This design comes from an exercise in tuning for small area, a short achievable clock period and few clock cycles per item on the open sky130 flow, not from production work. At most, simulation tests tie the RTL to the original design; equivalence was not proved. The series may have gaps, and a smaller design here may also do less where the tests do not look. The RTL of runs 4 to 9 was laid out without a check of its function.

run_1/clock_map.png
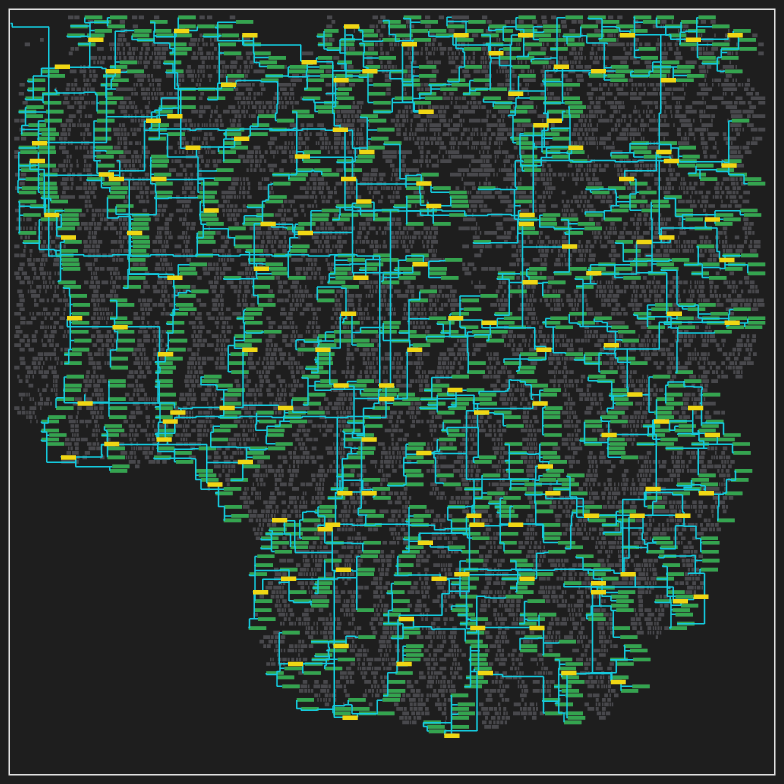
run_1/port_nets.png
The bar under the picture is 100 um long.
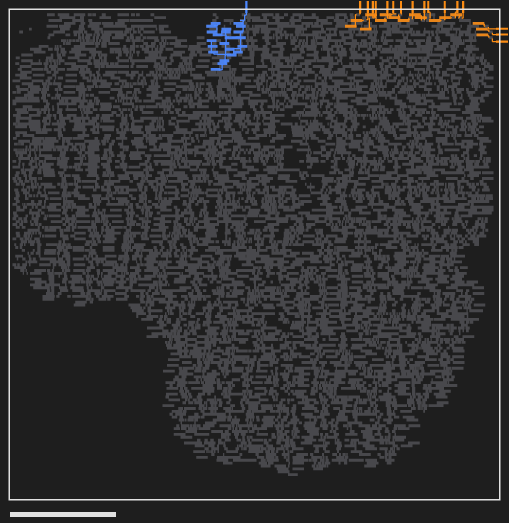
run_1/cell_classes.png
The bar under the picture is 100 um long. Fill, decap, tap and diode cells in gray.
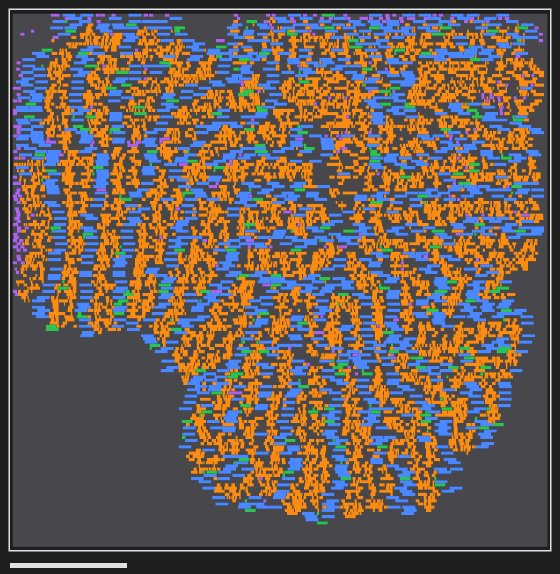
==> design/flow/design.v <==
package cordic_pkg;
    localparam int XY_W = 16;
    localparam int ANGLE_W = 32;
    localparam int MAX_ITER = 32;  
    localparam logic signed [31:0] ANG_PI = 32'sh8000_0000;
    localparam logic signed [31:0] ANG_PI_2 = 32'sh4000_0000;
    localparam logic signed [15:0] KINV_Q15 = 16'sd19898;  
    localparam int KINV_SHIFT = 15;
    localparam real PI = 3.14159265358979323846;
    function automatic logic signed [MAX_ITER-1:0] atan_lut(input int unsigned idx);
        case (idx)
          0: atan_lut = 32'sh2000_0000;
          1: atan_lut = 32'sh12E4_051D;
          2: atan_lut = 32'sh09FB_385B;
          3: atan_lut = 32'sh0511_11D4;
          4: atan_lut = 32'sh028B_0D43;
          5: atan_lut = 32'sh0145_77E1;
          6: atan_lut = 32'sh00A2_EC1E;
          7: atan_lut = 32'sh0051_F155;
          8: atan_lut = 32'sh0028_F953;
          9: atan_lut = 32'sh0014_7E6E;
          10: atan_lut = 32'sh000A_7CC8;
          11: atan_lut = 32'sh0005_3E64;
          12: atan_lut = 32'sh0002_9F32;
          13: atan_lut = 32'sh0001_4F99;
          14: atan_lut = 32'sh0000_A7CC;
          15: atan_lut = 32'sh0000_53E6;
          default: atan_lut = 32'sd0;
        endcase
    endfunction
endpackage
module cordic_preproc (
    input  logic signed [15:0] x_in,
    input  logic signed [15:0] y_in,
    input  logic [1:0]         q,
    output logic signed [17:0] x0,
    output logic signed [17:0] y0
);
    logic signed [17:0] xe, ye;
    assign xe = 18'(x_in);
    assign ye = 18'(y_in);
    assign x0 = (q == 2'b01) ? -ye : (q == 2'b10) ? ye : xe;
    assign y0 = (q == 2'b01) ? xe : (q == 2'b10) ? -xe : ye;
endmodule
module cordic_rotator (
    input  logic        clk,
    input  logic        rst_n,
    input  logic        ir,
    input  logic        ce,
    input  logic        in_valid,
    input  logic [15:0] x_start,
    input  logic [15:0] y_start,
    input  logic [31:0] angle,
    output logic        pv,
    output logic [31:0] res
);
    logic [17:0] v;
    always_ff @(posedge clk or negedge rst_n) begin
        if (!rst_n) v[0] <= 1'b0;
        else if (ir) v[0] <= in_valid;
    end
    always_ff @(posedge clk or negedge rst_n) begin
        if (!rst_n) v[17:1] <= '0;
        else if (ce) v[17:1] <= v[16:0];
    end
    assign pv = v[17];
    logic signed [17:0] x_0, y_0;
    cordic_preproc u_pre (.x_in(x_start), .y_in(y_start), .q(angle[31:30]), .x0(x_0), .y0(y_0));
    logic [29:0] z_1;
    assign z_1 = {~angle[29], angle[28:0]};
    logic d_0, d_1;
    assign d_0 = angle[31];
    assign d_1 = ~angle[29];
    logic [0:0] d_0_r;
    always_ff @(posedge clk) if (ir) d_0_r <= d_0;
    logic [16:0] x_0_r_q;
    always_ff @(posedge clk) if (ir) x_0_r_q <= x_0[16:0];
    logic signed [17:0] x_0_r;
    assign x_0_r = {{1{x_0_r_q[16]}}, x_0_r_q};
    logic [16:0] y_0_r_q;
    always_ff @(posedge clk) if (ir) y_0_r_q <= y_0[16:0];
    logic signed [17:0] y_0_r;
    assign y_0_r = {{1{y_0_r_q[16]}}, y_0_r_q};
    logic [29:0] z_1_r;
    always_ff @(posedge clk) if (ir) z_1_r <= z_1;
    logic d_1_s0;
    assign d_1_s0 = z_1_r[29];
    logic signed [17:0] x_1, y_1;
    logic signed [17:0] x_0_r_sh, y_0_r_sh;
    assign x_0_r_sh = x_0_r >>> 0;
    assign y_0_r_sh = y_0_r >>> 0;
    logic [18:0] x_1_w, y_1_w;
    assign x_1_w = {x_0_r, 1'b1} + {(d_0_r ? y_0_r_sh : ~y_0_r_sh), ~d_0_r};
    assign y_1_w = {y_0_r, 1'b1} + {(d_0_r ? ~x_0_r_sh : x_0_r_sh), d_0_r};
    assign x_1 = x_1_w[18:1];
    assign y_1 = y_1_w[18:1];
    logic signed [17:0] x_1_r;
    always_ff @(posedge clk) if (ce) x_1_r <= x_1;
    logic signed [17:0] y_1_r;
    always_ff @(posedge clk) if (ce) y_1_r <= y_1;
    logic [29:0] z_1_r_r;
    always_ff @(posedge clk) if (ce) z_1_r_r <= z_1_r;
    logic d_1_s1;
    assign d_1_s1 = z_1_r_r[29];
    logic signed [17:0] x_2, y_2;
    logic signed [17:0] x_1_r_sh, y_1_r_sh;
    assign x_1_r_sh = x_1_r >>> 1;
    assign y_1_r_sh = y_1_r >>> 1;
    logic [18:0] x_2_w, y_2_w;
    assign x_2_w = {x_1_r, 1'b1} + {(d_1_s1 ? y_1_r_sh : ~y_1_r_sh), ~d_1_s1};
    assign y_2_w = {y_1_r, 1'b1} + {(d_1_s1 ? ~x_1_r_sh : x_1_r_sh), d_1_s1};
    assign x_2 = x_2_w[18:1];
    assign y_2 = y_2_w[18:1];
    logic [29:0] z_2;
    assign z_2 = z_1_r_r[29:0] + (d_1_s1 ? 30'h12E4051D : 30'h2D1BFAE3);
    logic d_2;
    assign d_2 = z_2[29];
    logic signed [17:0] x_2_r;
    always_ff @(posedge clk) if (ce) x_2_r <= x_2;
    logic signed [17:0] y_2_r;
    always_ff @(posedge clk) if (ce) y_2_r <= y_2;
    logic [29:0] z_2_r;
    always_ff @(posedge clk) if (ce) z_2_r <= z_2;
    logic d_2_s2;
    assign d_2_s2 = z_2_r[29];
    logic signed [17:0] x_3, y_3;
    logic signed [17:0] x_2_r_sh, y_2_r_sh;
    assign x_2_r_sh = x_2_r >>> 2;
    assign y_2_r_sh = y_2_r >>> 2;
    logic [18:0] x_3_w, y_3_w;
    assign x_3_w = {x_2_r, 1'b1} + {(d_2_s2 ? y_2_r_sh : ~y_2_r_sh), ~d_2_s2};
    assign y_3_w = {y_2_r, 1'b1} + {(d_2_s2 ? ~x_2_r_sh : x_2_r_sh), d_2_s2};
    assign x_3 = x_3_w[18:1];
    assign y_3 = y_3_w[18:1];
    logic [28:0] z_3;
    assign z_3 = z_2_r[28:0] + (d_2_s2 ? 29'h9FB385B : 29'h1604C7A5);
    logic d_3;
    assign d_3 = z_3[28];
    logic signed [17:0] x_3_r;
    always_ff @(posedge clk) if (ce) x_3_r <= x_3;
    logic signed [17:0] y_3_r;
    always_ff @(posedge clk) if (ce) y_3_r <= y_3;
    logic [28:0] z_3_r;
    always_ff @(posedge clk) if (ce) z_3_r <= z_3;
    logic d_3_s3;
    assign d_3_s3 = z_3_r[28];
    logic signed [17:0] x_4, y_4;
    logic signed [17:0] x_3_r_sh, y_3_r_sh;
    assign x_3_r_sh = x_3_r >>> 3;
    assign y_3_r_sh = y_3_r >>> 3;
    logic [18:0] x_4_w, y_4_w;
    assign x_4_w = {x_3_r, 1'b1} + {(d_3_s3 ? y_3_r_sh : ~y_3_r_sh), ~d_3_s3};
    assign y_4_w = {y_3_r, 1'b1} + {(d_3_s3 ? ~x_3_r_sh : x_3_r_sh), d_3_s3};
    assign x_4 = x_4_w[18:1];
    assign y_4 = y_4_w[18:1];
    logic [27:0] z_4;
    assign z_4 = z_3_r[27:0] + (d_3_s3 ? 28'h51111D4 : 28'hAEEEE2C);
    logic d_4;
    assign d_4 = z_4[27];
    logic signed [17:0] x_4_r;
    always_ff @(posedge clk) if (ce) x_4_r <= x_4;
    logic signed [17:0] y_4_r;
    always_ff @(posedge clk) if (ce) y_4_r <= y_4;
    logic [27:0] z_4_r;
    always_ff @(posedge clk) if (ce) z_4_r <= z_4;
    logic d_4_s4;
    assign d_4_s4 = z_4_r[27];
    logic signed [17:0] x_5, y_5;
    logic signed [17:0] x_4_r_sh, y_4_r_sh;
    assign x_4_r_sh = x_4_r >>> 4;
    assign y_4_r_sh = y_4_r >>> 4;
    logic [18:0] x_5_w, y_5_w;
    assign x_5_w = {x_4_r, 1'b1} + {(d_4_s4 ? y_4_r_sh : ~y_4_r_sh), ~d_4_s4};
    assign y_5_w = {y_4_r, 1'b1} + {(d_4_s4 ? ~x_4_r_sh : x_4_r_sh), d_4_s4};
    assign x_5 = x_5_w[18:1];
    assign y_5 = y_5_w[18:1];
    logic [26:0] z_5;
    assign z_5 = z_4_r[26:0] + (d_4_s4 ? 27'h28B0D43 : 27'h574F2BD);
    logic d_5;
    assign d_5 = z_5[26];
    logic signed [17:0] x_5_r;
    always_ff @(posedge clk) if (ce) x_5_r <= x_5;
    logic signed [17:0] y_5_r;
    always_ff @(posedge clk) if (ce) y_5_r <= y_5;
    logic [26:0] z_5_r;
    always_ff @(posedge clk) if (ce) z_5_r <= z_5;
    logic d_5_s5;
    assign d_5_s5 = z_5_r[26];
    logic signed [17:0] x_6, y_6;
    logic signed [17:0] x_5_r_sh, y_5_r_sh;
    assign x_5_r_sh = x_5_r >>> 5;
    assign y_5_r_sh = y_5_r >>> 5;
    logic [18:0] x_6_w, y_6_w;
    assign x_6_w = {x_5_r, 1'b1} + {(d_5_s5 ? y_5_r_sh : ~y_5_r_sh), ~d_5_s5};
    assign y_6_w = {y_5_r, 1'b1} + {(d_5_s5 ? ~x_5_r_sh : x_5_r_sh), d_5_s5};
    assign x_6 = x_6_w[18:1];
    assign y_6 = y_6_w[18:1];
    logic [25:0] z_6;
    assign z_6 = z_5_r[25:0] + (d_5_s5 ? 26'h14577E1 : 26'h2BA881F);
    logic d_6;
    assign d_6 = z_6[25];
    logic signed [17:0] x_6_r;
    always_ff @(posedge clk) if (ce) x_6_r <= x_6;
    logic signed [17:0] y_6_r;
    always_ff @(posedge clk) if (ce) y_6_r <= y_6;
    logic [25:0] z_6_r;
    always_ff @(posedge clk) if (ce) z_6_r <= z_6;
    logic d_6_s6;
    assign d_6_s6 = z_6_r[25];
    logic signed [17:0] x_7, y_7;
    logic signed [17:0] x_6_r_sh, y_6_r_sh;
    assign x_6_r_sh = x_6_r >>> 6;
    assign y_6_r_sh = y_6_r >>> 6;
    logic [18:0] x_7_w, y_7_w;
    assign x_7_w = {x_6_r, 1'b1} + {(d_6_s6 ? y_6_r_sh : ~y_6_r_sh), ~d_6_s6};
    assign y_7_w = {y_6_r, 1'b1} + {(d_6_s6 ? ~x_6_r_sh : x_6_r_sh), d_6_s6};
    assign x_7 = x_7_w[18:1];
    assign y_7 = y_7_w[18:1];
    logic [24:0] z_7;
    assign z_7 = z_6_r[24:0] + (d_6_s6 ? 25'hA2EC1E : 25'h15D13E2);
    logic d_7;
    assign d_7 = z_7[24];
    logic signed [17:0] x_7_r;
    always_ff @(posedge clk) if (ce) x_7_r <= x_7;
    logic signed [17:0] y_7_r;
    always_ff @(posedge clk) if (ce) y_7_r <= y_7;
    logic [24:0] z_7_r;
    always_ff @(posedge clk) if (ce) z_7_r <= z_7;
    logic d_7_s7;
    assign d_7_s7 = z_7_r[24];
    logic signed [17:0] x_8, y_8;
    logic signed [17:0] x_7_r_sh, y_7_r_sh;
    assign x_7_r_sh = x_7_r >>> 7;
    assign y_7_r_sh = y_7_r >>> 7;
    logic [18:0] x_8_w, y_8_w;
    assign x_8_w = {x_7_r, 1'b1} + {(d_7_s7 ? y_7_r_sh : ~y_7_r_sh), ~d_7_s7};
    assign y_8_w = {y_7_r, 1'b1} + {(d_7_s7 ? ~x_7_r_sh : x_7_r_sh), d_7_s7};
    assign x_8 = x_8_w[18:1];
    assign y_8 = y_8_w[18:1];
    logic [23:0] z_8;
    assign z_8 = z_7_r[23:0] + (d_7_s7 ? 24'h51F155 : 24'hAE0EAB);
    logic d_8;
    assign d_8 = z_8[23];
    logic signed [17:0] x_8_r;
    always_ff @(posedge clk) if (ce) x_8_r <= x_8;
    logic signed [17:0] y_8_r;
    always_ff @(posedge clk) if (ce) y_8_r <= y_8;
    logic [23:0] z_8_r;
    always_ff @(posedge clk) if (ce) z_8_r <= z_8;
    logic d_8_s8;
    assign d_8_s8 = z_8_r[23];
    logic signed [17:0] x_9, y_9;
    logic signed [17:0] x_8_r_sh, y_8_r_sh;
    assign x_8_r_sh = x_8_r >>> 8;
    assign y_8_r_sh = y_8_r >>> 8;
    logic [18:0] x_9_w, y_9_w;
    assign x_9_w = {x_8_r, 1'b1} + {(d_8_s8 ? y_8_r_sh : ~y_8_r_sh), ~d_8_s8};
    assign y_9_w = {y_8_r, 1'b1} + {(d_8_s8 ? ~x_8_r_sh : x_8_r_sh), d_8_s8};
    assign x_9 = x_9_w[18:1];
    assign y_9 = y_9_w[18:1];
    logic [22:0] z_9;
    assign z_9 = z_8_r[22:0] + (d_8_s8 ? 23'h28F953 : 23'h5706AD);
    logic d_9;
    assign d_9 = z_9[22];
    logic signed [17:0] x_9_r;
    always_ff @(posedge clk) if (ce) x_9_r <= x_9;
    logic signed [17:0] y_9_r;
    always_ff @(posedge clk) if (ce) y_9_r <= y_9;
    logic [22:0] z_9_r;
    always_ff @(posedge clk) if (ce) z_9_r <= z_9;
    logic d_9_s9;
    assign d_9_s9 = z_9_r[22];
    logic signed [17:0] x_10, y_10;
    logic signed [17:0] x_9_r_sh, y_9_r_sh;
    assign x_9_r_sh = x_9_r >>> 9;
    assign y_9_r_sh = y_9_r >>> 9;
    logic [18:0] x_10_w, y_10_w;
    assign x_10_w = {x_9_r, 1'b1} + {(d_9_s9 ? y_9_r_sh : ~y_9_r_sh), ~d_9_s9};
    assign y_10_w = {y_9_r, 1'b1} + {(d_9_s9 ? ~x_9_r_sh : x_9_r_sh), d_9_s9};
    assign x_10 = x_10_w[18:1];
    assign y_10 = y_10_w[18:1];
    logic [21:0] z_10;
    assign z_10 = z_9_r[21:0] + (d_9_s9 ? 22'h147E6E : 22'h2B8192);
    logic d_10;
    assign d_10 = z_10[21];
    logic signed [17:0] x_10_r;
    always_ff @(posedge clk) if (ce) x_10_r <= x_10;
    logic signed [17:0] y_10_r;
    always_ff @(posedge clk) if (ce) y_10_r <= y_10;
    logic [21:0] z_10_r;
    always_ff @(posedge clk) if (ce) z_10_r <= z_10;
    logic d_10_s10;
    assign d_10_s10 = z_10_r[21];
    logic signed [17:0] x_11, y_11;
    logic signed [17:0] x_10_r_sh, y_10_r_sh;
    assign x_10_r_sh = x_10_r >>> 10;
    assign y_10_r_sh = y_10_r >>> 10;
    logic [18:0] x_11_w, y_11_w;
    assign x_11_w = {x_10_r, 1'b1} + {(d_10_s10 ? y_10_r_sh : ~y_10_r_sh), ~d_10_s10};
    assign y_11_w = {y_10_r, 1'b1} + {(d_10_s10 ? ~x_10_r_sh : x_10_r_sh), d_10_s10};
    assign x_11 = x_11_w[18:1];
    assign y_11 = y_11_w[18:1];
    logic [20:0] z_11;
    assign z_11 = z_10_r[20:0] + (d_10_s10 ? 21'hA7CC8 : 21'h158338);
    logic d_11;
    assign d_11 = z_11[20];
    logic signed [17:0] x_11_r;
    always_ff @(posedge clk) if (ce) x_11_r <= x_11;
    logic signed [17:0] y_11_r;
    always_ff @(posedge clk) if (ce) y_11_r <= y_11;
    logic [20:0] z_11_r;
    always_ff @(posedge clk) if (ce) z_11_r <= z_11;
    logic d_11_s11;
    assign d_11_s11 = z_11_r[20];
    logic signed [17:0] x_12, y_12;
    logic signed [17:0] x_11_r_sh, y_11_r_sh;
    assign x_11_r_sh = x_11_r >>> 11;
    assign y_11_r_sh = y_11_r >>> 11;
    logic [18:0] x_12_w, y_12_w;
    assign x_12_w = {x_11_r, 1'b1} + {(d_11_s11 ? y_11_r_sh : ~y_11_r_sh), ~d_11_s11};
    assign y_12_w = {y_11_r, 1'b1} + {(d_11_s11 ? ~x_11_r_sh : x_11_r_sh), d_11_s11};
    assign x_12 = x_12_w[18:1];
    assign y_12 = y_12_w[18:1];
    logic [19:0] z_12;
    assign z_12 = z_11_r[19:0] + (d_11_s11 ? 20'h53E64 : 20'hAC19C);
    logic d_12;
    assign d_12 = z_12[19];
    logic signed [17:0] x_12_r;
    always_ff @(posedge clk) if (ce) x_12_r <= x_12;
    logic signed [17:0] y_12_r;
    always_ff @(posedge clk) if (ce) y_12_r <= y_12;
    logic [19:0] z_12_r;
    always_ff @(posedge clk) if (ce) z_12_r <= z_12;
    logic d_12_s12;
    assign d_12_s12 = z_12_r[19];
    logic signed [17:0] x_13, y_13;
    logic signed [17:0] x_12_r_sh, y_12_r_sh;
    assign x_12_r_sh = x_12_r >>> 12;
    assign y_12_r_sh = y_12_r >>> 12;
    logic [18:0] x_13_w, y_13_w;
    assign x_13_w = {x_12_r, 1'b1} + {(d_12_s12 ? y_12_r_sh : ~y_12_r_sh), ~d_12_s12};
    assign y_13_w = {y_12_r, 1'b1} + {(d_12_s12 ? ~x_12_r_sh : x_12_r_sh), d_12_s12};
    assign x_13 = x_13_w[18:1];
    assign y_13 = y_13_w[18:1];
    logic [18:0] z_13;
    assign z_13 = z_12_r[18:0] + (d_12_s12 ? 19'h29F32 : 19'h560CE);
    logic d_13;
    assign d_13 = z_13[18];
    logic signed [17:0] x_13_r;
    always_ff @(posedge clk) if (ce) x_13_r <= x_13;
    logic signed [17:0] y_13_r;
    always_ff @(posedge clk) if (ce) y_13_r <= y_13;
    logic [18:0] z_13_r;
    always_ff @(posedge clk) if (ce) z_13_r <= z_13;
    logic d_13_s13;
    assign d_13_s13 = z_13_r[18];
    logic signed [17:0] x_14, y_14;
    logic signed [17:0] x_13_r_sh, y_13_r_sh;
    assign x_13_r_sh = x_13_r >>> 13;
    assign y_13_r_sh = y_13_r >>> 13;
    logic [18:0] x_14_w, y_14_w;
    assign x_14_w = {x_13_r, 1'b1} + {(d_13_s13 ? y_13_r_sh : ~y_13_r_sh), ~d_13_s13};
    assign y_14_w = {y_13_r, 1'b1} + {(d_13_s13 ? ~x_13_r_sh : x_13_r_sh), d_13_s13};
    assign x_14 = x_14_w[18:1];
    assign y_14 = y_14_w[18:1];
    logic [17:0] z_14;
    assign z_14 = z_13_r[17:0] + (d_13_s13 ? 18'h14F99 : 18'h2B067);
    logic d_14;
    assign d_14 = z_14[17];
    logic signed [17:0] x_14_r;
    always_ff @(posedge clk) if (ce) x_14_r <= x_14;
    logic signed [17:0] y_14_r;
    always_ff @(posedge clk) if (ce) y_14_r <= y_14;
    logic [17:0] z_14_r;
    always_ff @(posedge clk) if (ce) z_14_r <= z_14;
    logic d_14_s14;
    assign d_14_s14 = z_14_r[17];
    logic signed [17:0] x_15, y_15;
    logic signed [17:0] x_14_r_sh, y_14_r_sh;
    assign x_14_r_sh = x_14_r >>> 14;
    assign y_14_r_sh = y_14_r >>> 14;
    logic [18:0] x_15_w, y_15_w;
    assign x_15_w = {x_14_r, 1'b1} + {(d_14_s14 ? y_14_r_sh : ~y_14_r_sh), ~d_14_s14};
    assign y_15_w = {y_14_r, 1'b1} + {(d_14_s14 ? ~x_14_r_sh : x_14_r_sh), d_14_s14};
    assign x_15 = x_15_w[18:1];
    assign y_15 = y_15_w[18:1];
    logic [16:0] z_15;
    assign z_15 = z_14_r[16:0] + (d_14_s14 ? 17'hA7CC : 17'h15834);
    logic d_15;
    assign d_15 = z_15[16];
    logic [0:0] d_15_r;
    always_ff @(posedge clk) if (ce) d_15_r <= d_15;
    logic signed [17:0] x_15_r;
    always_ff @(posedge clk) if (ce) x_15_r <= x_15;
    logic signed [17:0] y_15_r;
    always_ff @(posedge clk) if (ce) y_15_r <= y_15;
    logic signed [17:0] x_16, y_16;
    logic signed [17:0] x_15_r_sh, y_15_r_sh;
    assign x_15_r_sh = x_15_r >>> 15;
    assign y_15_r_sh = y_15_r >>> 15;
    logic [18:0] x_16_w, y_16_w;
    assign x_16_w = {x_15_r, 1'b1} + {(d_15_r ? y_15_r_sh : ~y_15_r_sh), ~d_15_r};
    assign y_16_w = {y_15_r, 1'b1} + {(d_15_r ? ~x_15_r_sh : x_15_r_sh), d_15_r};
    assign x_16 = x_16_w[18:1];
    assign y_16 = y_16_w[18:1];
    logic signed [17:0] x_16_r;
    always_ff @(posedge clk) if (ce) x_16_r <= x_16;
    logic signed [17:0] y_16_r;
    always_ff @(posedge clk) if (ce) y_16_r <= y_16;
    logic [30:0] c_e;
    assign c_e = 31'(x_16_r);
    logic [30:0] c_t [0:5];
    assign c_t[0] = c_e << 14;
    assign c_t[1] = c_e << 12;
    assign c_t[2] = (~c_e) << 9;
    assign c_t[3] = (~c_e) << 6;
    assign c_t[4] = (~c_e) << 3;
    assign c_t[5] = c_e << 1;
    logic [17:0] c_lo;
    assign c_lo = 18'(c_t[0][14:0]) + 18'(c_t[1][14:0]) + 18'(c_t[2][14:0]) + 18'(c_t[3][14:0]) + 18'(c_t[4][14:0]) + 18'(c_t[5][14:0]) + 18'd584;
    logic [15:0] c_ha, c_hb;
    assign c_ha = c_t[0][30:15] + c_t[1][30:15] + c_t[2][30:15];
    assign c_hb = c_t[3][30:15] + c_t[4][30:15] + c_t[5][30:15];
    logic [2:0] c_cr;
    logic [15:0] c_har, c_hbr;
    always_ff @(posedge clk) if (ce) begin c_cr <= c_lo[17:15]; c_har <= c_ha; c_hbr <= c_hb; end
    logic [15:0] c_o;
    assign c_o = c_har + c_hbr + 16'(c_cr);
    logic [30:0] s_e;
    assign s_e = 31'(y_16_r);
    logic [30:0] s_t [0:5];
    assign s_t[0] = s_e << 14;
    assign s_t[1] = s_e << 12;
    assign s_t[2] = (~s_e) << 9;
    assign s_t[3] = (~s_e) << 6;
    assign s_t[4] = (~s_e) << 3;
    assign s_t[5] = s_e << 1;
    logic [17:0] s_lo;
    assign s_lo = 18'(s_t[0][14:0]) + 18'(s_t[1][14:0]) + 18'(s_t[2][14:0]) + 18'(s_t[3][14:0]) + 18'(s_t[4][14:0]) + 18'(s_t[5][14:0]) + 18'd584;
    logic [15:0] s_ha, s_hb;
    assign s_ha = s_t[0][30:15] + s_t[1][30:15] + s_t[2][30:15];
    assign s_hb = s_t[3][30:15] + s_t[4][30:15] + s_t[5][30:15];
    logic [2:0] s_cr;
    logic [15:0] s_har, s_hbr;
    always_ff @(posedge clk) if (ce) begin s_cr <= s_lo[17:15]; s_har <= s_ha; s_hbr <= s_hb; end
    logic [15:0] s_o;
    assign s_o = s_har + s_hbr + 16'(s_cr);
    assign res = {c_o, s_o};
endmodule
module cordic_rot_top (
    input logic clk,
    input logic rst_n,
    input logic in_valid,
    output logic in_ready,
    input logic signed [15:0] x_start,
    input logic signed [15:0] y_start,
    input logic signed [31:0] angle,
    output logic out_valid,
    input logic out_ready,
    output logic signed [15:0] cosine,
    output logic signed [15:0] sine
);
    logic ir, ce;
    logic pv;
    logic [31:0] pres;
    cordic_rotator u_rot (
        .clk(clk), .rst_n(rst_n), .ir(ir), .ce(ce), .in_valid(in_valid),
        .x_start(x_start), .y_start(y_start), .angle(angle),
        .pv(pv), .res(pres)
    );
    logic [31:0] main_q, skid_q;
    logic ov, sv;
    logic push, pop, sv_n;
    assign push = ce & pv;
    assign pop = ov & out_ready;
    assign sv_n = sv ? ~pop : (push & ov & ~pop);
    always_ff @(posedge clk) begin
        if (push) skid_q <= pres;
        if (~ov | out_ready) main_q <= sv ? skid_q : pres;
    end
    always_ff @(posedge clk or negedge rst_n) begin
        if (!rst_n) begin
            ov <= 1'b0;
            sv <= 1'b0;
            ir <= 1'b1;
            ce <= 1'b0;
        end else begin
            if (~ov | out_ready) ov <= sv | push;
            sv <= sv_n;
            ir <= ~sv_n;
            ce <= ~sv_n;
        end
    end
    assign in_ready = ir;
    assign out_valid = ov;
    assign cosine = main_q[31:16];
    assign sine = main_q[15:0];
endmodule
==> design/flow/run.sh <==
#!/bin/bash
# synth_recipe.tcl (not shown) runs the flow's synth.tcl, then flattens the netlist and writes it again
# the make line also repeats each setting of config.mk as NAME=value (left out here)
make -C /OpenROAD-flow-scripts/flow DESIGN_CONFIG=/design/flow/config.mk WORK_HOME=/design/flow/orfs CLKGATE_MAP_FILE= SYNTH_SCRIPT=/design/flow/synth_recipe.tcl finish
==> design/flow/config.mk <==
export PLATFORM = sky130hd
export DESIGN_NAME = cordic_rot_top
export DESIGN_NICKNAME = cordic_rot_top
export VERILOG_FILES = /design/flow/design.v
export SDC_FILE = /design/flow/constraint.sdc
export NUM_CORES = 4
export LEC_CHECK = 0
export ABC_CLOCK_PERIOD_IN_PS = 3000
export CAP_MARGIN = 20
export CORE_MARGIN = 2
export CORE_UTILIZATION = 40
export SETUP_SLACK_MARGIN = 5
export SLEW_MARGIN = 20
==> design/flow/constraint.sdc <==
create_clock -name core_clock -period 8.5 [get_ports {clk}]
set_input_delay 1.7000 -clock core_clock [delete_from_list [all_inputs] [get_ports {clk}]]
set_output_delay 1.7000 -clock core_clock [all_outputs]
set_load 0.01 [all_outputs]
==> impl_metrics.csv, run 1 <==
group,metric,value,unit
run_status,status,"timing/DRC/antenna clean",
final_layout,n_clock_buffer,178,
cts,cts.path.max_buffers,3,
detailed_routing,drt.antenna.violating_nets,0,
synth,synthMuxAreaShare,1.27,%
worst_setup_path,r2r_start,"u_rot.x_16_r[0]",
floorplan,fp.dieH,463,um
final_layout,nNonClkBuffers,229,
flow_run,max_cap_viol_count,0,
synth,synth_top_family_by_area,"adder cells",
placed_design,gp_congestion,0.846,
cts,cts_resized,66,
placed_design,dp_hpwl,135,mm
synth,yosys.area_share.adder,17.1,%
timing,rsz0062_at_grt,"yes",
synth,syn_nets,9106,
worst_setup_path,crit_family,"adder cells",
final_layout,nFlopsAndLatches,1136,
final_layout,final_cell_mix,"edfxtp_1, ha_1, xnor2_1, a21oi_1, nor2_1",
placed_design,io_buffers,101,
timing,slew_viol_final,0,
final_layout,design_area,0.0951,mm2
cts,clkTransAtPathRegs,0.06,ns
detailed_routing,viasPerCell,5.33,
global_routing,gr-usage-all-layers,16.3,%
final_layout,nets,9388,
final_layout,inv_count,440,
synth,synth_compound_area_share,16.2,%
final_layout,clkCellAreaFrac,4.84,%
cts,cts_made_buffers,138,
timing,worst_hold_slack,0.412,ns
detailed_routing,drc,0,
detailed_routing,drt_wl_total,180,mm
Testbench counts for the RTL of run 1, summed over its fixed seeds: cycles 16,152, items 16,000.
Back to the opening pictures, clock_map.png:
green -> flip-flops  # count 1136
yellow -> cells driving clock nets  # count 138
cyan -> clock wires  # length 16500 um
flops lie = widely spread

Back to the opening pictures, port_nets.png:
blue -> `rst_n`  # bits 1, direction input, edge top, end cells 22, buffers 1, wire 162 um
orange -> `cosine`  # bits 16, direction output, edge 13 top, 3 right, end cells 16, buffers 16, wire 195 um

Back to the opening pictures, cell_classes.png:
purple -> other buffers and delay cells  # cells 229
green -> clock drivers and dummy loads  # cells 251
orange -> all other logic  # cells 6722
blue -> flip-flops  # cells 1136
fin util: 45.4%
Rows: 168
Seq/total area: 35.8%
core area: 0.209 mm2

run_1/density.png
The bar under the picture is 100 um long. 23 x 23 tiles, from black (low) to pale yellow (high), 0 to 100% covered.
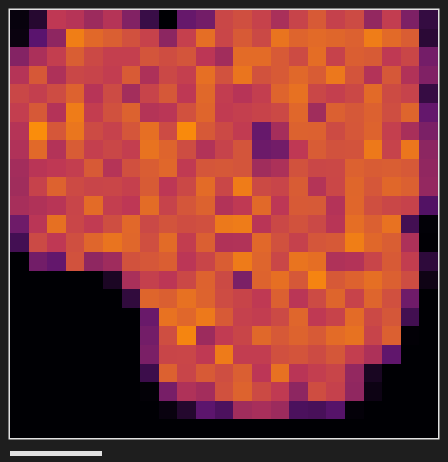

==> run 1 -> run 2 <==
--- a/design/flow/design.v
+++ b/design/flow/design.v
@@ -29,7 +29,7 @@
         endcase
     endfunction
 endpackage
-module cordic_preproc (
+module cordic_preproc0 (
     input  logic signed [15:0] x_in,
     input  logic signed [15:0] y_in,
     input  logic [1:0]         q,
@@ -42,6 +42,33 @@
     assign x0 = (q == 2'b01) ? -ye : (q == 2'b10) ? ye : xe;
     assign y0 = (q == 2'b01) ? xe : (q == 2'b10) ? -xe : ye;
 endmodule
+module cordic_preproc (
+    input  logic signed [15:0] x_in,
+    input  logic signed [15:0] y_in,
+    input  logic [1:0]         q,
+    output logic signed [17:0] x1,
+    output logic signed [17:0] y1
+);
+    logic signed [17:0] xe, ye, nxe;
+    logic swap;                  
+    assign xe = 18'(x_in);
+    assign ye = 18'(y_in);
+    assign nxe = -xe;
+    assign swap = q[1] ^ q[0];
+    logic [17:0] ax, bx, ay, by;
+    logic cx, cy;
+    assign ax = swap ? nxe : xe;
+    assign bx = q[1] ? ye : ~ye;
+    assign cx = ~q[1];
+    assign ay = q[1] ? nxe : xe;
+    assign by = swap ? ~ye : ye;
+    assign cy = swap;
+    logic [18:0] sx, sy;
+    assign sx = {ax, 1'b1} + {bx, cx};
+    assign sy = {ay, 1'b1} + {by, cy};
+    assign x1 = sx[18:1];
+    assign y1 = sy[18:1];
+endmodule
 module cordic_rotator (
     input  logic        clk,
     input  logic        rst_n,
@@ -65,7 +92,7 @@
     end
     assign pv = v[17];
     logic signed [17:0] x_0, y_0;
-    cordic_preproc u_pre (.x_in(x_start), .y_in(y_start), .q(angle[31:30]), .x0(x_0), .y0(y_0));
+    cordic_preproc0 u_pre (.x_in(x_start), .y_in(y_start), .q(angle[31:30]), .x0(x_0), .y0(y_0));
     logic [29:0] z_1;
     assign z_1 = {~angle[29], angle[28:0]};
     logic d_0, d_1;
--- a/design/flow/config.mk
+++ b/design/flow/config.mk
@@ -8,6 +8,6 @@
 export ABC_CLOCK_PERIOD_IN_PS = 3000
 export CAP_MARGIN = 20
 export CORE_MARGIN = 2
-export CORE_UTILIZATION = 40
+export CORE_UTILIZATION = 60
 export SETUP_SLACK_MARGIN = 5
 export SLEW_MARGIN = 20
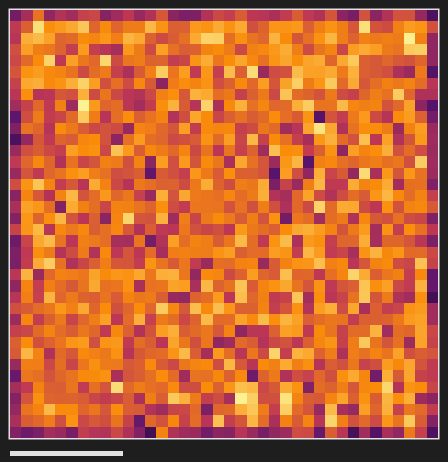
run_2/density.png
The bar under the picture is 100 um long. 38 x 38 tiles, from black (low) to pale yellow (high), 0 to 100% covered.
tiles over 75% full = 23%
mean over tiles = 64%
fullest tile = 97%
fin util: 67.4%
initial core utilization: 60.4%
core area: 0.139 mm2

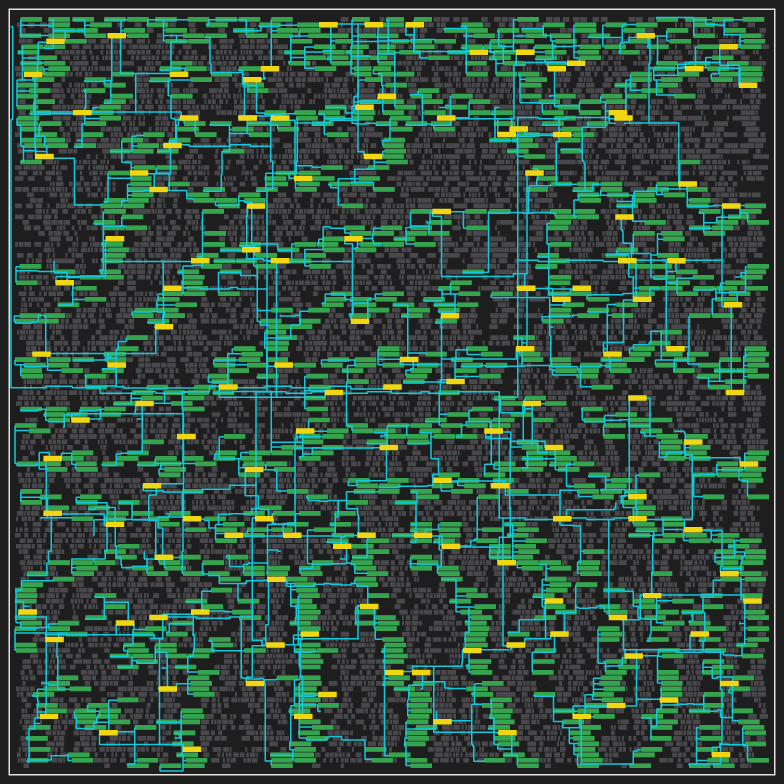
run_2/clock_map.png
cyan -> clock wires  # length 15900 um
yellow -> cells driving clock nets  # count 137
green -> flip-flops  # count 1136
routed clock nets = 138
flops lie = widely spread
Clk Latency, worst-skew pair: 0.77 ns
Worst Skew: 0.0269 ns

==> impl_metrics.csv, run 2 <==
group,metric,value,unit
run_status,status,"timing/DRC/antenna clean",
flow_run,max_cap_viol_count,0,
final_layout,diodes,3,
final_layout,nFlopsAndLatches,1136,
synth,yosys.area_share.adder,17.1,%
final_layout,inv_count,440,
worst_setup_path,crit_family,"adder cells",
detailed_routing,viasPerCell,5.90,
timing,worst_hold_slack,0.412,ns
placed_design,dp_hpwl,132,mm
detailed_routing,top_layer_used,"met4",
placed_design,gp_congestion,0.889,
detailed_routing,drt_wl_total,180,mm
detailed_routing,drc,0,
timing,rsz0062_at_grt,"yes",
synth,synth_compound_area_share,16.2,%
final_layout,clkCellAreaFrac,4.70,%
synth,netlist_top_cells_count,"edfxtp_1, ha_1, xnor2_1",
detailed_routing,drt.antenna.violating_nets,0,
cts,cts_resized,72,
detailed_routing,met3WireLength,6.87,mm
synth,synthMuxAreaShare,1.27,%
worst_setup_path,r2r_start,"u_rot.x_16_r[0]",
timing,slew_viol_final,0,
final_layout,final_cell_mix,"edfxtp_1, ha_1, xnor2_1, a21oi_1, nor2_1",
worst_setup_path,worstPathRequired,8.99,ns
floorplan,fp.dieH,379,um
worst_setup_path,path_common_cell,"fa_1",
synth,syn_nets,9106,
final_layout,sh_seq_area,36.2,%
global_routing,gr-usage-all-layers,24.4,%
cts,cts.path.max_buffers,3,
cts,cts_tree,"yes",
cts,clkTransAtPathRegs,0.06,ns
Testbench counts for the RTL of run 2, summed over its fixed seeds: cycles 16,152, items 16,000.
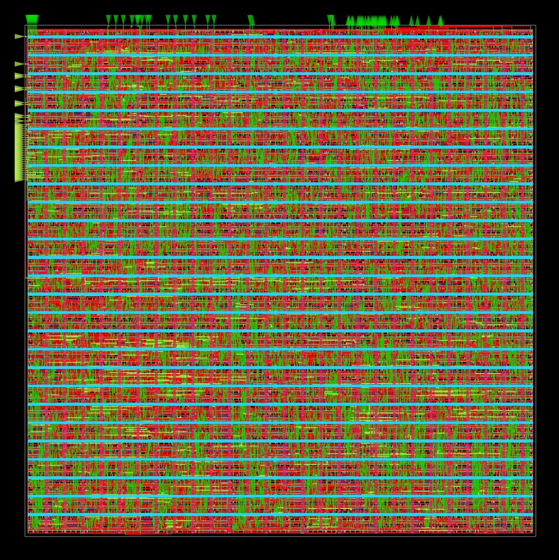
run_2/final_all.png
post-layout instance area: 0.0940 mm2
# IOs: 102
Rows: 137

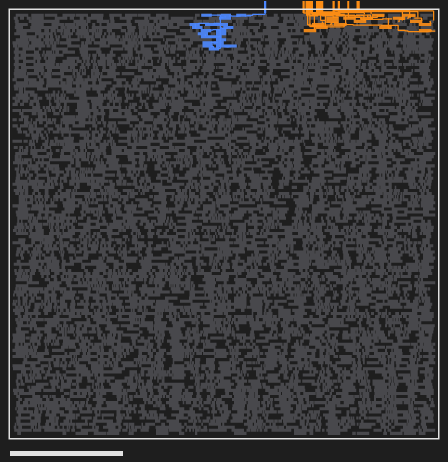
run_2/port_nets.png
The bar under the picture is 100 um long.
blue -> `rst_n`  # bits 1, direction input, edge top, end cells 22, buffers 1, wire 152 um
orange -> `cosine`  # bits 16, direction output, edge top, end cells 16, buffers 16, wire 932 um
PortBufs: 101

run_2/cell_classes.png
The bar under the picture is 100 um long. Fill, decap, tap and diode cells in gray.
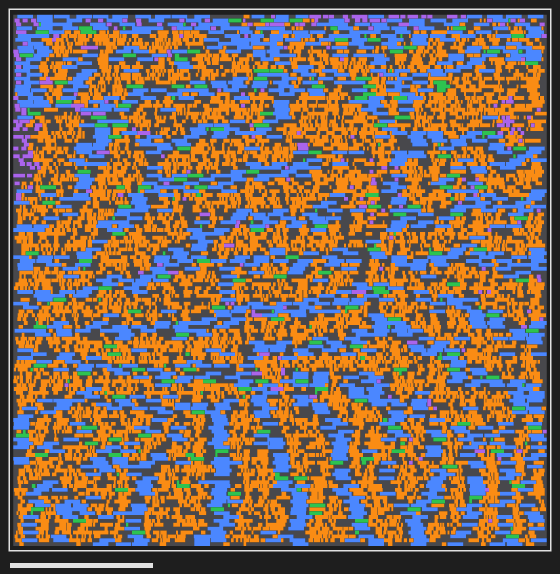

==> run 2 -> run 3 <==
--- a/design/flow/config.mk
+++ b/design/flow/config.mk
@@ -8,6 +8,8 @@
 export ABC_CLOCK_PERIOD_IN_PS = 3000
 export CAP_MARGIN = 20
 export CORE_MARGIN = 2
-export CORE_UTILIZATION = 60
+export CORE_UTILIZATION = 40
+export CTS_CLUSTER_DIAMETER = 100
+export CTS_CLUSTER_SIZE = 24
 export SETUP_SLACK_MARGIN = 5
 export SLEW_MARGIN = 20
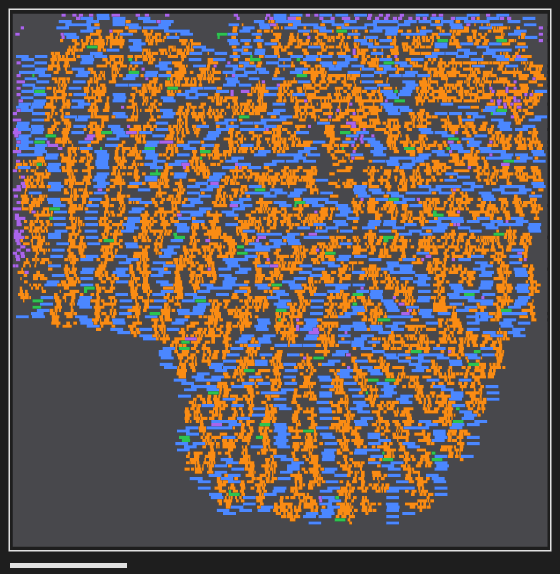
run_3/cell_classes.png
The bar under the picture is 100 um long. Fill, decap, tap and diode cells in gray.
blue -> flip-flops  # cells 1136
orange -> all other logic  # cells 6722
green -> clock drivers and dummy loads  # cells 96
purple -> other buffers and delay cells  # cells 233
fin util: 44.2%
Rows: 168

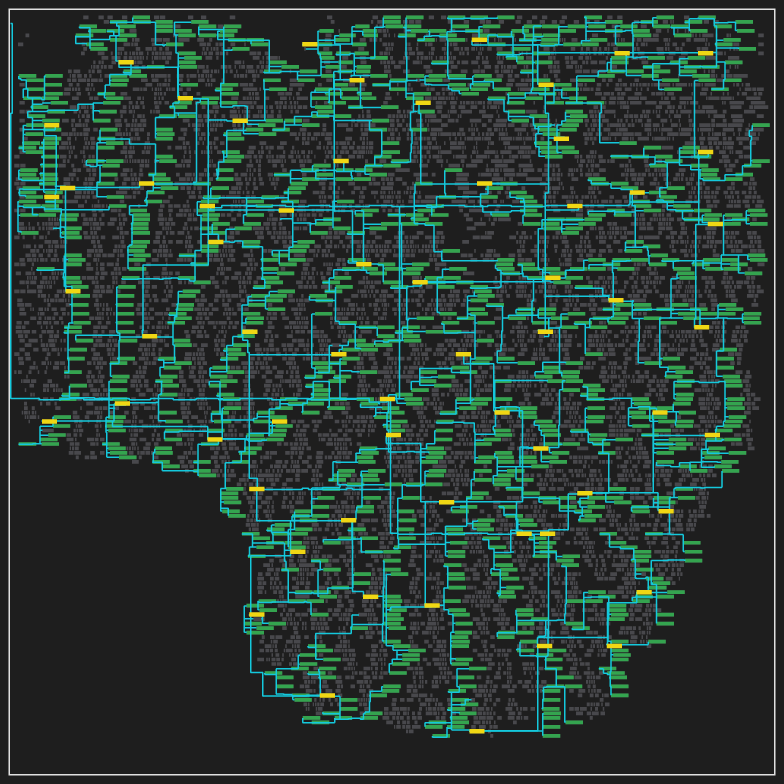
run_3/clock_map.png
yellow -> cells driving clock nets  # count 61
cyan -> clock wires  # length 15000 um
green -> flip-flops  # count 1136
routed clock nets = 62
flops lie = widely spread

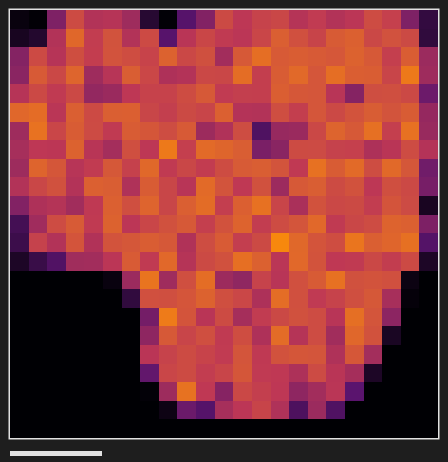
run_3/density.png
The bar under the picture is 100 um long. 23 x 23 tiles, from black (low) to pale yellow (high), 0 to 100% covered.
emptiest ninth of the die = lower left
mean over tiles = 42%
fullest tile = 74%
core area: 0.209 mm2
initial core utilization: 40.2%

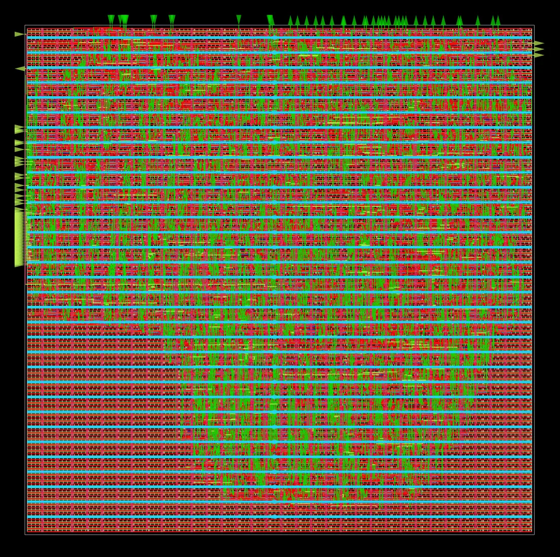
run_3/final_all.png
Post-Route WL: 179 mm
Finished Layout Cells: 11000
post-layout instance area: 0.0925 mm2

==> impl_metrics.csv, run 3 <==
group,metric,value,unit
run_status,status,"timing/DRC/antenna clean",
cts,cts_tree,"yes",
placed_design,gp_congestion,0.854,
cts,clkTransAtPathRegs,0.10,ns
synth,synthMuxAreaShare,1.27,%
worst_setup_path,crit_family,"adder cells",
detailed_routing,viasPerCell,5.35,
detailed_routing,drt.antenna.violating_nets,0,
worst_setup_path,path_common_cell,"fa_1",
synth,syn_nets,9106,
synth,yosys.cell_types.count,96,
detailed_routing,met3WireLength,4.36,mm
timing,slew_viol_final,0,
placed_design,dp_hpwl,136,mm
worst_setup_path,crit_buf_inv,2,
cts,worst_skew_pair.late_latency,0.76,ns
synth,netlist_top_cells_count,"edfxtp_1, ha_1, xnor2_1",
timing,worst_hold_slack,0.424,ns
synth,yosys.area_share.adder,17.1,%
cts,cts_resized,76,
final_layout,sh_seq_area,36.8,%
worst_setup_path,cp_max_fo,3,
timing,rsz0062_at_grt,"yes",
placed_design,io_buffers,101,
synth,synth_compound_area_share,16.2,%
final_layout,final_cell_mix,"edfxtp_1, ha_1, xnor2_1, a21oi_1, nor2_1",
cts,cts.path.max_buffers,3,
worst_setup_path,r2r_start,"u_rot.y_16_r[4]",
timing,fin_skew,0.0382,ns
worst_setup_path,worstPathRequired,9.01,ns
final_layout,nFlopsAndLatches,1136,
detailed_routing,drc,0,
floorplan,pin_count,102,
timing,fmax,286,MHz
final_layout,diodes,1,
run_3/port_nets.png
The bar under the picture is 100 um long.
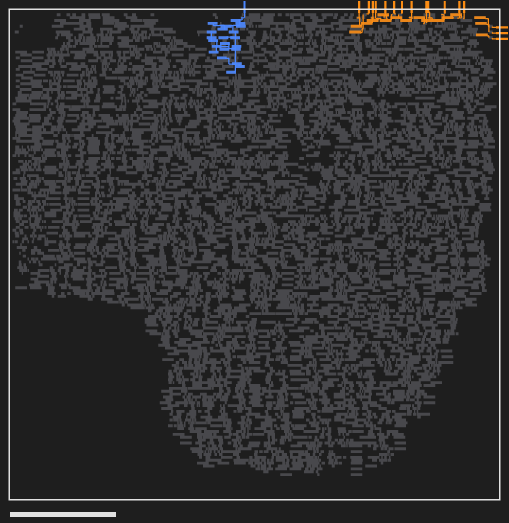

==> run 3 -> run 4 <==
--- a/design/flow/design.v
+++ b/design/flow/design.v
@@ -445,8 +445,9 @@
     assign c_t[5] = c_e << 1;
     logic [17:0] c_lo;
     assign c_lo = 18'(c_t[0][14:0]) + 18'(c_t[1][14:0]) + 18'(c_t[2][14:0]) + 18'(c_t[3][14:0]) + 18'(c_t[4][14:0]) + 18'(c_t[5][14:0]) + 18'd584;
-    logic [15:0] c_ha, c_hb;
+    logic [15:0] c_ha;
     assign c_ha = c_t[0][30:15] + c_t[1][30:15] + c_t[2][30:15];
+    logic [15:0] c_hb;
     assign c_hb = c_t[3][30:15] + c_t[4][30:15] + c_t[5][30:15];
     logic [2:0] c_cr;
     logic [15:0] c_har, c_hbr;
@@ -464,8 +465,9 @@
     assign s_t[5] = s_e << 1;
     logic [17:0] s_lo;
     assign s_lo = 18'(s_t[0][14:0]) + 18'(s_t[1][14:0]) + 18'(s_t[2][14:0]) + 18'(s_t[3][14:0]) + 18'(s_t[4][14:0]) + 18'(s_t[5][14:0]) + 18'd584;
-    logic [15:0] s_ha, s_hb;
+    logic [15:0] s_ha;
     assign s_ha = s_t[0][30:15] + s_t[1][30:15] + s_t[2][30:15];
+    logic [15:0] s_hb;
     assign s_hb = s_t[3][30:15] + s_t[4][30:15] + s_t[5][30:15];
     logic [2:0] s_cr;
     logic [15:0] s_har, s_hbr;
--- a/design/flow/config.mk
+++ b/design/flow/config.mk
@@ -11,5 +11,6 @@
 export CORE_UTILIZATION = 40
 export CTS_CLUSTER_DIAMETER = 100
 export CTS_CLUSTER_SIZE = 24
+export PLACE_DENSITY = 0.8
 export SETUP_SLACK_MARGIN = 5
 export SLEW_MARGIN = 20
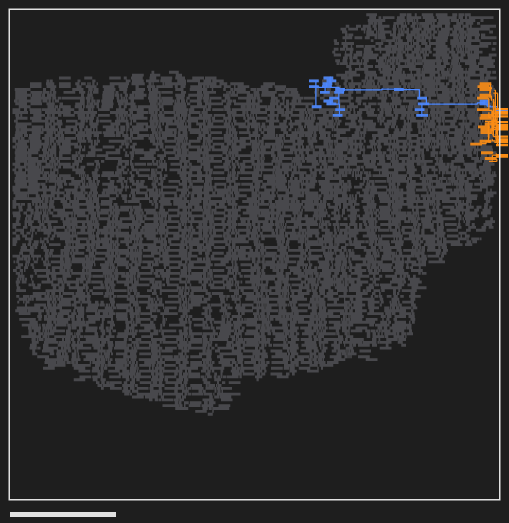
run_4/port_nets.png
The bar under the picture is 100 um long.
orange -> `cosine`  # bits 16, direction output, edge right, end cells 16, buffers 16, wire 397 um
blue -> `rst_n`  # bits 1, direction input, edge right, end cells 22, buffers 2, wire 279 um

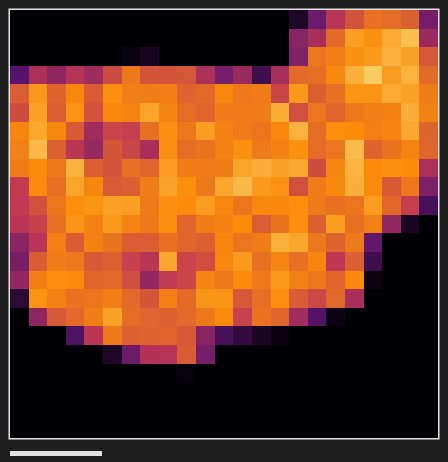
run_4/density.png
The bar under the picture is 100 um long. 23 x 23 tiles, from black (low) to pale yellow (high), 0 to 100% covered.
emptiest ninth of the die = lower right
mean over tiles = 42%
tiles over 75% full = 14%
nearly empty tiles = 35%
fin util: 44.1%

==> impl_metrics.csv, run 4 <==
group,metric,value,unit
run_status,status,"timing/DRC/antenna clean",
placed_design,io_buffers,101,
detailed_routing,viasPerCell,5.51,
cts,cts.path.max_buffers,3,
timing,slew_viol_final,0,
timing,worst_hold_slack,0.419,ns
worst_setup_path,worstPathRequired,9.00,ns
detailed_routing,met3WireLength,5.41,mm
final_layout,nFlopsAndLatches,1136,
detailed_routing,drc,0,
worst_setup_path,path_common_cell,"fa_1",
synth,netlist_top_cells_count,"edfxtp_1, ha_1, xnor2_1",
worst_setup_path,cp_max_fo,4,
synth,syn_nets,9106,
cts,clkTransAtPathRegs,0.10,ns
floorplan,fp-row-count,168,
timing,fin_skew,0.0612,ns
placed_design,gp_congestion,0.913,
synth,synthMuxAreaShare,1.27,%
timing,fmax,283,MHz
worst_setup_path,r2r_start,"u_rot.x_16_r[0]",
synth,yosys.area_share.adder,17.1,%
floorplan,pin_count,102,
worst_setup_path,crit_family,"adder cells",
cts,cts_resized,71,
placed_design,dp_hpwl,136,mm
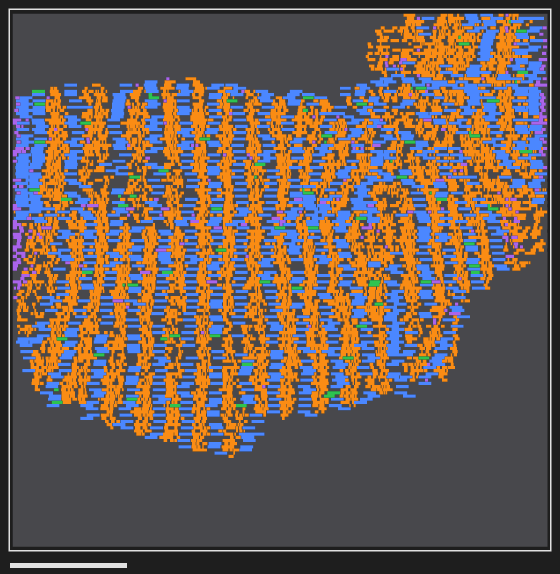
run_4/cell_classes.png
The bar under the picture is 100 um long. Fill, decap, tap and diode cells in gray.
blue -> flip-flops  # cells 1136
green -> clock drivers and dummy loads  # cells 79
purple -> other buffers and delay cells  # cells 248
orange -> all other logic  # cells 6722

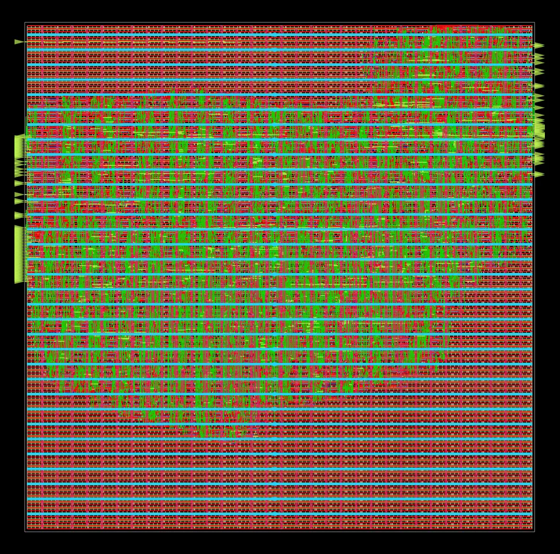
run_4/final_all.png
post-layout instance area: 0.0923 mm2
Finished Layout Cells: 11000
Post-Route WL: 179 mm
Die W: 463 um
Die Span Y: 463 um

run_4/clock_map.png
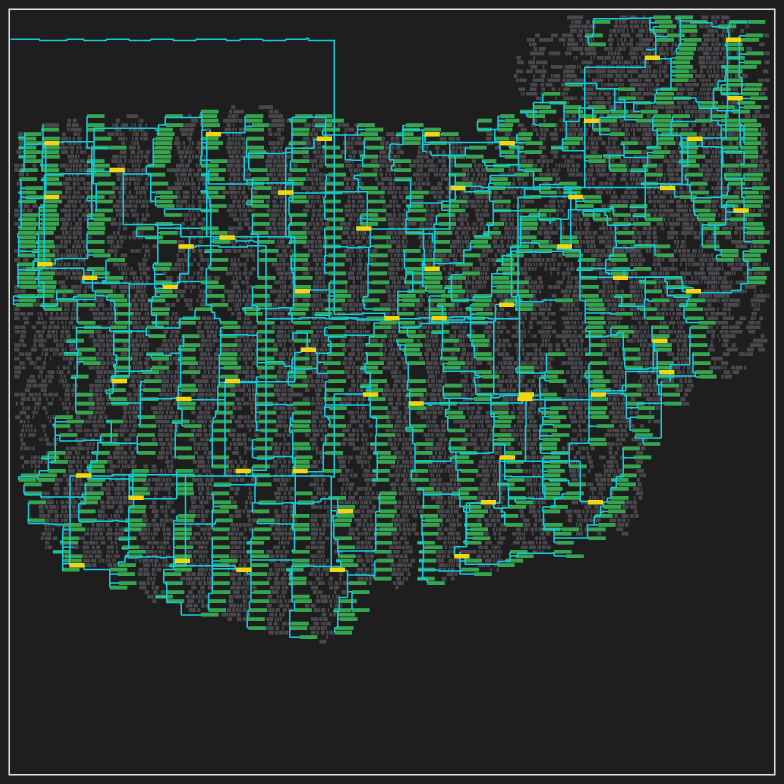

==> run 4 -> run 5 <==
--- a/design/flow/config.mk
+++ b/design/flow/config.mk
@@ -9,8 +9,7 @@
 export CAP_MARGIN = 20
 export CORE_MARGIN = 2
 export CORE_UTILIZATION = 40
-export CTS_CLUSTER_DIAMETER = 100
-export CTS_CLUSTER_SIZE = 24
-export PLACE_DENSITY = 0.8
+export CTS_CLUSTER_DIAMETER = 80
+export CTS_CLUSTER_SIZE = 30
 export SETUP_SLACK_MARGIN = 5
 export SLEW_MARGIN = 20
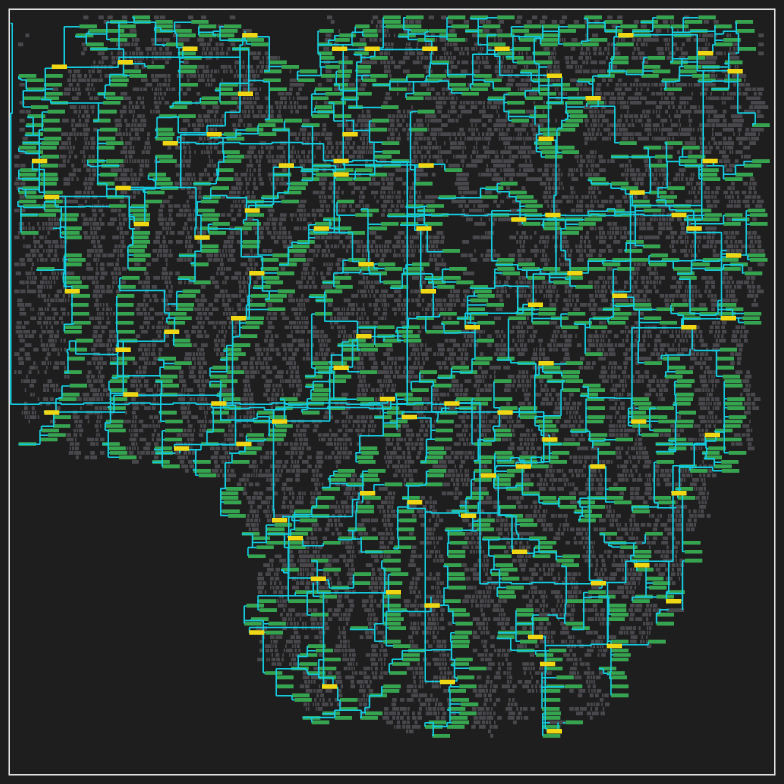
run_5/clock_map.png
green -> flip-flops  # count 1136
cyan -> clock wires  # length 15400 um
yellow -> cells driving clock nets  # count 89
routed clock nets = 90
flops lie = widely spread

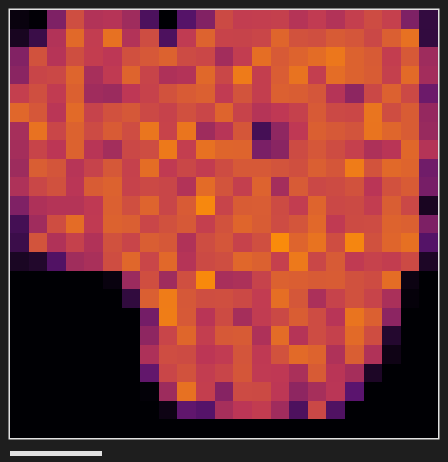
run_5/density.png
The bar under the picture is 100 um long. 23 x 23 tiles, from black (low) to pale yellow (high), 0 to 100% covered.
emptiest ninth of the die = lower left
nearly empty tiles = 19%
mean over tiles = 42%
fullest tile = 75%

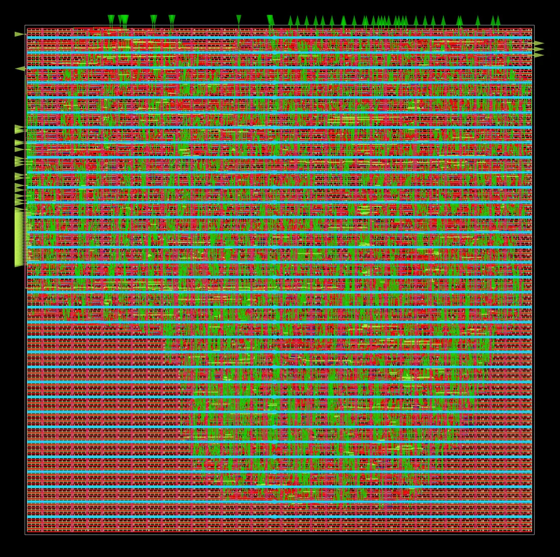
run_5/final_all.png
area of the die: 0.214 mm2
Post-Route WL: 180 mm

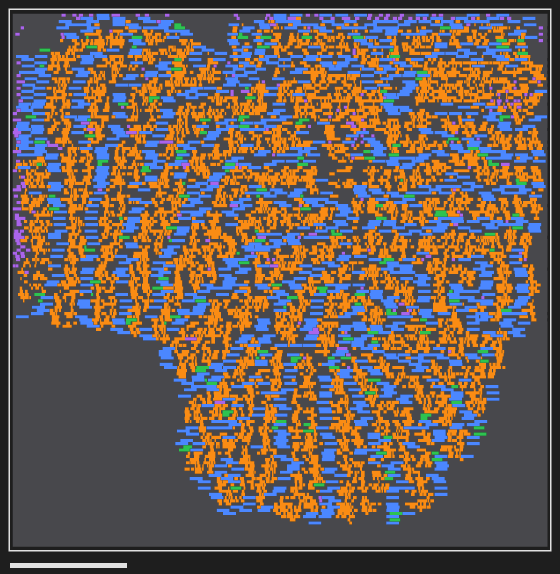
run_5/cell_classes.png
The bar under the picture is 100 um long. Fill, decap, tap and diode cells in gray.
purple -> other buffers and delay cells  # cells 233
orange -> all other logic  # cells 6722
green -> clock drivers and dummy loads  # cells 167
blue -> flip-flops  # cells 1136

==> impl_metrics.csv, run 5 <==
group,metric,value,unit
placed_design,dp_hpwl,136,mm
floorplan,fp.dieH,463,um
worst_setup_path,r2r_start,"u_rot.x_16_r[3]",
synth,synth_largest_area_cell,"edfxtp_1",
synth,synthMuxAreaShare,1.27,%
final_layout,postLayoutCoreUtil,44.9,%
final_layout,nFlopsAndLatches,1136,
floorplan,chipWidth,463,um
cts,worst_skew_pair.late_latency,0.74,ns
cts,root_buffer,"clkbuf_16",
timing,rsz0062_at_grt,"yes",
detailed_routing,met3WireLength,4.93,mm
timing,fmax,288,MHz
detailed_routing,viasPerCell,5.35,
synth,netlist_top_cells_count,"edfxtp_1, ha_1, xnor2_1",
worst_setup_path,path_common_cell,"fa_1",
timing,fin_skew,0.0432,ns
final_layout,design_area,0.0940,mm2
floorplan,pin_count,102,
synth,yosys.area_share.adder,17.1,%
worst_setup_path,cp_slowest_cell,"fa_1",
final_layout,multi_input_area_share,52.2,%
run_status,status,"timing/DRC/antenna clean",
timing,slew_viol_final,0,
worst_setup_path,worstPathRequired,9.00,ns
worst_setup_path,crit_family,"adder cells",
worst_setup_path,cp_max_fo,4,
detailed_routing,drc,0,
cts,cts.path.max_buffers,3,
floorplan,fp-row-count,168,
cts,cts_resized,68,
worst_setup_path,r2r_end,"u_rot.c_cr[2]",
worst_setup_path,crit_buf_inv,1,
final_layout,largest_class,"multi-input combinational cells",
timing,worst_hold_slack,0.423,ns
floorplan,core_area,0.209,mm2
worst_setup_path,path_cells,"inv_1, fa_1, fa_1, fa_1, ha_1, a21oi_2, nor2b_4, o21ai_2, nand2_2, a21oi_2, o21bai_1",
placed_design,gp_congestion,0.854,
cts,clkTransAtPathRegs,0.08,ns
placed_design,io_buffers,101,
final_layout,multi_input_comb_cells,6282,
placed_design,dpl_worst_slack,4.08,ns
cts,postCtsHoldBufs,0,
synth,syn_nets,9106,
run_5/port_nets.png
The bar under the picture is 100 um long.
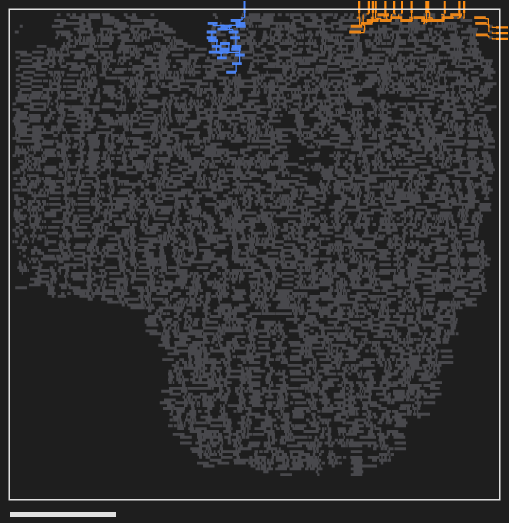

==> run 5 -> run 6 <==
--- a/design/flow/design.v
+++ b/design/flow/design.v
@@ -81,16 +81,16 @@
     output logic        pv,
     output logic [31:0] res
 );
-    logic [17:0] v;
+    logic [16:0] v;
     always_ff @(posedge clk or negedge rst_n) begin
         if (!rst_n) v[0] <= 1'b0;
         else if (ir) v[0] <= in_valid;
     end
     always_ff @(posedge clk or negedge rst_n) begin
-        if (!rst_n) v[17:1] <= '0;
-        else if (ce) v[17:1] <= v[16:0];
+        if (!rst_n) v[16:1] <= '0;
+        else if (ce) v[16:1] <= v[15:0];
     end
-    assign pv = v[17];
+    assign pv = v[16];
     logic signed [17:0] x_0, y_0;
     cordic_preproc0 u_pre (.x_in(x_start), .y_in(y_start), .q(angle[31:30]), .x0(x_0), .y0(y_0));
     logic [29:0] z_1;
@@ -421,21 +421,8 @@
     always_ff @(posedge clk) if (ce) x_15_r <= x_15;
     logic signed [17:0] y_15_r;
     always_ff @(posedge clk) if (ce) y_15_r <= y_15;
-    logic signed [17:0] x_16, y_16;
-    logic signed [17:0] x_15_r_sh, y_15_r_sh;
-    assign x_15_r_sh = x_15_r >>> 15;
-    assign y_15_r_sh = y_15_r >>> 15;
-    logic [18:0] x_16_w, y_16_w;
-    assign x_16_w = {x_15_r, 1'b1} + {(d_15_r ? y_15_r_sh : ~y_15_r_sh), ~d_15_r};
-    assign y_16_w = {y_15_r, 1'b1} + {(d_15_r ? ~x_15_r_sh : x_15_r_sh), d_15_r};
-    assign x_16 = x_16_w[18:1];
-    assign y_16 = y_16_w[18:1];
-    logic signed [17:0] x_16_r;
-    always_ff @(posedge clk) if (ce) x_16_r <= x_16;
-    logic signed [17:0] y_16_r;
-    always_ff @(posedge clk) if (ce) y_16_r <= y_16;
     logic [30:0] c_e;
-    assign c_e = 31'(x_16_r);
+    assign c_e = 31'(x_15_r);
     logic [30:0] c_t [0:5];
     assign c_t[0] = c_e << 14;
     assign c_t[1] = c_e << 12;
@@ -443,19 +430,37 @@
     assign c_t[3] = (~c_e) << 6;
     assign c_t[4] = (~c_e) << 3;
     assign c_t[5] = c_e << 1;
+    logic signed [3:0] c_dv;
+    logic signed [17:0] c_o15;
+    assign c_o15 = y_15_r >>> 15;
+    assign c_dv = d_15_r ? 4'(c_o15) : -(4'(c_o15));
+    logic [30:0] c_kd;
+    always_comb begin
+        case (c_dv)
+            -4'sd4: c_kd = 31'h7FFEC918;
+            -4'sd3: c_kd = 31'h7FFF16D2;
+            -4'sd2: c_kd = 31'h7FFF648C;
+            -4'sd1: c_kd = 31'h7FFFB246;
+            4'sd0: c_kd = 31'h0;
+            4'sd1: c_kd = 31'h4DBA;
+            4'sd2: c_kd = 31'h9B74;
+            4'sd3: c_kd = 31'hE92E;
+            4'sd4: c_kd = 31'h136E8;
+            default: c_kd = 31'h0;
+        endcase
+    end
     logic [17:0] c_lo;
-    assign c_lo = 18'(c_t[0][14:0]) + 18'(c_t[1][14:0]) + 18'(c_t[2][14:0]) + 18'(c_t[3][14:0]) + 18'(c_t[4][14:0]) + 18'(c_t[5][14:0]) + 18'd584;
-    logic [15:0] c_ha;
+    assign c_lo = 18'(c_t[0][14:0]) + 18'(c_t[1][14:0]) + 18'(c_t[2][14:0]) + 18'(c_t[3][14:0]) + 18'(c_t[4][14:0]) + 18'(c_t[5][14:0]) + 18'(c_kd[14:0]) + 18'd584;
+    logic [15:0] c_ha, c_hb;
     assign c_ha = c_t[0][30:15] + c_t[1][30:15] + c_t[2][30:15];
-    logic [15:0] c_hb;
-    assign c_hb = c_t[3][30:15] + c_t[4][30:15] + c_t[5][30:15];
+    assign c_hb = c_t[3][30:15] + c_t[4][30:15] + c_t[5][30:15] + c_kd[30:15];
     logic [2:0] c_cr;
     logic [15:0] c_har, c_hbr;
     always_ff @(posedge clk) if (ce) begin c_cr <= c_lo[17:15]; c_har <= c_ha; c_hbr <= c_hb; end
     logic [15:0] c_o;
     assign c_o = c_har + c_hbr + 16'(c_cr);
     logic [30:0] s_e;
-    assign s_e = 31'(y_16_r);
+    assign s_e = 31'(y_15_r);
     logic [30:0] s_t [0:5];
     assign s_t[0] = s_e << 14;
     assign s_t[1] = s_e << 12;
@@ -463,12 +468,30 @@
     assign s_t[3] = (~s_e) << 6;
     assign s_t[4] = (~s_e) << 3;
     assign s_t[5] = s_e << 1;
+    logic signed [3:0] s_dv;
+    logic signed [17:0] s_o15;
+    assign s_o15 = x_15_r >>> 15;
+    assign s_dv = d_15_r ? -(4'(s_o15)) : 4'(s_o15);
+    logic [30:0] s_kd;
+    always_comb begin
+        case (s_dv)
+            -4'sd4: s_kd = 31'h7FFEC918;
+            -4'sd3: s_kd = 31'h7FFF16D2;
+            -4'sd2: s_kd = 31'h7FFF648C;
+            -4'sd1: s_kd = 31'h7FFFB246;
+            4'sd0: s_kd = 31'h0;
+            4'sd1: s_kd = 31'h4DBA;
+            4'sd2: s_kd = 31'h9B74;
+            4'sd3: s_kd = 31'hE92E;
+            4'sd4: s_kd = 31'h136E8;
+            default: s_kd = 31'h0;
+        endcase
+    end
     logic [17:0] s_lo;
-    assign s_lo = 18'(s_t[0][14:0]) + 18'(s_t[1][14:0]) + 18'(s_t[2][14:0]) + 18'(s_t[3][14:0]) + 18'(s_t[4][14:0]) + 18'(s_t[5][14:0]) + 18'd584;
-    logic [15:0] s_ha;
+    assign s_lo = 18'(s_t[0][14:0]) + 18'(s_t[1][14:0]) + 18'(s_t[2][14:0]) + 18'(s_t[3][14:0]) + 18'(s_t[4][14:0]) + 18'(s_t[5][14:0]) + 18'(s_kd[14:0]) + 18'd584;
+    logic [15:0] s_ha, s_hb;
     assign s_ha = s_t[0][30:15] + s_t[1][30:15] + s_t[2][30:15];
-    logic [15:0] s_hb;
-    assign s_hb = s_t[3][30:15] + s_t[4][30:15] + s_t[5][30:15];
+    assign s_hb = s_t[3][30:15] + s_t[4][30:15] + s_t[5][30:15] + s_kd[30:15];
     logic [2:0] s_cr;
     logic [15:0] s_har, s_hbr;
     always_ff @(posedge clk) if (ce) begin s_cr <= s_lo[17:15]; s_har <= s_ha; s_hbr <= s_hb; end
--- a/design/flow/config.mk
+++ b/design/flow/config.mk
@@ -9,7 +9,7 @@
 export CAP_MARGIN = 20
 export CORE_MARGIN = 2
 export CORE_UTILIZATION = 40
-export CTS_CLUSTER_DIAMETER = 80
-export CTS_CLUSTER_SIZE = 30
+export CTS_CLUSTER_DIAMETER = 100
+export CTS_CLUSTER_SIZE = 24
 export SETUP_SLACK_MARGIN = 5
 export SLEW_MARGIN = 20
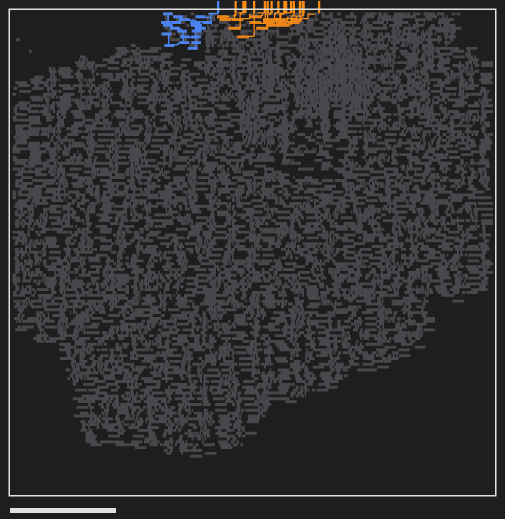
run_6/port_nets.png
The bar under the picture is 100 um long.
blue -> `rst_n`  # bits 1, direction input, edge top, end cells 21, buffers 1, wire 157 um
orange -> `cosine`  # bits 16, direction output, edge top, end cells 16, buffers 16, wire 286 um

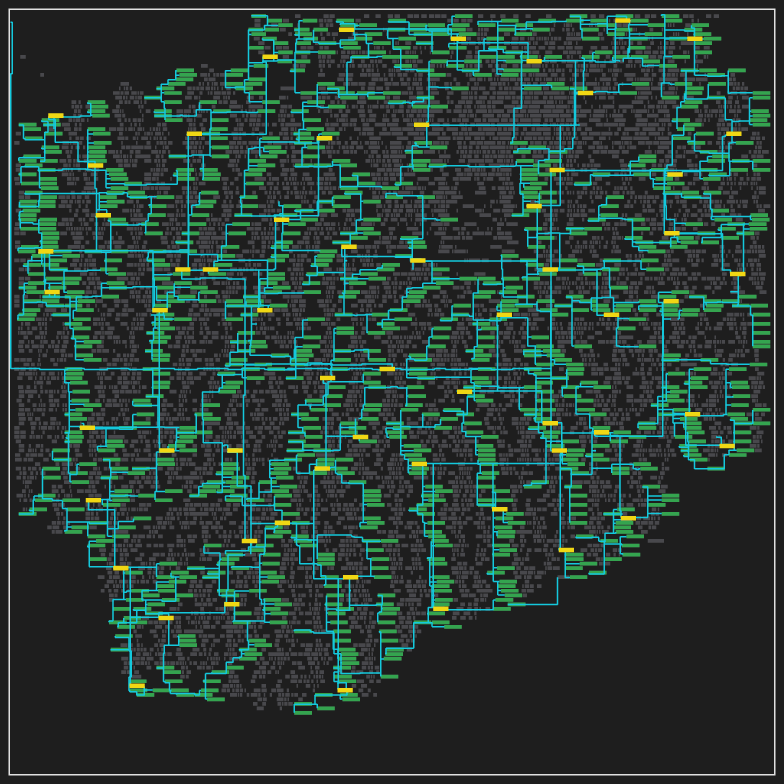
run_6/clock_map.png
green -> flip-flops  # count 1101
cyan -> clock wires  # length 14700 um
yellow -> cells driving clock nets  # count 59
routed clock nets = 60
Worst Skew: 0.0647 ns
Clk Latency, worst-skew pair: 0.78 ns

==> impl_metrics.csv, run 6 <==
group,metric,value,unit
worst_setup_path,path_common_cell,"o21ai_2",
worst_setup_path,r2r_end,"u_rot.s_hbr[11]",
worst_setup_path,path_cells,"clkinvlp_4, buf_6, ha_4, a21o_4, xnor2_4, nand2_1, a21oi_2, fa_1, fa_1, ha_2, inv_2, fa_2, nor2b_2, o21ai_2, a21boi_2, o21ai_2, a21boi_2, o21a_1, o21ai_2, and4b_1, a2111oi_2",
final_layout,final_cell_mix,"edfxtp_1, ha_1, xnor2_1, a21oi_1, nor2_1",
detailed_routing,met3WireLength,5.27,mm
detailed_routing,drc,0,
final_layout,multi_input_comb_cells,6190,
floorplan,fp.dieH,459,um
synth,syn_nets,9044,
cts,root_buffer,"clkbuf_16",
placed_design,gp_congestion,0.846,
run_status,status,"timing/DRC/antenna clean",
worst_setup_path,cp_max_fo,4,
cts,cts.path.max_buffers,3,
worst_setup_path,r2r_start,"u_rot.x_15_r[16]",
synth,netlist_top_cells_count,"edfxtp_1, ha_1, xnor2_1",
cts,clkTransAtPathRegs,0.10,ns
final_layout,nets,9448,
worst_setup_path,cp-endpoint,"u_rot.s_hbr[11]",
placed_design,dpl_worst_slack,2.31,ns
synth,yosys.area_share.adder,18.3,%
worst_setup_path,cp_slowest_cell,"fa_1",
final_layout,multi_input_area_share,52.7,%
final_layout,nFlopsAndLatches,1101,
worst_setup_path,worstPathRequired,9.09,ns
cts,cts_made_buffers,59,
timing,rsz0062_at_grt,"yes",
worst_setup_path,crit_family,"adder cells",
floorplan,pin_count,102,
placed_design,io_buffers,101,
placed_design,dp_hpwl,137,mm
timing,fmax,207,MHz
synth,synth_largest_area_cell,"edfxtp_1",
timing,worst_hold_slack,0.396,ns
timing,slew_viol_final,0,
worst_setup_path,crit_buf_inv,3,
detailed_routing,viasPerCell,5.40,
floorplan,chipWidth,459,um
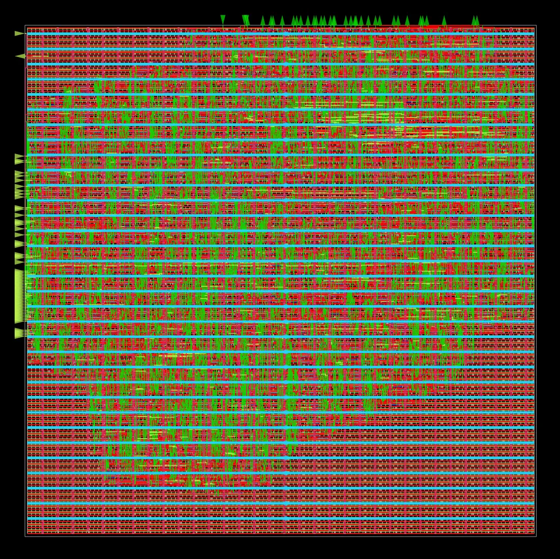
run_6/final_all.png
Post-Route WL: 189 mm
Rows: 167
area of the die: 0.211 mm2
fin util: 45.5%

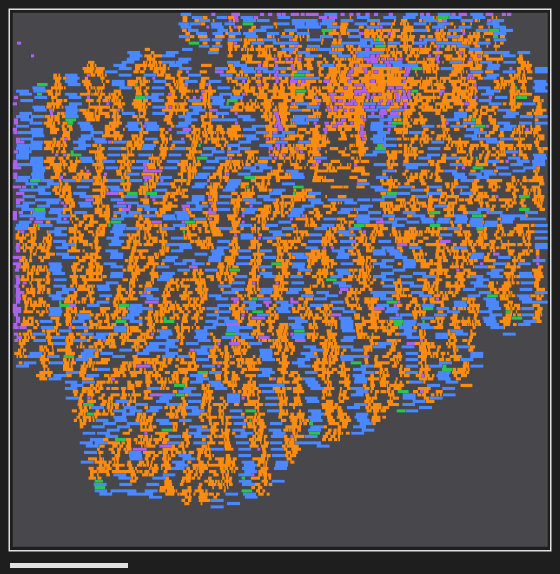
run_6/cell_classes.png
The bar under the picture is 100 um long. Fill, decap, tap and diode cells in gray.
green -> clock drivers and dummy loads  # cells 102
blue -> flip-flops  # cells 1101
orange -> all other logic  # cells 6656
purple -> other buffers and delay cells  # cells 435
Seq/total area: 35.0%
core area: 0.207 mm2
post-layout instance area: 0.0941 mm2

run_6/density.png
The bar under the picture is 100 um long. 23 x 23 tiles, from black (low) to pale yellow (high), 0 to 100% covered.
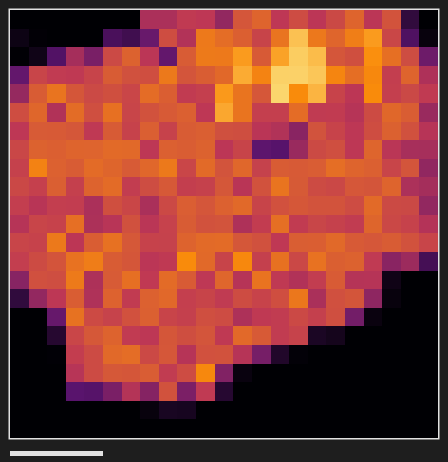

==> run 7: a larger rewrite; changed files in full <==
==> design/flow/design.v <==
package cordic_pkg;
    localparam int XY_W = 16;
    localparam int ANGLE_W = 32;
    localparam int MAX_ITER = 32;  
    localparam logic signed [31:0] ANG_PI = 32'sh8000_0000;
    localparam logic signed [31:0] ANG_PI_2 = 32'sh4000_0000;
    localparam logic signed [15:0] KINV_Q15 = 16'sd19898;  
    localparam int KINV_SHIFT = 15;
    localparam real PI = 3.14159265358979323846;
    function automatic logic signed [MAX_ITER-1:0] atan_lut(input int unsigned idx);
        case (idx)
          0: atan_lut = 32'sh2000_0000;
          1: atan_lut = 32'sh12E4_051D;
          2: atan_lut = 32'sh09FB_385B;
          3: atan_lut = 32'sh0511_11D4;
          4: atan_lut = 32'sh028B_0D43;
          5: atan_lut = 32'sh0145_77E1;
          6: atan_lut = 32'sh00A2_EC1E;
          7: atan_lut = 32'sh0051_F155;
          8: atan_lut = 32'sh0028_F953;
          9: atan_lut = 32'sh0014_7E6E;
          10: atan_lut = 32'sh000A_7CC8;
          11: atan_lut = 32'sh0005_3E64;
          12: atan_lut = 32'sh0002_9F32;
          13: atan_lut = 32'sh0001_4F99;
          14: atan_lut = 32'sh0000_A7CC;
          15: atan_lut = 32'sh0000_53E6;
          default: atan_lut = 32'sd0;
        endcase
    endfunction
endpackage
module cordic_preproc0 (
    input  logic signed [15:0] x_in,
    input  logic signed [15:0] y_in,
    input  logic [1:0]         q,
    output logic signed [17:0] x0,
    output logic signed [17:0] y0
);
    logic signed [17:0] xe, ye;
    assign xe = 18'(x_in);
    assign ye = 18'(y_in);
    assign x0 = (q == 2'b01) ? -ye : (q == 2'b10) ? ye : xe;
    assign y0 = (q == 2'b01) ? xe : (q == 2'b10) ? -xe : ye;
endmodule
module cordic_preproc (
    input  logic signed [15:0] x_in,
    input  logic signed [15:0] y_in,
    input  logic [1:0]         q,
    output logic signed [17:0] x1,
    output logic signed [17:0] y1
);
    logic signed [17:0] xe, ye, nxe;
    logic swap;                  
    assign xe = 18'(x_in);
    assign ye = 18'(y_in);
    assign nxe = -xe;
    assign swap = q[1] ^ q[0];
    logic [17:0] ax, bx, ay, by;
    logic cx, cy;
    assign ax = swap ? nxe : xe;
    assign bx = q[1] ? ye : ~ye;
    assign cx = ~q[1];
    assign ay = q[1] ? nxe : xe;
    assign by = swap ? ~ye : ye;
    assign cy = swap;
    logic [18:0] sx, sy;
    assign sx = {ax, 1'b1} + {bx, cx};
    assign sy = {ay, 1'b1} + {by, cy};
    assign x1 = sx[18:1];
    assign y1 = sy[18:1];
endmodule
module cordic_rotator (
    input  logic        clk,
    input  logic        rst_n,
    input  logic        ir,
    input  logic        ce,
    input  logic        in_valid,
    input  logic [15:0] x_start,
    input  logic [15:0] y_start,
    input  logic [31:0] angle,
    output logic        pv,
    output logic [31:0] res
);
    logic [16:0] v;
    always_ff @(posedge clk or negedge rst_n) begin
        if (!rst_n) v[0] <= 1'b0;
        else if (ir) v[0] <= in_valid;
    end
    always_ff @(posedge clk or negedge rst_n) begin
        if (!rst_n) v[16:1] <= '0;
        else if (ce) v[16:1] <= v[15:0];
    end
    assign pv = v[16];
    logic signed [17:0] x_1, y_1;
    cordic_preproc u_pre (.x_in(x_start), .y_in(y_start), .q(angle[31:30]), .x1(x_1), .y1(y_1));
    logic [29:0] z_1;
    assign z_1 = {~angle[29], angle[28:0]};
    logic d_0, d_1;
    assign d_0 = angle[31];
    assign d_1 = ~angle[29];
    logic signed [17:0] x_1_r;
    always_ff @(posedge clk) if (ir) x_1_r <= x_1;
    logic signed [17:0] y_1_r;
    always_ff @(posedge clk) if (ir) y_1_r <= y_1;
    logic [29:0] z_1_r;
    always_ff @(posedge clk) if (ir) z_1_r <= z_1;
    logic d_1_s0;
    assign d_1_s0 = z_1_r[29];
    logic signed [17:0] x_2, y_2;
    logic signed [17:0] x_1_r_sh, y_1_r_sh;
    assign x_1_r_sh = x_1_r >>> 1;
    assign y_1_r_sh = y_1_r >>> 1;
    logic [18:0] x_2_w, y_2_w;
    assign x_2_w = {x_1_r, 1'b1} + {(d_1_s0 ? y_1_r_sh : ~y_1_r_sh), ~d_1_s0};
    assign y_2_w = {y_1_r, 1'b1} + {(d_1_s0 ? ~x_1_r_sh : x_1_r_sh), d_1_s0};
    assign x_2 = x_2_w[18:1];
    assign y_2 = y_2_w[18:1];
    logic [29:0] z_2;
    assign z_2 = z_1_r[29:0] + (d_1_s0 ? 30'h12E4051D : 30'h2D1BFAE3);
    logic d_2;
    assign d_2 = z_2[29];
    logic signed [17:0] x_2_r;
    always_ff @(posedge clk) if (ce) x_2_r <= x_2;
    logic signed [17:0] y_2_r;
    always_ff @(posedge clk) if (ce) y_2_r <= y_2;
    logic [29:0] z_2_r;
    always_ff @(posedge clk) if (ce) z_2_r <= z_2;
    logic d_2_s1;
    assign d_2_s1 = z_2_r[29];
    logic signed [17:0] x_3, y_3;
    logic signed [17:0] x_2_r_sh, y_2_r_sh;
    assign x_2_r_sh = x_2_r >>> 2;
    assign y_2_r_sh = y_2_r >>> 2;
    logic [18:0] x_3_w, y_3_w;
    assign x_3_w = {x_2_r, 1'b1} + {(d_2_s1 ? y_2_r_sh : ~y_2_r_sh), ~d_2_s1};
    assign y_3_w = {y_2_r, 1'b1} + {(d_2_s1 ? ~x_2_r_sh : x_2_r_sh), d_2_s1};
    assign x_3 = x_3_w[18:1];
    assign y_3 = y_3_w[18:1];
    logic [28:0] z_3;
    assign z_3 = z_2_r[28:0] + (d_2_s1 ? 29'h9FB385B : 29'h1604C7A5);
    logic d_3;
    assign d_3 = z_3[28];
    logic signed [17:0] x_3_r;
    always_ff @(posedge clk) if (ce) x_3_r <= x_3;
    logic signed [17:0] y_3_r;
    always_ff @(posedge clk) if (ce) y_3_r <= y_3;
    logic [28:0] z_3_r;
    always_ff @(posedge clk) if (ce) z_3_r <= z_3;
    logic d_3_s2;
    assign d_3_s2 = z_3_r[28];
    logic signed [17:0] x_4, y_4;
    logic signed [17:0] x_3_r_sh, y_3_r_sh;
    assign x_3_r_sh = x_3_r >>> 3;
    assign y_3_r_sh = y_3_r >>> 3;
    logic [18:0] x_4_w, y_4_w;
    assign x_4_w = {x_3_r, 1'b1} + {(d_3_s2 ? y_3_r_sh : ~y_3_r_sh), ~d_3_s2};
    assign y_4_w = {y_3_r, 1'b1} + {(d_3_s2 ? ~x_3_r_sh : x_3_r_sh), d_3_s2};
    assign x_4 = x_4_w[18:1];
    assign y_4 = y_4_w[18:1];
    logic [27:0] z_4;
    assign z_4 = z_3_r[27:0] + (d_3_s2 ? 28'h51111D4 : 28'hAEEEE2C);
    logic d_4;
    assign d_4 = z_4[27];
    logic signed [17:0] x_4_r;
    always_ff @(posedge clk) if (ce) x_4_r <= x_4;
    logic signed [17:0] y_4_r;
    always_ff @(posedge clk) if (ce) y_4_r <= y_4;
    logic [27:0] z_4_r;
    always_ff @(posedge clk) if (ce) z_4_r <= z_4;
    logic d_4_s3;
    assign d_4_s3 = z_4_r[27];
    logic signed [17:0] x_5, y_5;
    logic signed [17:0] x_4_r_sh, y_4_r_sh;
    assign x_4_r_sh = x_4_r >>> 4;
    assign y_4_r_sh = y_4_r >>> 4;
    logic [18:0] x_5_w, y_5_w;
    assign x_5_w = {x_4_r, 1'b1} + {(d_4_s3 ? y_4_r_sh : ~y_4_r_sh), ~d_4_s3};
    assign y_5_w = {y_4_r, 1'b1} + {(d_4_s3 ? ~x_4_r_sh : x_4_r_sh), d_4_s3};
    assign x_5 = x_5_w[18:1];
    assign y_5 = y_5_w[18:1];
    logic [26:0] z_5;
    assign z_5 = z_4_r[26:0] + (d_4_s3 ? 27'h28B0D43 : 27'h574F2BD);
    logic d_5;
    assign d_5 = z_5[26];
    logic signed [17:0] x_5_r;
    always_ff @(posedge clk) if (ce) x_5_r <= x_5;
    logic signed [17:0] y_5_r;
    always_ff @(posedge clk) if (ce) y_5_r <= y_5;
    logic [26:0] z_5_r;
    always_ff @(posedge clk) if (ce) z_5_r <= z_5;
    logic d_5_s4;
    assign d_5_s4 = z_5_r[26];
    logic signed [17:0] x_6, y_6;
    logic signed [17:0] x_5_r_sh, y_5_r_sh;
    assign x_5_r_sh = x_5_r >>> 5;
    assign y_5_r_sh = y_5_r >>> 5;
    logic [18:0] x_6_w, y_6_w;
    assign x_6_w = {x_5_r, 1'b1} + {(d_5_s4 ? y_5_r_sh : ~y_5_r_sh), ~d_5_s4};
    assign y_6_w = {y_5_r, 1'b1} + {(d_5_s4 ? ~x_5_r_sh : x_5_r_sh), d_5_s4};
    assign x_6 = x_6_w[18:1];
    assign y_6 = y_6_w[18:1];
    logic [25:0] z_6;
    assign z_6 = z_5_r[25:0] + (d_5_s4 ? 26'h14577E1 : 26'h2BA881F);
    logic d_6;
    assign d_6 = z_6[25];
    logic signed [17:0] x_6_r;
    always_ff @(posedge clk) if (ce) x_6_r <= x_6;
    logic signed [17:0] y_6_r;
    always_ff @(posedge clk) if (ce) y_6_r <= y_6;
    logic [25:0] z_6_r;
    always_ff @(posedge clk) if (ce) z_6_r <= z_6;
    logic d_6_s5;
    assign d_6_s5 = z_6_r[25];
    logic signed [17:0] x_7, y_7;
    logic signed [17:0] x_6_r_sh, y_6_r_sh;
    assign x_6_r_sh = x_6_r >>> 6;
    assign y_6_r_sh = y_6_r >>> 6;
    logic [18:0] x_7_w, y_7_w;
    assign x_7_w = {x_6_r, 1'b1} + {(d_6_s5 ? y_6_r_sh : ~y_6_r_sh), ~d_6_s5};
    assign y_7_w = {y_6_r, 1'b1} + {(d_6_s5 ? ~x_6_r_sh : x_6_r_sh), d_6_s5};
    assign x_7 = x_7_w[18:1];
    assign y_7 = y_7_w[18:1];
    logic [24:0] z_7;
    assign z_7 = z_6_r[24:0] + (d_6_s5 ? 25'hA2EC1E : 25'h15D13E2);
    logic d_7;
    assign d_7 = z_7[24];
    logic signed [17:0] x_7_r;
    always_ff @(posedge clk) if (ce) x_7_r <= x_7;
    logic signed [17:0] y_7_r;
    always_ff @(posedge clk) if (ce) y_7_r <= y_7;
    logic [24:0] z_7_r;
    always_ff @(posedge clk) if (ce) z_7_r <= z_7;
    logic d_7_s6;
    assign d_7_s6 = z_7_r[24];
    logic signed [17:0] x_8, y_8;
    logic signed [17:0] x_7_r_sh, y_7_r_sh;
    assign x_7_r_sh = x_7_r >>> 7;
    assign y_7_r_sh = y_7_r >>> 7;
    logic [18:0] x_8_w, y_8_w;
    assign x_8_w = {x_7_r, 1'b1} + {(d_7_s6 ? y_7_r_sh : ~y_7_r_sh), ~d_7_s6};
    assign y_8_w = {y_7_r, 1'b1} + {(d_7_s6 ? ~x_7_r_sh : x_7_r_sh), d_7_s6};
    assign x_8 = x_8_w[18:1];
    assign y_8 = y_8_w[18:1];
    logic [23:0] z_8;
    assign z_8 = z_7_r[23:0] + (d_7_s6 ? 24'h51F155 : 24'hAE0EAB);
    logic d_8;
    assign d_8 = z_8[23];
    logic signed [17:0] x_8_r;
    always_ff @(posedge clk) if (ce) x_8_r <= x_8;
    logic signed [17:0] y_8_r;
    always_ff @(posedge clk) if (ce) y_8_r <= y_8;
    logic [23:0] z_8_r;
    always_ff @(posedge clk) if (ce) z_8_r <= z_8;
    logic d_8_s7;
    assign d_8_s7 = z_8_r[23];
    logic signed [17:0] x_9, y_9;
    logic signed [17:0] x_8_r_sh, y_8_r_sh;
    assign x_8_r_sh = x_8_r >>> 8;
    assign y_8_r_sh = y_8_r >>> 8;
    logic [18:0] x_9_w, y_9_w;
    assign x_9_w = {x_8_r, 1'b1} + {(d_8_s7 ? y_8_r_sh : ~y_8_r_sh), ~d_8_s7};
    assign y_9_w = {y_8_r, 1'b1} + {(d_8_s7 ? ~x_8_r_sh : x_8_r_sh), d_8_s7};
    assign x_9 = x_9_w[18:1];
    assign y_9 = y_9_w[18:1];
    logic [22:0] z_9;
    assign z_9 = z_8_r[22:0] + (d_8_s7 ? 23'h28F953 : 23'h5706AD);
    logic d_9;
    assign d_9 = z_9[22];
    logic signed [17:0] x_9_r;
    always_ff @(posedge clk) if (ce) x_9_r <= x_9;
    logic signed [17:0] y_9_r;
    always_ff @(posedge clk) if (ce) y_9_r <= y_9;
    logic [22:0] z_9_r;
    always_ff @(posedge clk) if (ce) z_9_r <= z_9;
    logic d_9_s8;
    assign d_9_s8 = z_9_r[22];
    logic signed [17:0] x_10, y_10;
    logic signed [17:0] x_9_r_sh, y_9_r_sh;
    assign x_9_r_sh = x_9_r >>> 9;
    assign y_9_r_sh = y_9_r >>> 9;
    logic [18:0] x_10_w, y_10_w;
    assign x_10_w = {x_9_r, 1'b1} + {(d_9_s8 ? y_9_r_sh : ~y_9_r_sh), ~d_9_s8};
    assign y_10_w = {y_9_r, 1'b1} + {(d_9_s8 ? ~x_9_r_sh : x_9_r_sh), d_9_s8};
    assign x_10 = x_10_w[18:1];
    assign y_10 = y_10_w[18:1];
    logic [21:0] z_10;
    assign z_10 = z_9_r[21:0] + (d_9_s8 ? 22'h147E6E : 22'h2B8192);
    logic d_10;
    assign d_10 = z_10[21];
    logic signed [17:0] x_10_r;
    always_ff @(posedge clk) if (ce) x_10_r <= x_10;
    logic signed [17:0] y_10_r;
    always_ff @(posedge clk) if (ce) y_10_r <= y_10;
    logic [21:0] z_10_r;
    always_ff @(posedge clk) if (ce) z_10_r <= z_10;
    logic d_10_s9;
    assign d_10_s9 = z_10_r[21];
    logic signed [17:0] x_11, y_11;
    logic signed [17:0] x_10_r_sh, y_10_r_sh;
    assign x_10_r_sh = x_10_r >>> 10;
    assign y_10_r_sh = y_10_r >>> 10;
    logic [18:0] x_11_w, y_11_w;
    assign x_11_w = {x_10_r, 1'b1} + {(d_10_s9 ? y_10_r_sh : ~y_10_r_sh), ~d_10_s9};
    assign y_11_w = {y_10_r, 1'b1} + {(d_10_s9 ? ~x_10_r_sh : x_10_r_sh), d_10_s9};
    assign x_11 = x_11_w[18:1];
    assign y_11 = y_11_w[18:1];
    logic [20:0] z_11;
    assign z_11 = z_10_r[20:0] + (d_10_s9 ? 21'hA7CC8 : 21'h158338);
    logic d_11;
    assign d_11 = z_11[20];
    logic signed [17:0] x_11_r;
    always_ff @(posedge clk) if (ce) x_11_r <= x_11;
    logic signed [17:0] y_11_r;
    always_ff @(posedge clk) if (ce) y_11_r <= y_11;
    logic [20:0] z_11_r;
    always_ff @(posedge clk) if (ce) z_11_r <= z_11;
    logic d_11_s10;
    assign d_11_s10 = z_11_r[20];
    logic signed [17:0] x_12, y_12;
    logic signed [17:0] x_11_r_sh, y_11_r_sh;
    assign x_11_r_sh = x_11_r >>> 11;
    assign y_11_r_sh = y_11_r >>> 11;
    logic [18:0] x_12_w, y_12_w;
    assign x_12_w = {x_11_r, 1'b1} + {(d_11_s10 ? y_11_r_sh : ~y_11_r_sh), ~d_11_s10};
    assign y_12_w = {y_11_r, 1'b1} + {(d_11_s10 ? ~x_11_r_sh : x_11_r_sh), d_11_s10};
    assign x_12 = x_12_w[18:1];
    assign y_12 = y_12_w[18:1];
    logic [19:0] z_12;
    assign z_12 = z_11_r[19:0] + (d_11_s10 ? 20'h53E64 : 20'hAC19C);
    logic d_12;
    assign d_12 = z_12[19];
    logic signed [17:0] x_12_r;
    always_ff @(posedge clk) if (ce) x_12_r <= x_12;
    logic signed [17:0] y_12_r;
    always_ff @(posedge clk) if (ce) y_12_r <= y_12;
    logic [19:0] z_12_r;
    always_ff @(posedge clk) if (ce) z_12_r <= z_12;
    logic d_12_s11;
    assign d_12_s11 = z_12_r[19];
    logic signed [17:0] x_13, y_13;
    logic signed [17:0] x_12_r_sh, y_12_r_sh;
    assign x_12_r_sh = x_12_r >>> 12;
    assign y_12_r_sh = y_12_r >>> 12;
    logic [18:0] x_13_w, y_13_w;
    assign x_13_w = {x_12_r, 1'b1} + {(d_12_s11 ? y_12_r_sh : ~y_12_r_sh), ~d_12_s11};
    assign y_13_w = {y_12_r, 1'b1} + {(d_12_s11 ? ~x_12_r_sh : x_12_r_sh), d_12_s11};
    assign x_13 = x_13_w[18:1];
    assign y_13 = y_13_w[18:1];
    logic [18:0] z_13;
    assign z_13 = z_12_r[18:0] + (d_12_s11 ? 19'h29F32 : 19'h560CE);
    logic d_13;
    assign d_13 = z_13[18];
    logic signed [17:0] x_13_r;
    always_ff @(posedge clk) if (ce) x_13_r <= x_13;
    logic signed [17:0] y_13_r;
    always_ff @(posedge clk) if (ce) y_13_r <= y_13;
    logic [18:0] z_13_r;
    always_ff @(posedge clk) if (ce) z_13_r <= z_13;
    logic d_13_s12;
    assign d_13_s12 = z_13_r[18];
    logic signed [17:0] x_14, y_14;
    logic signed [17:0] x_13_r_sh, y_13_r_sh;
    assign x_13_r_sh = x_13_r >>> 13;
    assign y_13_r_sh = y_13_r >>> 13;
    logic [18:0] x_14_w, y_14_w;
    assign x_14_w = {x_13_r, 1'b1} + {(d_13_s12 ? y_13_r_sh : ~y_13_r_sh), ~d_13_s12};
    assign y_14_w = {y_13_r, 1'b1} + {(d_13_s12 ? ~x_13_r_sh : x_13_r_sh), d_13_s12};
    assign x_14 = x_14_w[18:1];
    assign y_14 = y_14_w[18:1];
    logic [17:0] z_14;
    assign z_14 = z_13_r[17:0] + (d_13_s12 ? 18'h14F99 : 18'h2B067);
    logic d_14;
    assign d_14 = z_14[17];
    logic signed [17:0] x_14_r;
    always_ff @(posedge clk) if (ce) x_14_r <= x_14;
    logic signed [17:0] y_14_r;
    always_ff @(posedge clk) if (ce) y_14_r <= y_14;
    logic [17:0] z_14_r;
    always_ff @(posedge clk) if (ce) z_14_r <= z_14;
    logic d_14_s13;
    assign d_14_s13 = z_14_r[17];
    logic signed [17:0] x_15, y_15;
    logic signed [17:0] x_14_r_sh, y_14_r_sh;
    assign x_14_r_sh = x_14_r >>> 14;
    assign y_14_r_sh = y_14_r >>> 14;
    logic [18:0] x_15_w, y_15_w;
    assign x_15_w = {x_14_r, 1'b1} + {(d_14_s13 ? y_14_r_sh : ~y_14_r_sh), ~d_14_s13};
    assign y_15_w = {y_14_r, 1'b1} + {(d_14_s13 ? ~x_14_r_sh : x_14_r_sh), d_14_s13};
    assign x_15 = x_15_w[18:1];
    assign y_15 = y_15_w[18:1];
    logic [16:0] z_15;
    assign z_15 = z_14_r[16:0] + (d_14_s13 ? 17'hA7CC : 17'h15834);
    logic d_15;
    assign d_15 = z_15[16];
    logic [0:0] d_15_r;
    always_ff @(posedge clk) if (ce) d_15_r <= d_15;
    logic signed [17:0] x_15_r;
    always_ff @(posedge clk) if (ce) x_15_r <= x_15;
    logic signed [17:0] y_15_r;
    always_ff @(posedge clk) if (ce) y_15_r <= y_15;
    logic signed [17:0] x_16, y_16;
    logic signed [17:0] x_15_r_sh, y_15_r_sh;
    assign x_15_r_sh = x_15_r >>> 15;
    assign y_15_r_sh = y_15_r >>> 15;
    logic [18:0] x_16_w, y_16_w;
    assign x_16_w = {x_15_r, 1'b1} + {(d_15_r ? y_15_r_sh : ~y_15_r_sh), ~d_15_r};
    assign y_16_w = {y_15_r, 1'b1} + {(d_15_r ? ~x_15_r_sh : x_15_r_sh), d_15_r};
    assign x_16 = x_16_w[18:1];
    assign y_16 = y_16_w[18:1];
    logic signed [17:0] x_16_r;
    always_ff @(posedge clk) if (ce) x_16_r <= x_16;
    logic signed [17:0] y_16_r;
    always_ff @(posedge clk) if (ce) y_16_r <= y_16;
    logic [30:0] c_e;
    assign c_e = 31'(x_16_r);
    logic [30:0] c_t [0:5];
    assign c_t[0] = c_e << 14;
    assign c_t[1] = c_e << 12;
    assign c_t[2] = (~c_e) << 9;
    assign c_t[3] = (~c_e) << 6;
    assign c_t[4] = (~c_e) << 3;
    assign c_t[5] = c_e << 1;
    logic [17:0] c_lo;
    assign c_lo = 18'(c_t[0][14:0]) + 18'(c_t[1][14:0]) + 18'(c_t[2][14:0]) + 18'(c_t[3][14:0]) + 18'(c_t[4][14:0]) + 18'(c_t[5][14:0]) + 18'd584;
    logic [15:0] c_ha, c_hb;
    assign c_ha = c_t[0][30:15] + c_t[1][30:15] + c_t[2][30:15];
    assign c_hb = c_t[3][30:15] + c_t[4][30:15] + c_t[5][30:15];
    logic [2:0] c_cr;
    logic [15:0] c_har, c_hbr;
    always_ff @(posedge clk) if (ce) begin c_cr <= c_lo[17:15]; c_har <= c_ha; c_hbr <= c_hb; end
    logic [15:0] c_o;
    assign c_o = c_har + c_hbr + 16'(c_cr);
    logic [30:0] s_e;
    assign s_e = 31'(y_16_r);
    logic [30:0] s_t [0:5];
    assign s_t[0] = s_e << 14;
    assign s_t[1] = s_e << 12;
    assign s_t[2] = (~s_e) << 9;
    assign s_t[3] = (~s_e) << 6;
    assign s_t[4] = (~s_e) << 3;
    assign s_t[5] = s_e << 1;
    logic [17:0] s_lo;
    assign s_lo = 18'(s_t[0][14:0]) + 18'(s_t[1][14:0]) + 18'(s_t[2][14:0]) + 18'(s_t[3][14:0]) + 18'(s_t[4][14:0]) + 18'(s_t[5][14:0]) + 18'd584;
    logic [15:0] s_ha, s_hb;
    assign s_ha = s_t[0][30:15] + s_t[1][30:15] + s_t[2][30:15];
    assign s_hb = s_t[3][30:15] + s_t[4][30:15] + s_t[5][30:15];
    logic [2:0] s_cr;
    logic [15:0] s_har, s_hbr;
    always_ff @(posedge clk) if (ce) begin s_cr <= s_lo[17:15]; s_har <= s_ha; s_hbr <= s_hb; end
    logic [15:0] s_o;
    assign s_o = s_har + s_hbr + 16'(s_cr);
    assign res = {c_o, s_o};
endmodule
module cordic_rot_top (
    input logic clk,
    input logic rst_n,
    input logic in_valid,
    output logic in_ready,
    input logic signed [15:0] x_start,
    input logic signed [15:0] y_start,
    input logic signed [31:0] angle,
    output logic out_valid,
    input logic out_ready,
    output logic signed [15:0] cosine,
    output logic signed [15:0] sine
);
    logic ir, ce;
    logic pv;
    logic [31:0] pres;
    cordic_rotator u_rot (
        .clk(clk), .rst_n(rst_n), .ir(ir), .ce(ce), .in_valid(in_valid),
        .x_start(x_start), .y_start(y_start), .angle(angle),
        .pv(pv), .res(pres)
    );
    logic [31:0] main_q, skid_q;
    logic ov, sv;
    logic push, pop, sv_n;
    assign push = ce & pv;
    assign pop = ov & out_ready;
    assign sv_n = sv ? ~pop : (push & ov & ~pop);
    always_ff @(posedge clk) begin
        if (push) skid_q <= pres;
        if (~ov | out_ready) main_q <= sv ? skid_q : pres;
    end
    always_ff @(posedge clk or negedge rst_n) begin
        if (!rst_n) begin
            ov <= 1'b0;
            sv <= 1'b0;
            ir <= 1'b1;
            ce <= 1'b0;
        end else begin
            if (~ov | out_ready) ov <= sv | push;
            sv <= sv_n;
            ir <= ~sv_n;
            ce <= ~sv_n;
        end
    end
    assign in_ready = ir;
    assign out_valid = ov;
    assign cosine = main_q[31:16];
    assign sine = main_q[15:0];
endmodule
==> design/flow/config.mk <==
export PLATFORM = sky130hd
export DESIGN_NAME = cordic_rot_top
export DESIGN_NICKNAME = cordic_rot_top
export VERILOG_FILES = /design/flow/design.v
export SDC_FILE = /design/flow/constraint.sdc
export NUM_CORES = 4
export LEC_CHECK = 0
export ABC_CLOCK_PERIOD_IN_PS = 3000
export CAP_MARGIN = 20
export CORE_MARGIN = 2
export CORE_UTILIZATION = 40
export SETUP_SLACK_MARGIN = 5
export SLEW_MARGIN = 20
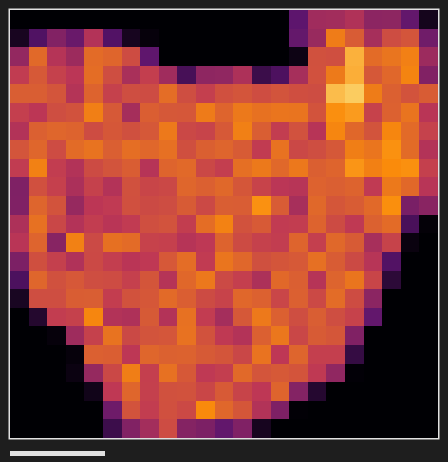
run_7/density.png
The bar under the picture is 100 um long. 23 x 23 tiles, from black (low) to pale yellow (high), 0 to 100% covered.
fullest tile = 89%
nearly empty tiles = 20%
tiles over 75% full = 2.1%
emptiest ninth of the die = lower right
mean over tiles = 44%

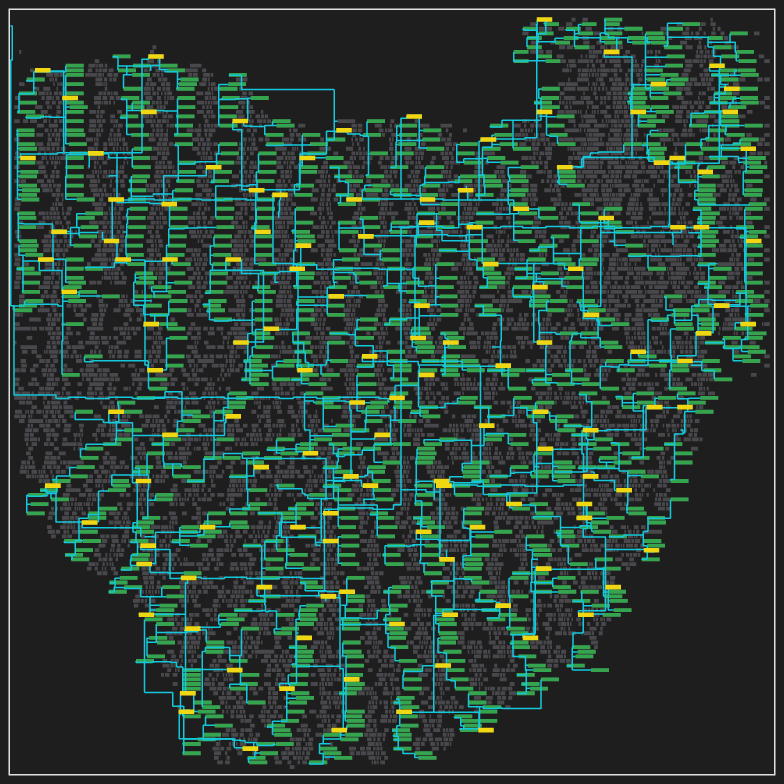
run_7/clock_map.png
cyan -> clock wires  # length 15900 um
yellow -> cells driving clock nets  # count 132
green -> flip-flops  # count 1069
routed clock nets = 133
Clk Latency, worst-skew pair: 0.77 ns
Worst Skew: 0.0275 ns

==> impl_metrics.csv, run 7 <==
group,metric,value,unit
floorplan,chipWidth,450,um
run_status,status,"timing/DRC/antenna clean",
synth,syn_nets,8574,
final_layout,postLayoutCoreUtil,46.6,%
worst_setup_path,cp_max_fo,3,
floorplan,fp.dieH,450,um
detailed_routing,drc,0,
worst_setup_path,crit_family,"simple AND/OR/NAND/NOR gates",
timing,slew_viol_final,0,
placed_design,dpl_worst_slack,2.39,ns
worst_setup_path,cp-endpoint,"u_rot.x_1_r[16]",
detailed_routing,viasPerCell,5.30,
final_layout,final_cell_mix,"edfxtp_1, ha_1, xnor2_1, a21oi_1, nor2_1",
worst_setup_path,crit_buf_inv,2,
timing,rsz0062_at_grt,"yes",
placed_design,dp_hpwl,127,mm
cts,cts.path.max_buffers,3,
cts,root_buffer,"clkbuf_16",
floorplan,dieArea,0.203,mm2
cts,cts_made_buffers,132,
worst_setup_path,worstPathRequired,9.00,ns
final_layout,nFlopsAndLatches,1069,
floorplan,fp-row-count,163,
placed_design,gp_congestion,0.853,
timing,worst_hold_slack,0.428,ns
final_layout,multi_input_area_share,51.6,%
final_layout,design_area,0.0921,mm2
detailed_routing,drt_wl_total,173,mm
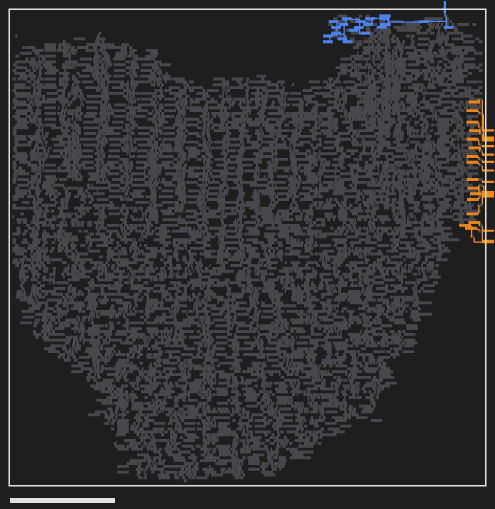
run_7/port_nets.png
The bar under the picture is 100 um long.
blue -> `rst_n`  # bits 1, direction input, edge top, end cells 21, buffers 1, wire 196 um
orange -> `cosine`  # bits 16, direction output, edge right, end cells 16, buffers 16, wire 230 um

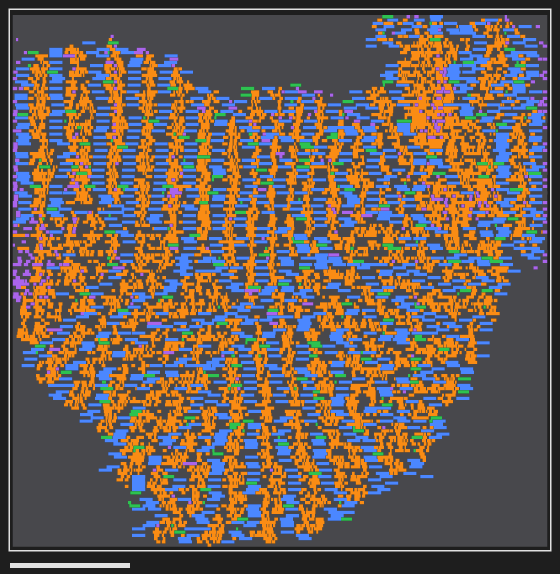
run_7/cell_classes.png
The bar under the picture is 100 um long. Fill, decap, tap and diode cells in gray.
orange -> all other logic  # cells 6269
blue -> flip-flops  # cells 1069
green -> clock drivers and dummy loads  # cells 240
purple -> other buffers and delay cells  # cells 352

run_7/final_all.png
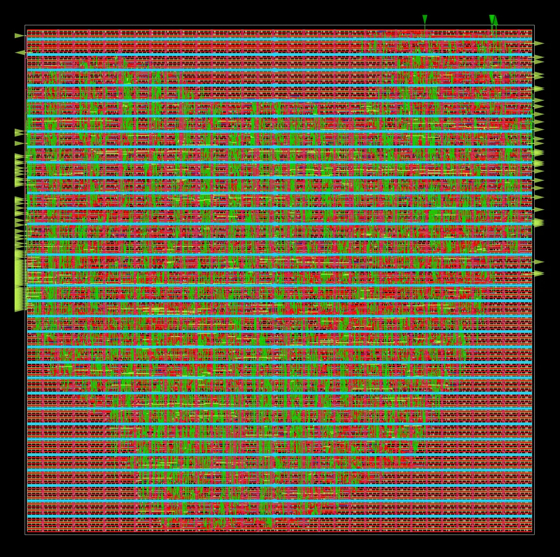

==> run 7 -> run 8 <==
--- a/design/flow/design.v
+++ b/design/flow/design.v
@@ -81,16 +81,16 @@
     output logic        pv,
     output logic [31:0] res
 );
-    logic [16:0] v;
+    logic [15:0] v;
     always_ff @(posedge clk or negedge rst_n) begin
         if (!rst_n) v[0] <= 1'b0;
         else if (ir) v[0] <= in_valid;
     end
     always_ff @(posedge clk or negedge rst_n) begin
-        if (!rst_n) v[16:1] <= '0;
-        else if (ce) v[16:1] <= v[15:0];
+        if (!rst_n) v[15:1] <= '0;
+        else if (ce) v[15:1] <= v[14:0];
     end
-    assign pv = v[16];
+    assign pv = v[15];
     logic signed [17:0] x_1, y_1;
     cordic_preproc u_pre (.x_in(x_start), .y_in(y_start), .q(angle[31:30]), .x1(x_1), .y1(y_1));
     logic [29:0] z_1;
@@ -420,16 +420,10 @@
     assign c_t[3] = (~c_e) << 6;
     assign c_t[4] = (~c_e) << 3;
     assign c_t[5] = c_e << 1;
-    logic [17:0] c_lo;
-    assign c_lo = 18'(c_t[0][14:0]) + 18'(c_t[1][14:0]) + 18'(c_t[2][14:0]) + 18'(c_t[3][14:0]) + 18'(c_t[4][14:0]) + 18'(c_t[5][14:0]) + 18'd584;
-    logic [15:0] c_ha, c_hb;
-    assign c_ha = c_t[0][30:15] + c_t[1][30:15] + c_t[2][30:15];
-    assign c_hb = c_t[3][30:15] + c_t[4][30:15] + c_t[5][30:15];
-    logic [2:0] c_cr;
-    logic [15:0] c_har, c_hbr;
-    always_ff @(posedge clk) if (ce) begin c_cr <= c_lo[17:15]; c_har <= c_ha; c_hbr <= c_hb; end
+    logic [30:0] c_p;
+    assign c_p = c_t[0] + c_t[1] + c_t[2] + c_t[3] + c_t[4] + c_t[5] + 31'd584;
     logic [15:0] c_o;
-    assign c_o = c_har + c_hbr + 16'(c_cr);
+    assign c_o = c_p[30:15];
     logic [30:0] s_e;
     assign s_e = 31'(y_16_r);
     logic [30:0] s_t [0:5];
@@ -439,16 +433,10 @@
     assign s_t[3] = (~s_e) << 6;
     assign s_t[4] = (~s_e) << 3;
     assign s_t[5] = s_e << 1;
-    logic [17:0] s_lo;
-    assign s_lo = 18'(s_t[0][14:0]) + 18'(s_t[1][14:0]) + 18'(s_t[2][14:0]) + 18'(s_t[3][14:0]) + 18'(s_t[4][14:0]) + 18'(s_t[5][14:0]) + 18'd584;
-    logic [15:0] s_ha, s_hb;
-    assign s_ha = s_t[0][30:15] + s_t[1][30:15] + s_t[2][30:15];
-    assign s_hb = s_t[3][30:15] + s_t[4][30:15] + s_t[5][30:15];
-    logic [2:0] s_cr;
-    logic [15:0] s_har, s_hbr;
-    always_ff @(posedge clk) if (ce) begin s_cr <= s_lo[17:15]; s_har <= s_ha; s_hbr <= s_hb; end
+    logic [30:0] s_p;
+    assign s_p = s_t[0] + s_t[1] + s_t[2] + s_t[3] + s_t[4] + s_t[5] + 31'd584;
     logic [15:0] s_o;
-    assign s_o = s_har + s_hbr + 16'(s_cr);
+    assign s_o = s_p[30:15];
     assign res = {c_o, s_o};
 endmodule
 module cordic_rot_top (
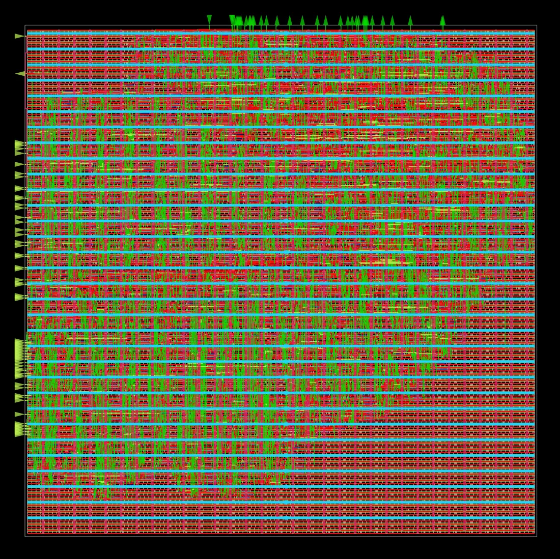
run_8/final_all.png
Die W: 445 um
Post-Route WL: 174 mm
Rows: 161
Die Span Y: 445 um
fin util: 47.2%

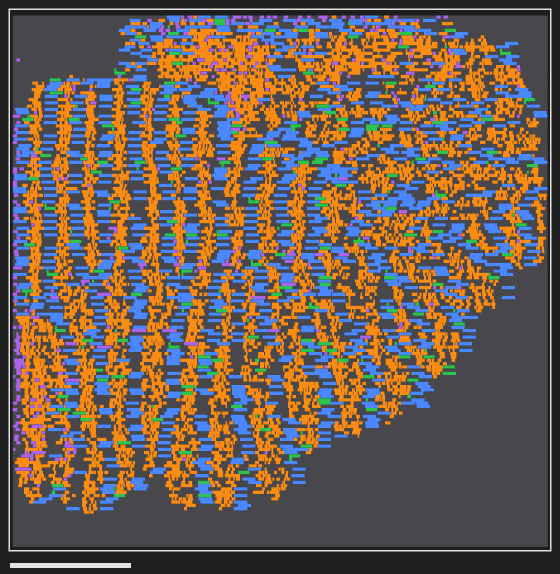
run_8/cell_classes.png
The bar under the picture is 100 um long. Fill, decap, tap and diode cells in gray.
green -> clock drivers and dummy loads  # cells 223
purple -> other buffers and delay cells  # cells 388
orange -> all other logic  # cells 6296
blue -> flip-flops  # cells 1000

==> impl_metrics.csv, run 8 <==
group,metric,value,unit
placed_design,dpl_worst_slack,2.82,ns
timing,slew_viol_final,0,
hold_path,worstHoldPathCells,0,
final_layout,final_cell_mix,"edfxtp_1, ha_1, xnor2_1, a21oi_1, nor2_1",
cts,cts_made_buffers,120,
placed_design,gp_congestion,0.866,
floorplan,dieArea,0.198,mm2
timing,worst_hold_slack,0.411,ns
worst_setup_path,cp-endpoint,"main_q[31]",
timing,fin_skew,0.0450,ns
synth,ys_async_sr_fraction,2.00,%
final_layout,nFlopsAndLatches,1000,
detailed_routing,viasPerCell,5.34,
cts,cts.path.max_buffers,3,
final_layout,design_area,0.0911,mm2
run_status,status,"timing/DRC/antenna clean",
final_layout,diodes,0,
timing,rsz0062_at_grt,"yes",
synth,ys_warn_count,4,
cts,root_buffer,"clkbuf_16",
synth,syn_nets,8527,
worst_setup_path,cp_max_fo,4,
detailed_routing,drc,0,
worst_setup_path,r2r_start,"u_rot.x_16_r[13]",
worst_setup_path,worstPathRequired,9.01,ns
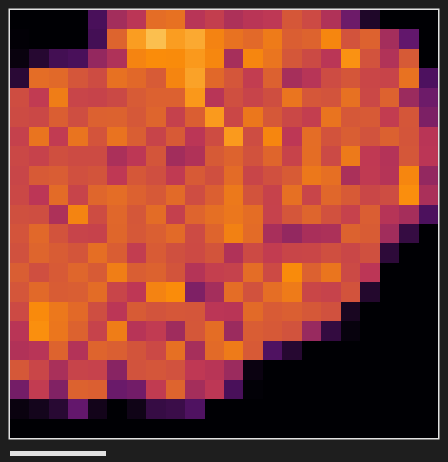
run_8/density.png
The bar under the picture is 100 um long. 22 x 22 tiles, from black (low) to pale yellow (high), 0 to 100% covered.
fullest tile = 86%
nearly empty tiles = 19%
emptiest ninth of the die = lower right
mean over tiles = 44%

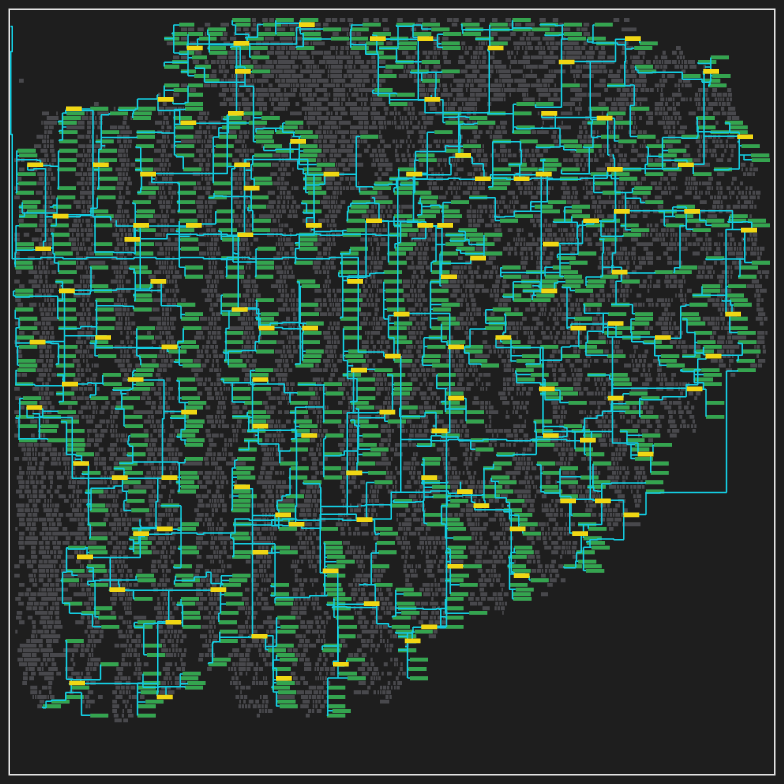
run_8/clock_map.png
green -> flip-flops  # count 1000
yellow -> cells driving clock nets  # count 120
cyan -> clock wires  # length 15000 um
routed clock nets = 121

run_8/port_nets.png
The bar under the picture is 100 um long.
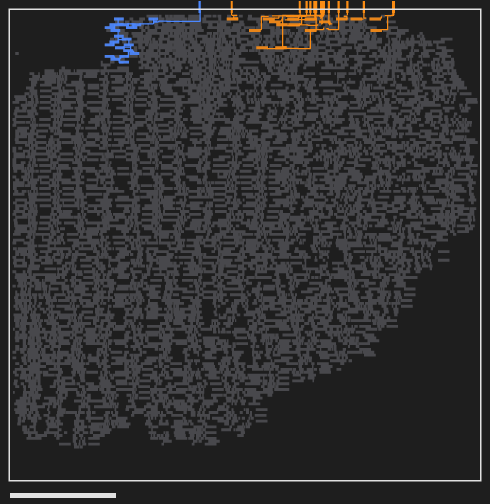

==> run 8 -> run 9 <==
--- a/design/flow/design.v
+++ b/design/flow/design.v
@@ -81,38 +81,62 @@
     output logic        pv,
     output logic [31:0] res
 );
-    logic [15:0] v;
+    logic [16:0] v;
     always_ff @(posedge clk or negedge rst_n) begin
         if (!rst_n) v[0] <= 1'b0;
         else if (ir) v[0] <= in_valid;
     end
     always_ff @(posedge clk or negedge rst_n) begin
-        if (!rst_n) v[15:1] <= '0;
-        else if (ce) v[15:1] <= v[14:0];
+        if (!rst_n) v[16:1] <= '0;
+        else if (ce) v[16:1] <= v[15:0];
     end
-    assign pv = v[15];
-    logic signed [17:0] x_1, y_1;
-    cordic_preproc u_pre (.x_in(x_start), .y_in(y_start), .q(angle[31:30]), .x1(x_1), .y1(y_1));
+    assign pv = v[16];
     logic [29:0] z_1;
     assign z_1 = {~angle[29], angle[28:0]};
     logic d_0, d_1;
     assign d_0 = angle[31];
     assign d_1 = ~angle[29];
-    logic signed [17:0] x_1_r;
-    always_ff @(posedge clk) if (ir) x_1_r <= x_1;
-    logic signed [17:0] y_1_r;
-    always_ff @(posedge clk) if (ir) y_1_r <= y_1;
+    logic ns_in, nt_in;
+    assign ns_in = angle[31] ^ angle[30];
+    assign nt_in = angle[31];
+    logic signed [17:0] s_in, t_in;
+    logic [17:0] sx_e, sy_e, s_a, s_b;
+    assign sx_e = 18'($signed(x_start));
+    assign sy_e = 18'($signed(y_start));
+    assign s_a = sx_e + sy_e;
+    assign s_b = ~(sx_e ^ sy_e) + {sx_e[16:0] | sy_e[16:0], 1'b0};
+    assign s_in = ns_in ? s_b : s_a;
+    logic [17:0] t_w;
+    assign t_w = {17'($signed(x_start)), 1'b1} + {~(17'($signed(y_start))), ~nt_in};
+    assign t_in = 18'($signed(t_w[17:1]));
+    logic [1:0] q_in;
+    assign q_in = angle[31:30];
+    logic [1:0] q_in_r;
+    always_ff @(posedge clk) if (ir) q_in_r <= q_in;
+    logic signed [17:0] s_in_r;
+    always_ff @(posedge clk) if (ir) s_in_r <= s_in;
+    logic signed [17:0] t_in_r;
+    always_ff @(posedge clk) if (ir) t_in_r <= t_in;
     logic [29:0] z_1_r;
     always_ff @(posedge clk) if (ir) z_1_r <= z_1;
     logic d_1_s0;
     assign d_1_s0 = z_1_r[29];
+    logic signed [17:0] x_1, y_1;
+    always_comb begin
+        case (q_in_r)
+            2'b00: begin x_1 = t_in_r; y_1 = s_in_r; end
+            2'b11: begin x_1 = s_in_r; y_1 = ~t_in_r; end
+            2'b01: begin x_1 = ~s_in_r; y_1 = t_in_r; end
+            default: begin x_1 = ~t_in_r; y_1 = ~s_in_r; end
+        endcase
+    end
     logic signed [17:0] x_2, y_2;
-    logic signed [17:0] x_1_r_sh, y_1_r_sh;
-    assign x_1_r_sh = x_1_r >>> 1;
-    assign y_1_r_sh = y_1_r >>> 1;
+    logic signed [17:0] x_1_sh, y_1_sh;
+    assign x_1_sh = x_1 >>> 1;
+    assign y_1_sh = y_1 >>> 1;
     logic [18:0] x_2_w, y_2_w;
-    assign x_2_w = {x_1_r, 1'b1} + {(d_1_s0 ? y_1_r_sh : ~y_1_r_sh), ~d_1_s0};
-    assign y_2_w = {y_1_r, 1'b1} + {(d_1_s0 ? ~x_1_r_sh : x_1_r_sh), d_1_s0};
+    assign x_2_w = {x_1, 1'b1} + {(d_1_s0 ? y_1_sh : ~y_1_sh), ~d_1_s0};
+    assign y_2_w = {y_1, 1'b1} + {(d_1_s0 ? ~x_1_sh : x_1_sh), d_1_s0};
     assign x_2 = x_2_w[18:1];
     assign y_2 = y_2_w[18:1];
     logic [29:0] z_2;
@@ -420,10 +444,17 @@
     assign c_t[3] = (~c_e) << 6;
     assign c_t[4] = (~c_e) << 3;
     assign c_t[5] = c_e << 1;
-    logic [30:0] c_p;
-    assign c_p = c_t[0] + c_t[1] + c_t[2] + c_t[3] + c_t[4] + c_t[5] + 31'd584;
+    logic [17:0] c_lo;
+    assign c_lo = 18'(c_t[0][14:0]) + 18'(c_t[1][14:0]) + 18'(c_t[2][14:0]) + 18'(c_t[3][14:0]) + 18'(c_t[4][14:0]) + 18'(c_t[5][14:0]) + 18'd584;
+    logic [15:0] c_ha;
+    assign c_ha = c_t[0][30:15] + c_t[1][30:15] + c_t[2][30:15];
+    logic [15:0] c_hb;
+    assign c_hb = c_t[3][30:15] + c_t[4][30:15] + c_t[5][30:15];
+    logic [2:0] c_cr;
+    logic [15:0] c_har, c_hbr;
+    always_ff @(posedge clk) if (ce) begin c_cr <= c_lo[17:15]; c_har <= c_ha; c_hbr <= c_hb; end
     logic [15:0] c_o;
-    assign c_o = c_p[30:15];
+    assign c_o = c_har + c_hbr + 16'(c_cr);
     logic [30:0] s_e;
     assign s_e = 31'(y_16_r);
     logic [30:0] s_t [0:5];
@@ -433,10 +464,17 @@
     assign s_t[3] = (~s_e) << 6;
     assign s_t[4] = (~s_e) << 3;
     assign s_t[5] = s_e << 1;
-    logic [30:0] s_p;
-    assign s_p = s_t[0] + s_t[1] + s_t[2] + s_t[3] + s_t[4] + s_t[5] + 31'd584;
+    logic [17:0] s_lo;
+    assign s_lo = 18'(s_t[0][14:0]) + 18'(s_t[1][14:0]) + 18'(s_t[2][14:0]) + 18'(s_t[3][14:0]) + 18'(s_t[4][14:0]) + 18'(s_t[5][14:0]) + 18'd584;
+    logic [15:0] s_ha;
+    assign s_ha = s_t[0][30:15] + s_t[1][30:15] + s_t[2][30:15];
+    logic [15:0] s_hb;
+    assign s_hb = s_t[3][30:15] + s_t[4][30:15] + s_t[5][30:15];
+    logic [2:0] s_cr;
+    logic [15:0] s_har, s_hbr;
+    always_ff @(posedge clk) if (ce) begin s_cr <= s_lo[17:15]; s_har <= s_ha; s_hbr <= s_hb; end
     logic [15:0] s_o;
-    assign s_o = s_p[30:15];
+    assign s_o = s_har + s_hbr + 16'(s_cr);
     assign res = {c_o, s_o};
 endmodule
 module cordic_rot_top (
--- a/design/flow/config.mk
+++ b/design/flow/config.mk
@@ -9,5 +9,7 @@
 export CAP_MARGIN = 20
 export CORE_MARGIN = 2
 export CORE_UTILIZATION = 40
+export CTS_CLUSTER_DIAMETER = 100
+export CTS_CLUSTER_SIZE = 24
 export SETUP_SLACK_MARGIN = 5
 export SLEW_MARGIN = 20
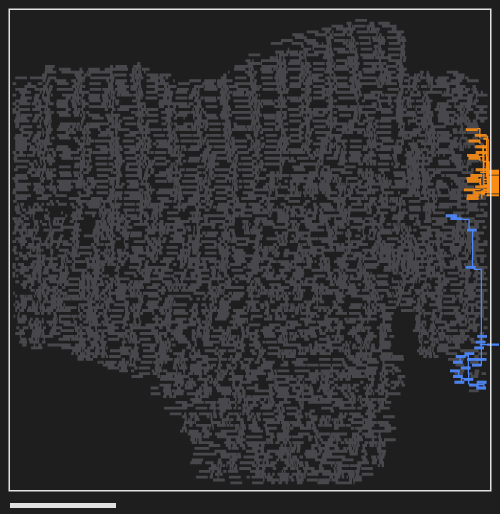
run_9/port_nets.png
The bar under the picture is 100 um long.
orange -> `cosine`  # bits 16, direction output, edge right, end cells 16, buffers 16, wire 363 um
blue -> `rst_n`  # bits 1, direction input, edge right, end cells 21, buffers 1, wire 254 um

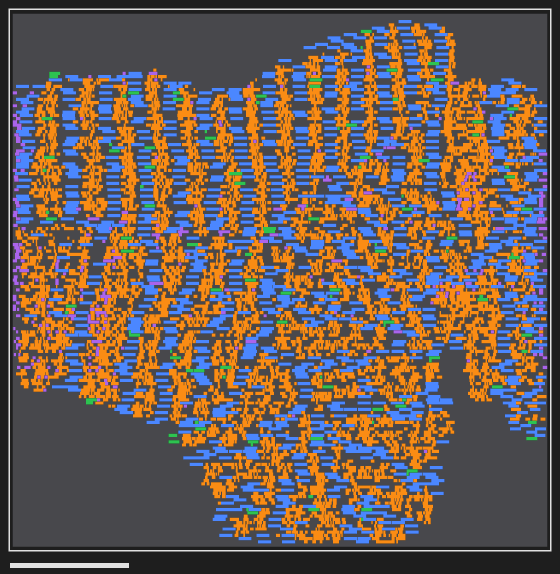
run_9/cell_classes.png
The bar under the picture is 100 um long. Fill, decap, tap and diode cells in gray.
green -> clock drivers and dummy loads  # cells 110
orange -> all other logic  # cells 6451
purple -> other buffers and delay cells  # cells 325
blue -> flip-flops  # cells 1071

==> impl_metrics.csv, run 9 <==
group,metric,value,unit
cts,clkTransAtPathRegs,0.10,ns
placed_design,dpl_worst_slack,3.46,ns
synth,ys_warn_count,4,
placed_design,gp_congestion,0.857,
detailed_routing,drtIter0Drc,2634,
timing,slew_viol_final,0,
run_status,status,"timing/DRC/antenna clean",
hold_path,worstHoldPathCells,0,
final_layout,layout-drive-gt1-share,9.12,%
final_layout,n_clock_buffer,76,
worst_setup_path,cp_slowest_stage_delay,0.50,ns
final_layout,design_area,0.0909,mm2
worst_setup_path,cp_max_fo,2,
global_routing,grt_use_met2,29.4,%
worst_setup_path,r2r_end,"u_rot.c_cr[1]",
cts,cts_made_buffers,59,
final_layout,reg.largest.list,"main_q x32, skid_q x32",
detailed_routing,drt_wl_total,170,mm
synth,syn_nets,8811,
timing,fin_skew,0.0401,ns
synth,ys_async_sr_fraction,1.96,%
final_layout,largest_class,"multi-input combinational cells",
detailed_routing,drc,0,
final_layout,nFlopsAndLatches,1071,
timing,tightest_slew,1.09,ns
cts,root_buffer,"clkbuf_16",
floorplan,chipWidth,455,um
final_layout,final_cell_mix,"edfxtp_1, ha_1, xnor2_1, a21oi_1, inv_1",
cts,postCtsHoldBufs,0,
worst_setup_path,cp_slowest_cell,"fa_1",
timing,rsz0062_at_grt,"yes",
floorplan,dieArea,0.207,mm2
synth,synth_ff_type,"edfxtp_1",
floorplan,fp-row-count,165,
worst_setup_path,cp-endpoint,"u_rot.c_cr[1]",
final_layout,fillers,18600,
worst_setup_path,r2r_start,"u_rot.x_16_r[5]",
worst_setup_path,worstPathRequired,9.00,ns
global_routing,grt_max_degree,191,
detailed_routing,viasPerCell,5.26,
detailed_routing,routedWlPerCell,16.0,um
floorplan,fp.dieH,455,um
synth,synth_compound_area_share,16.1,%
timing,worst_hold_slack,0.425,ns
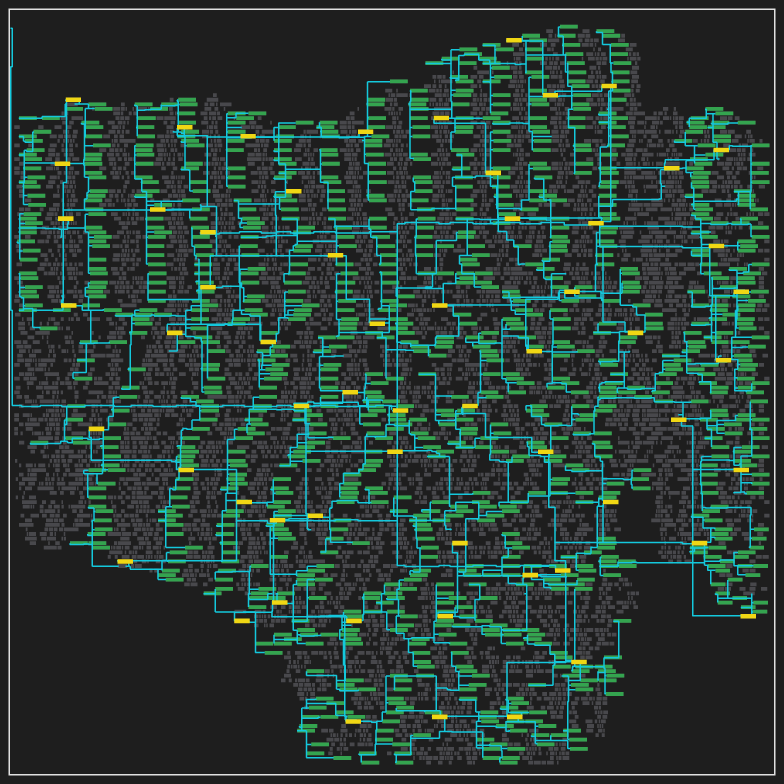
run_9/clock_map.png
yellow -> cells driving clock nets  # count 59
green -> flip-flops  # count 1071
cyan -> clock wires  # length 14200 um
flops lie = widely spread
routed clock nets = 60

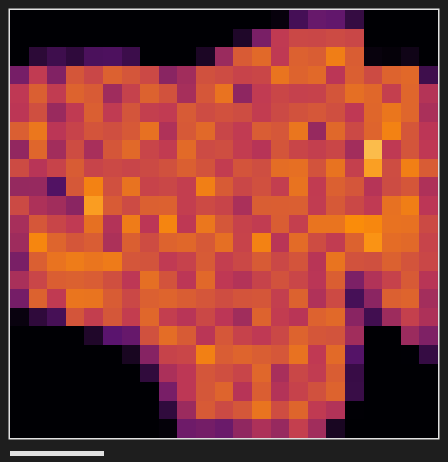
run_9/density.png
The bar under the picture is 100 um long. 23 x 23 tiles, from black (low) to pale yellow (high), 0 to 100% covered.
nearly empty tiles = 20%
mean over tiles = 42%
emptiest ninth of the die = lower left
core area: 0.202 mm2
initial core utilization: 40.2%
fin util: 45.0%

## what the ideal ports hide
Ports are ideal in the flow. The routed layouts listed here were re-timed in OpenROAD.
Step 1: set_driving_cell puts a clkbuf_16 on clk and a buf_2 on each other input, an assumption about the parent block.
Step 2 also shifts input and output timing later by t, the mid clock arrival at the registers, as if the neighbouring blocks saw the same clock.
a / b / c = no drivers / after step 1 / after step 2; a / b = the first two.
| run | t (ns) | setup slack, ns | hold WS [ns] |
|---|---|---|---|
| run 1 | 0.859 | 4.990 / 4.990 / 4.314 | 0.412 / 0.412 / 0.412 |
| run 2 | 0.837 | 4.999 / 4.996 / 4.216 | 0.412 / 0.412 / 0.412 |
| run 3 | 0.829 | 5.002 / 5.002 / 4.422 | 0.424 / 0.424 / 0.424 |
| run 4 | 0.789 | 4.966 / 4.966 / 4.375 | 0.419 / 0.419 / 0.419 |
| run 5 | 0.822 | 5.025 / 5.025 / 4.435 | 0.423 / 0.423 / 0.423 |
| run 6 | 0.837 | 3.674 / 3.674 / 3.674 | 0.396 / 0.396 / 0.396 |
| run 7 | 0.857 | 3.955 / 4.011 / 3.155 | 0.428 / 0.428 / 0.428 |
| run 8 | 0.819 | 4.022 / 4.022 / 3.486 | 0.411 / 0.411 / 0.411 |
| run 9 | 0.818 | 4.936 / 4.936 / 4.163 | 0.425 / 0.425 / 0.425 |
After both steps every run listed still meets setup and hold. The setup slack of run 7, which loses most, moves by +0.056 ns with the drivers and by -0.800 ns with both steps.
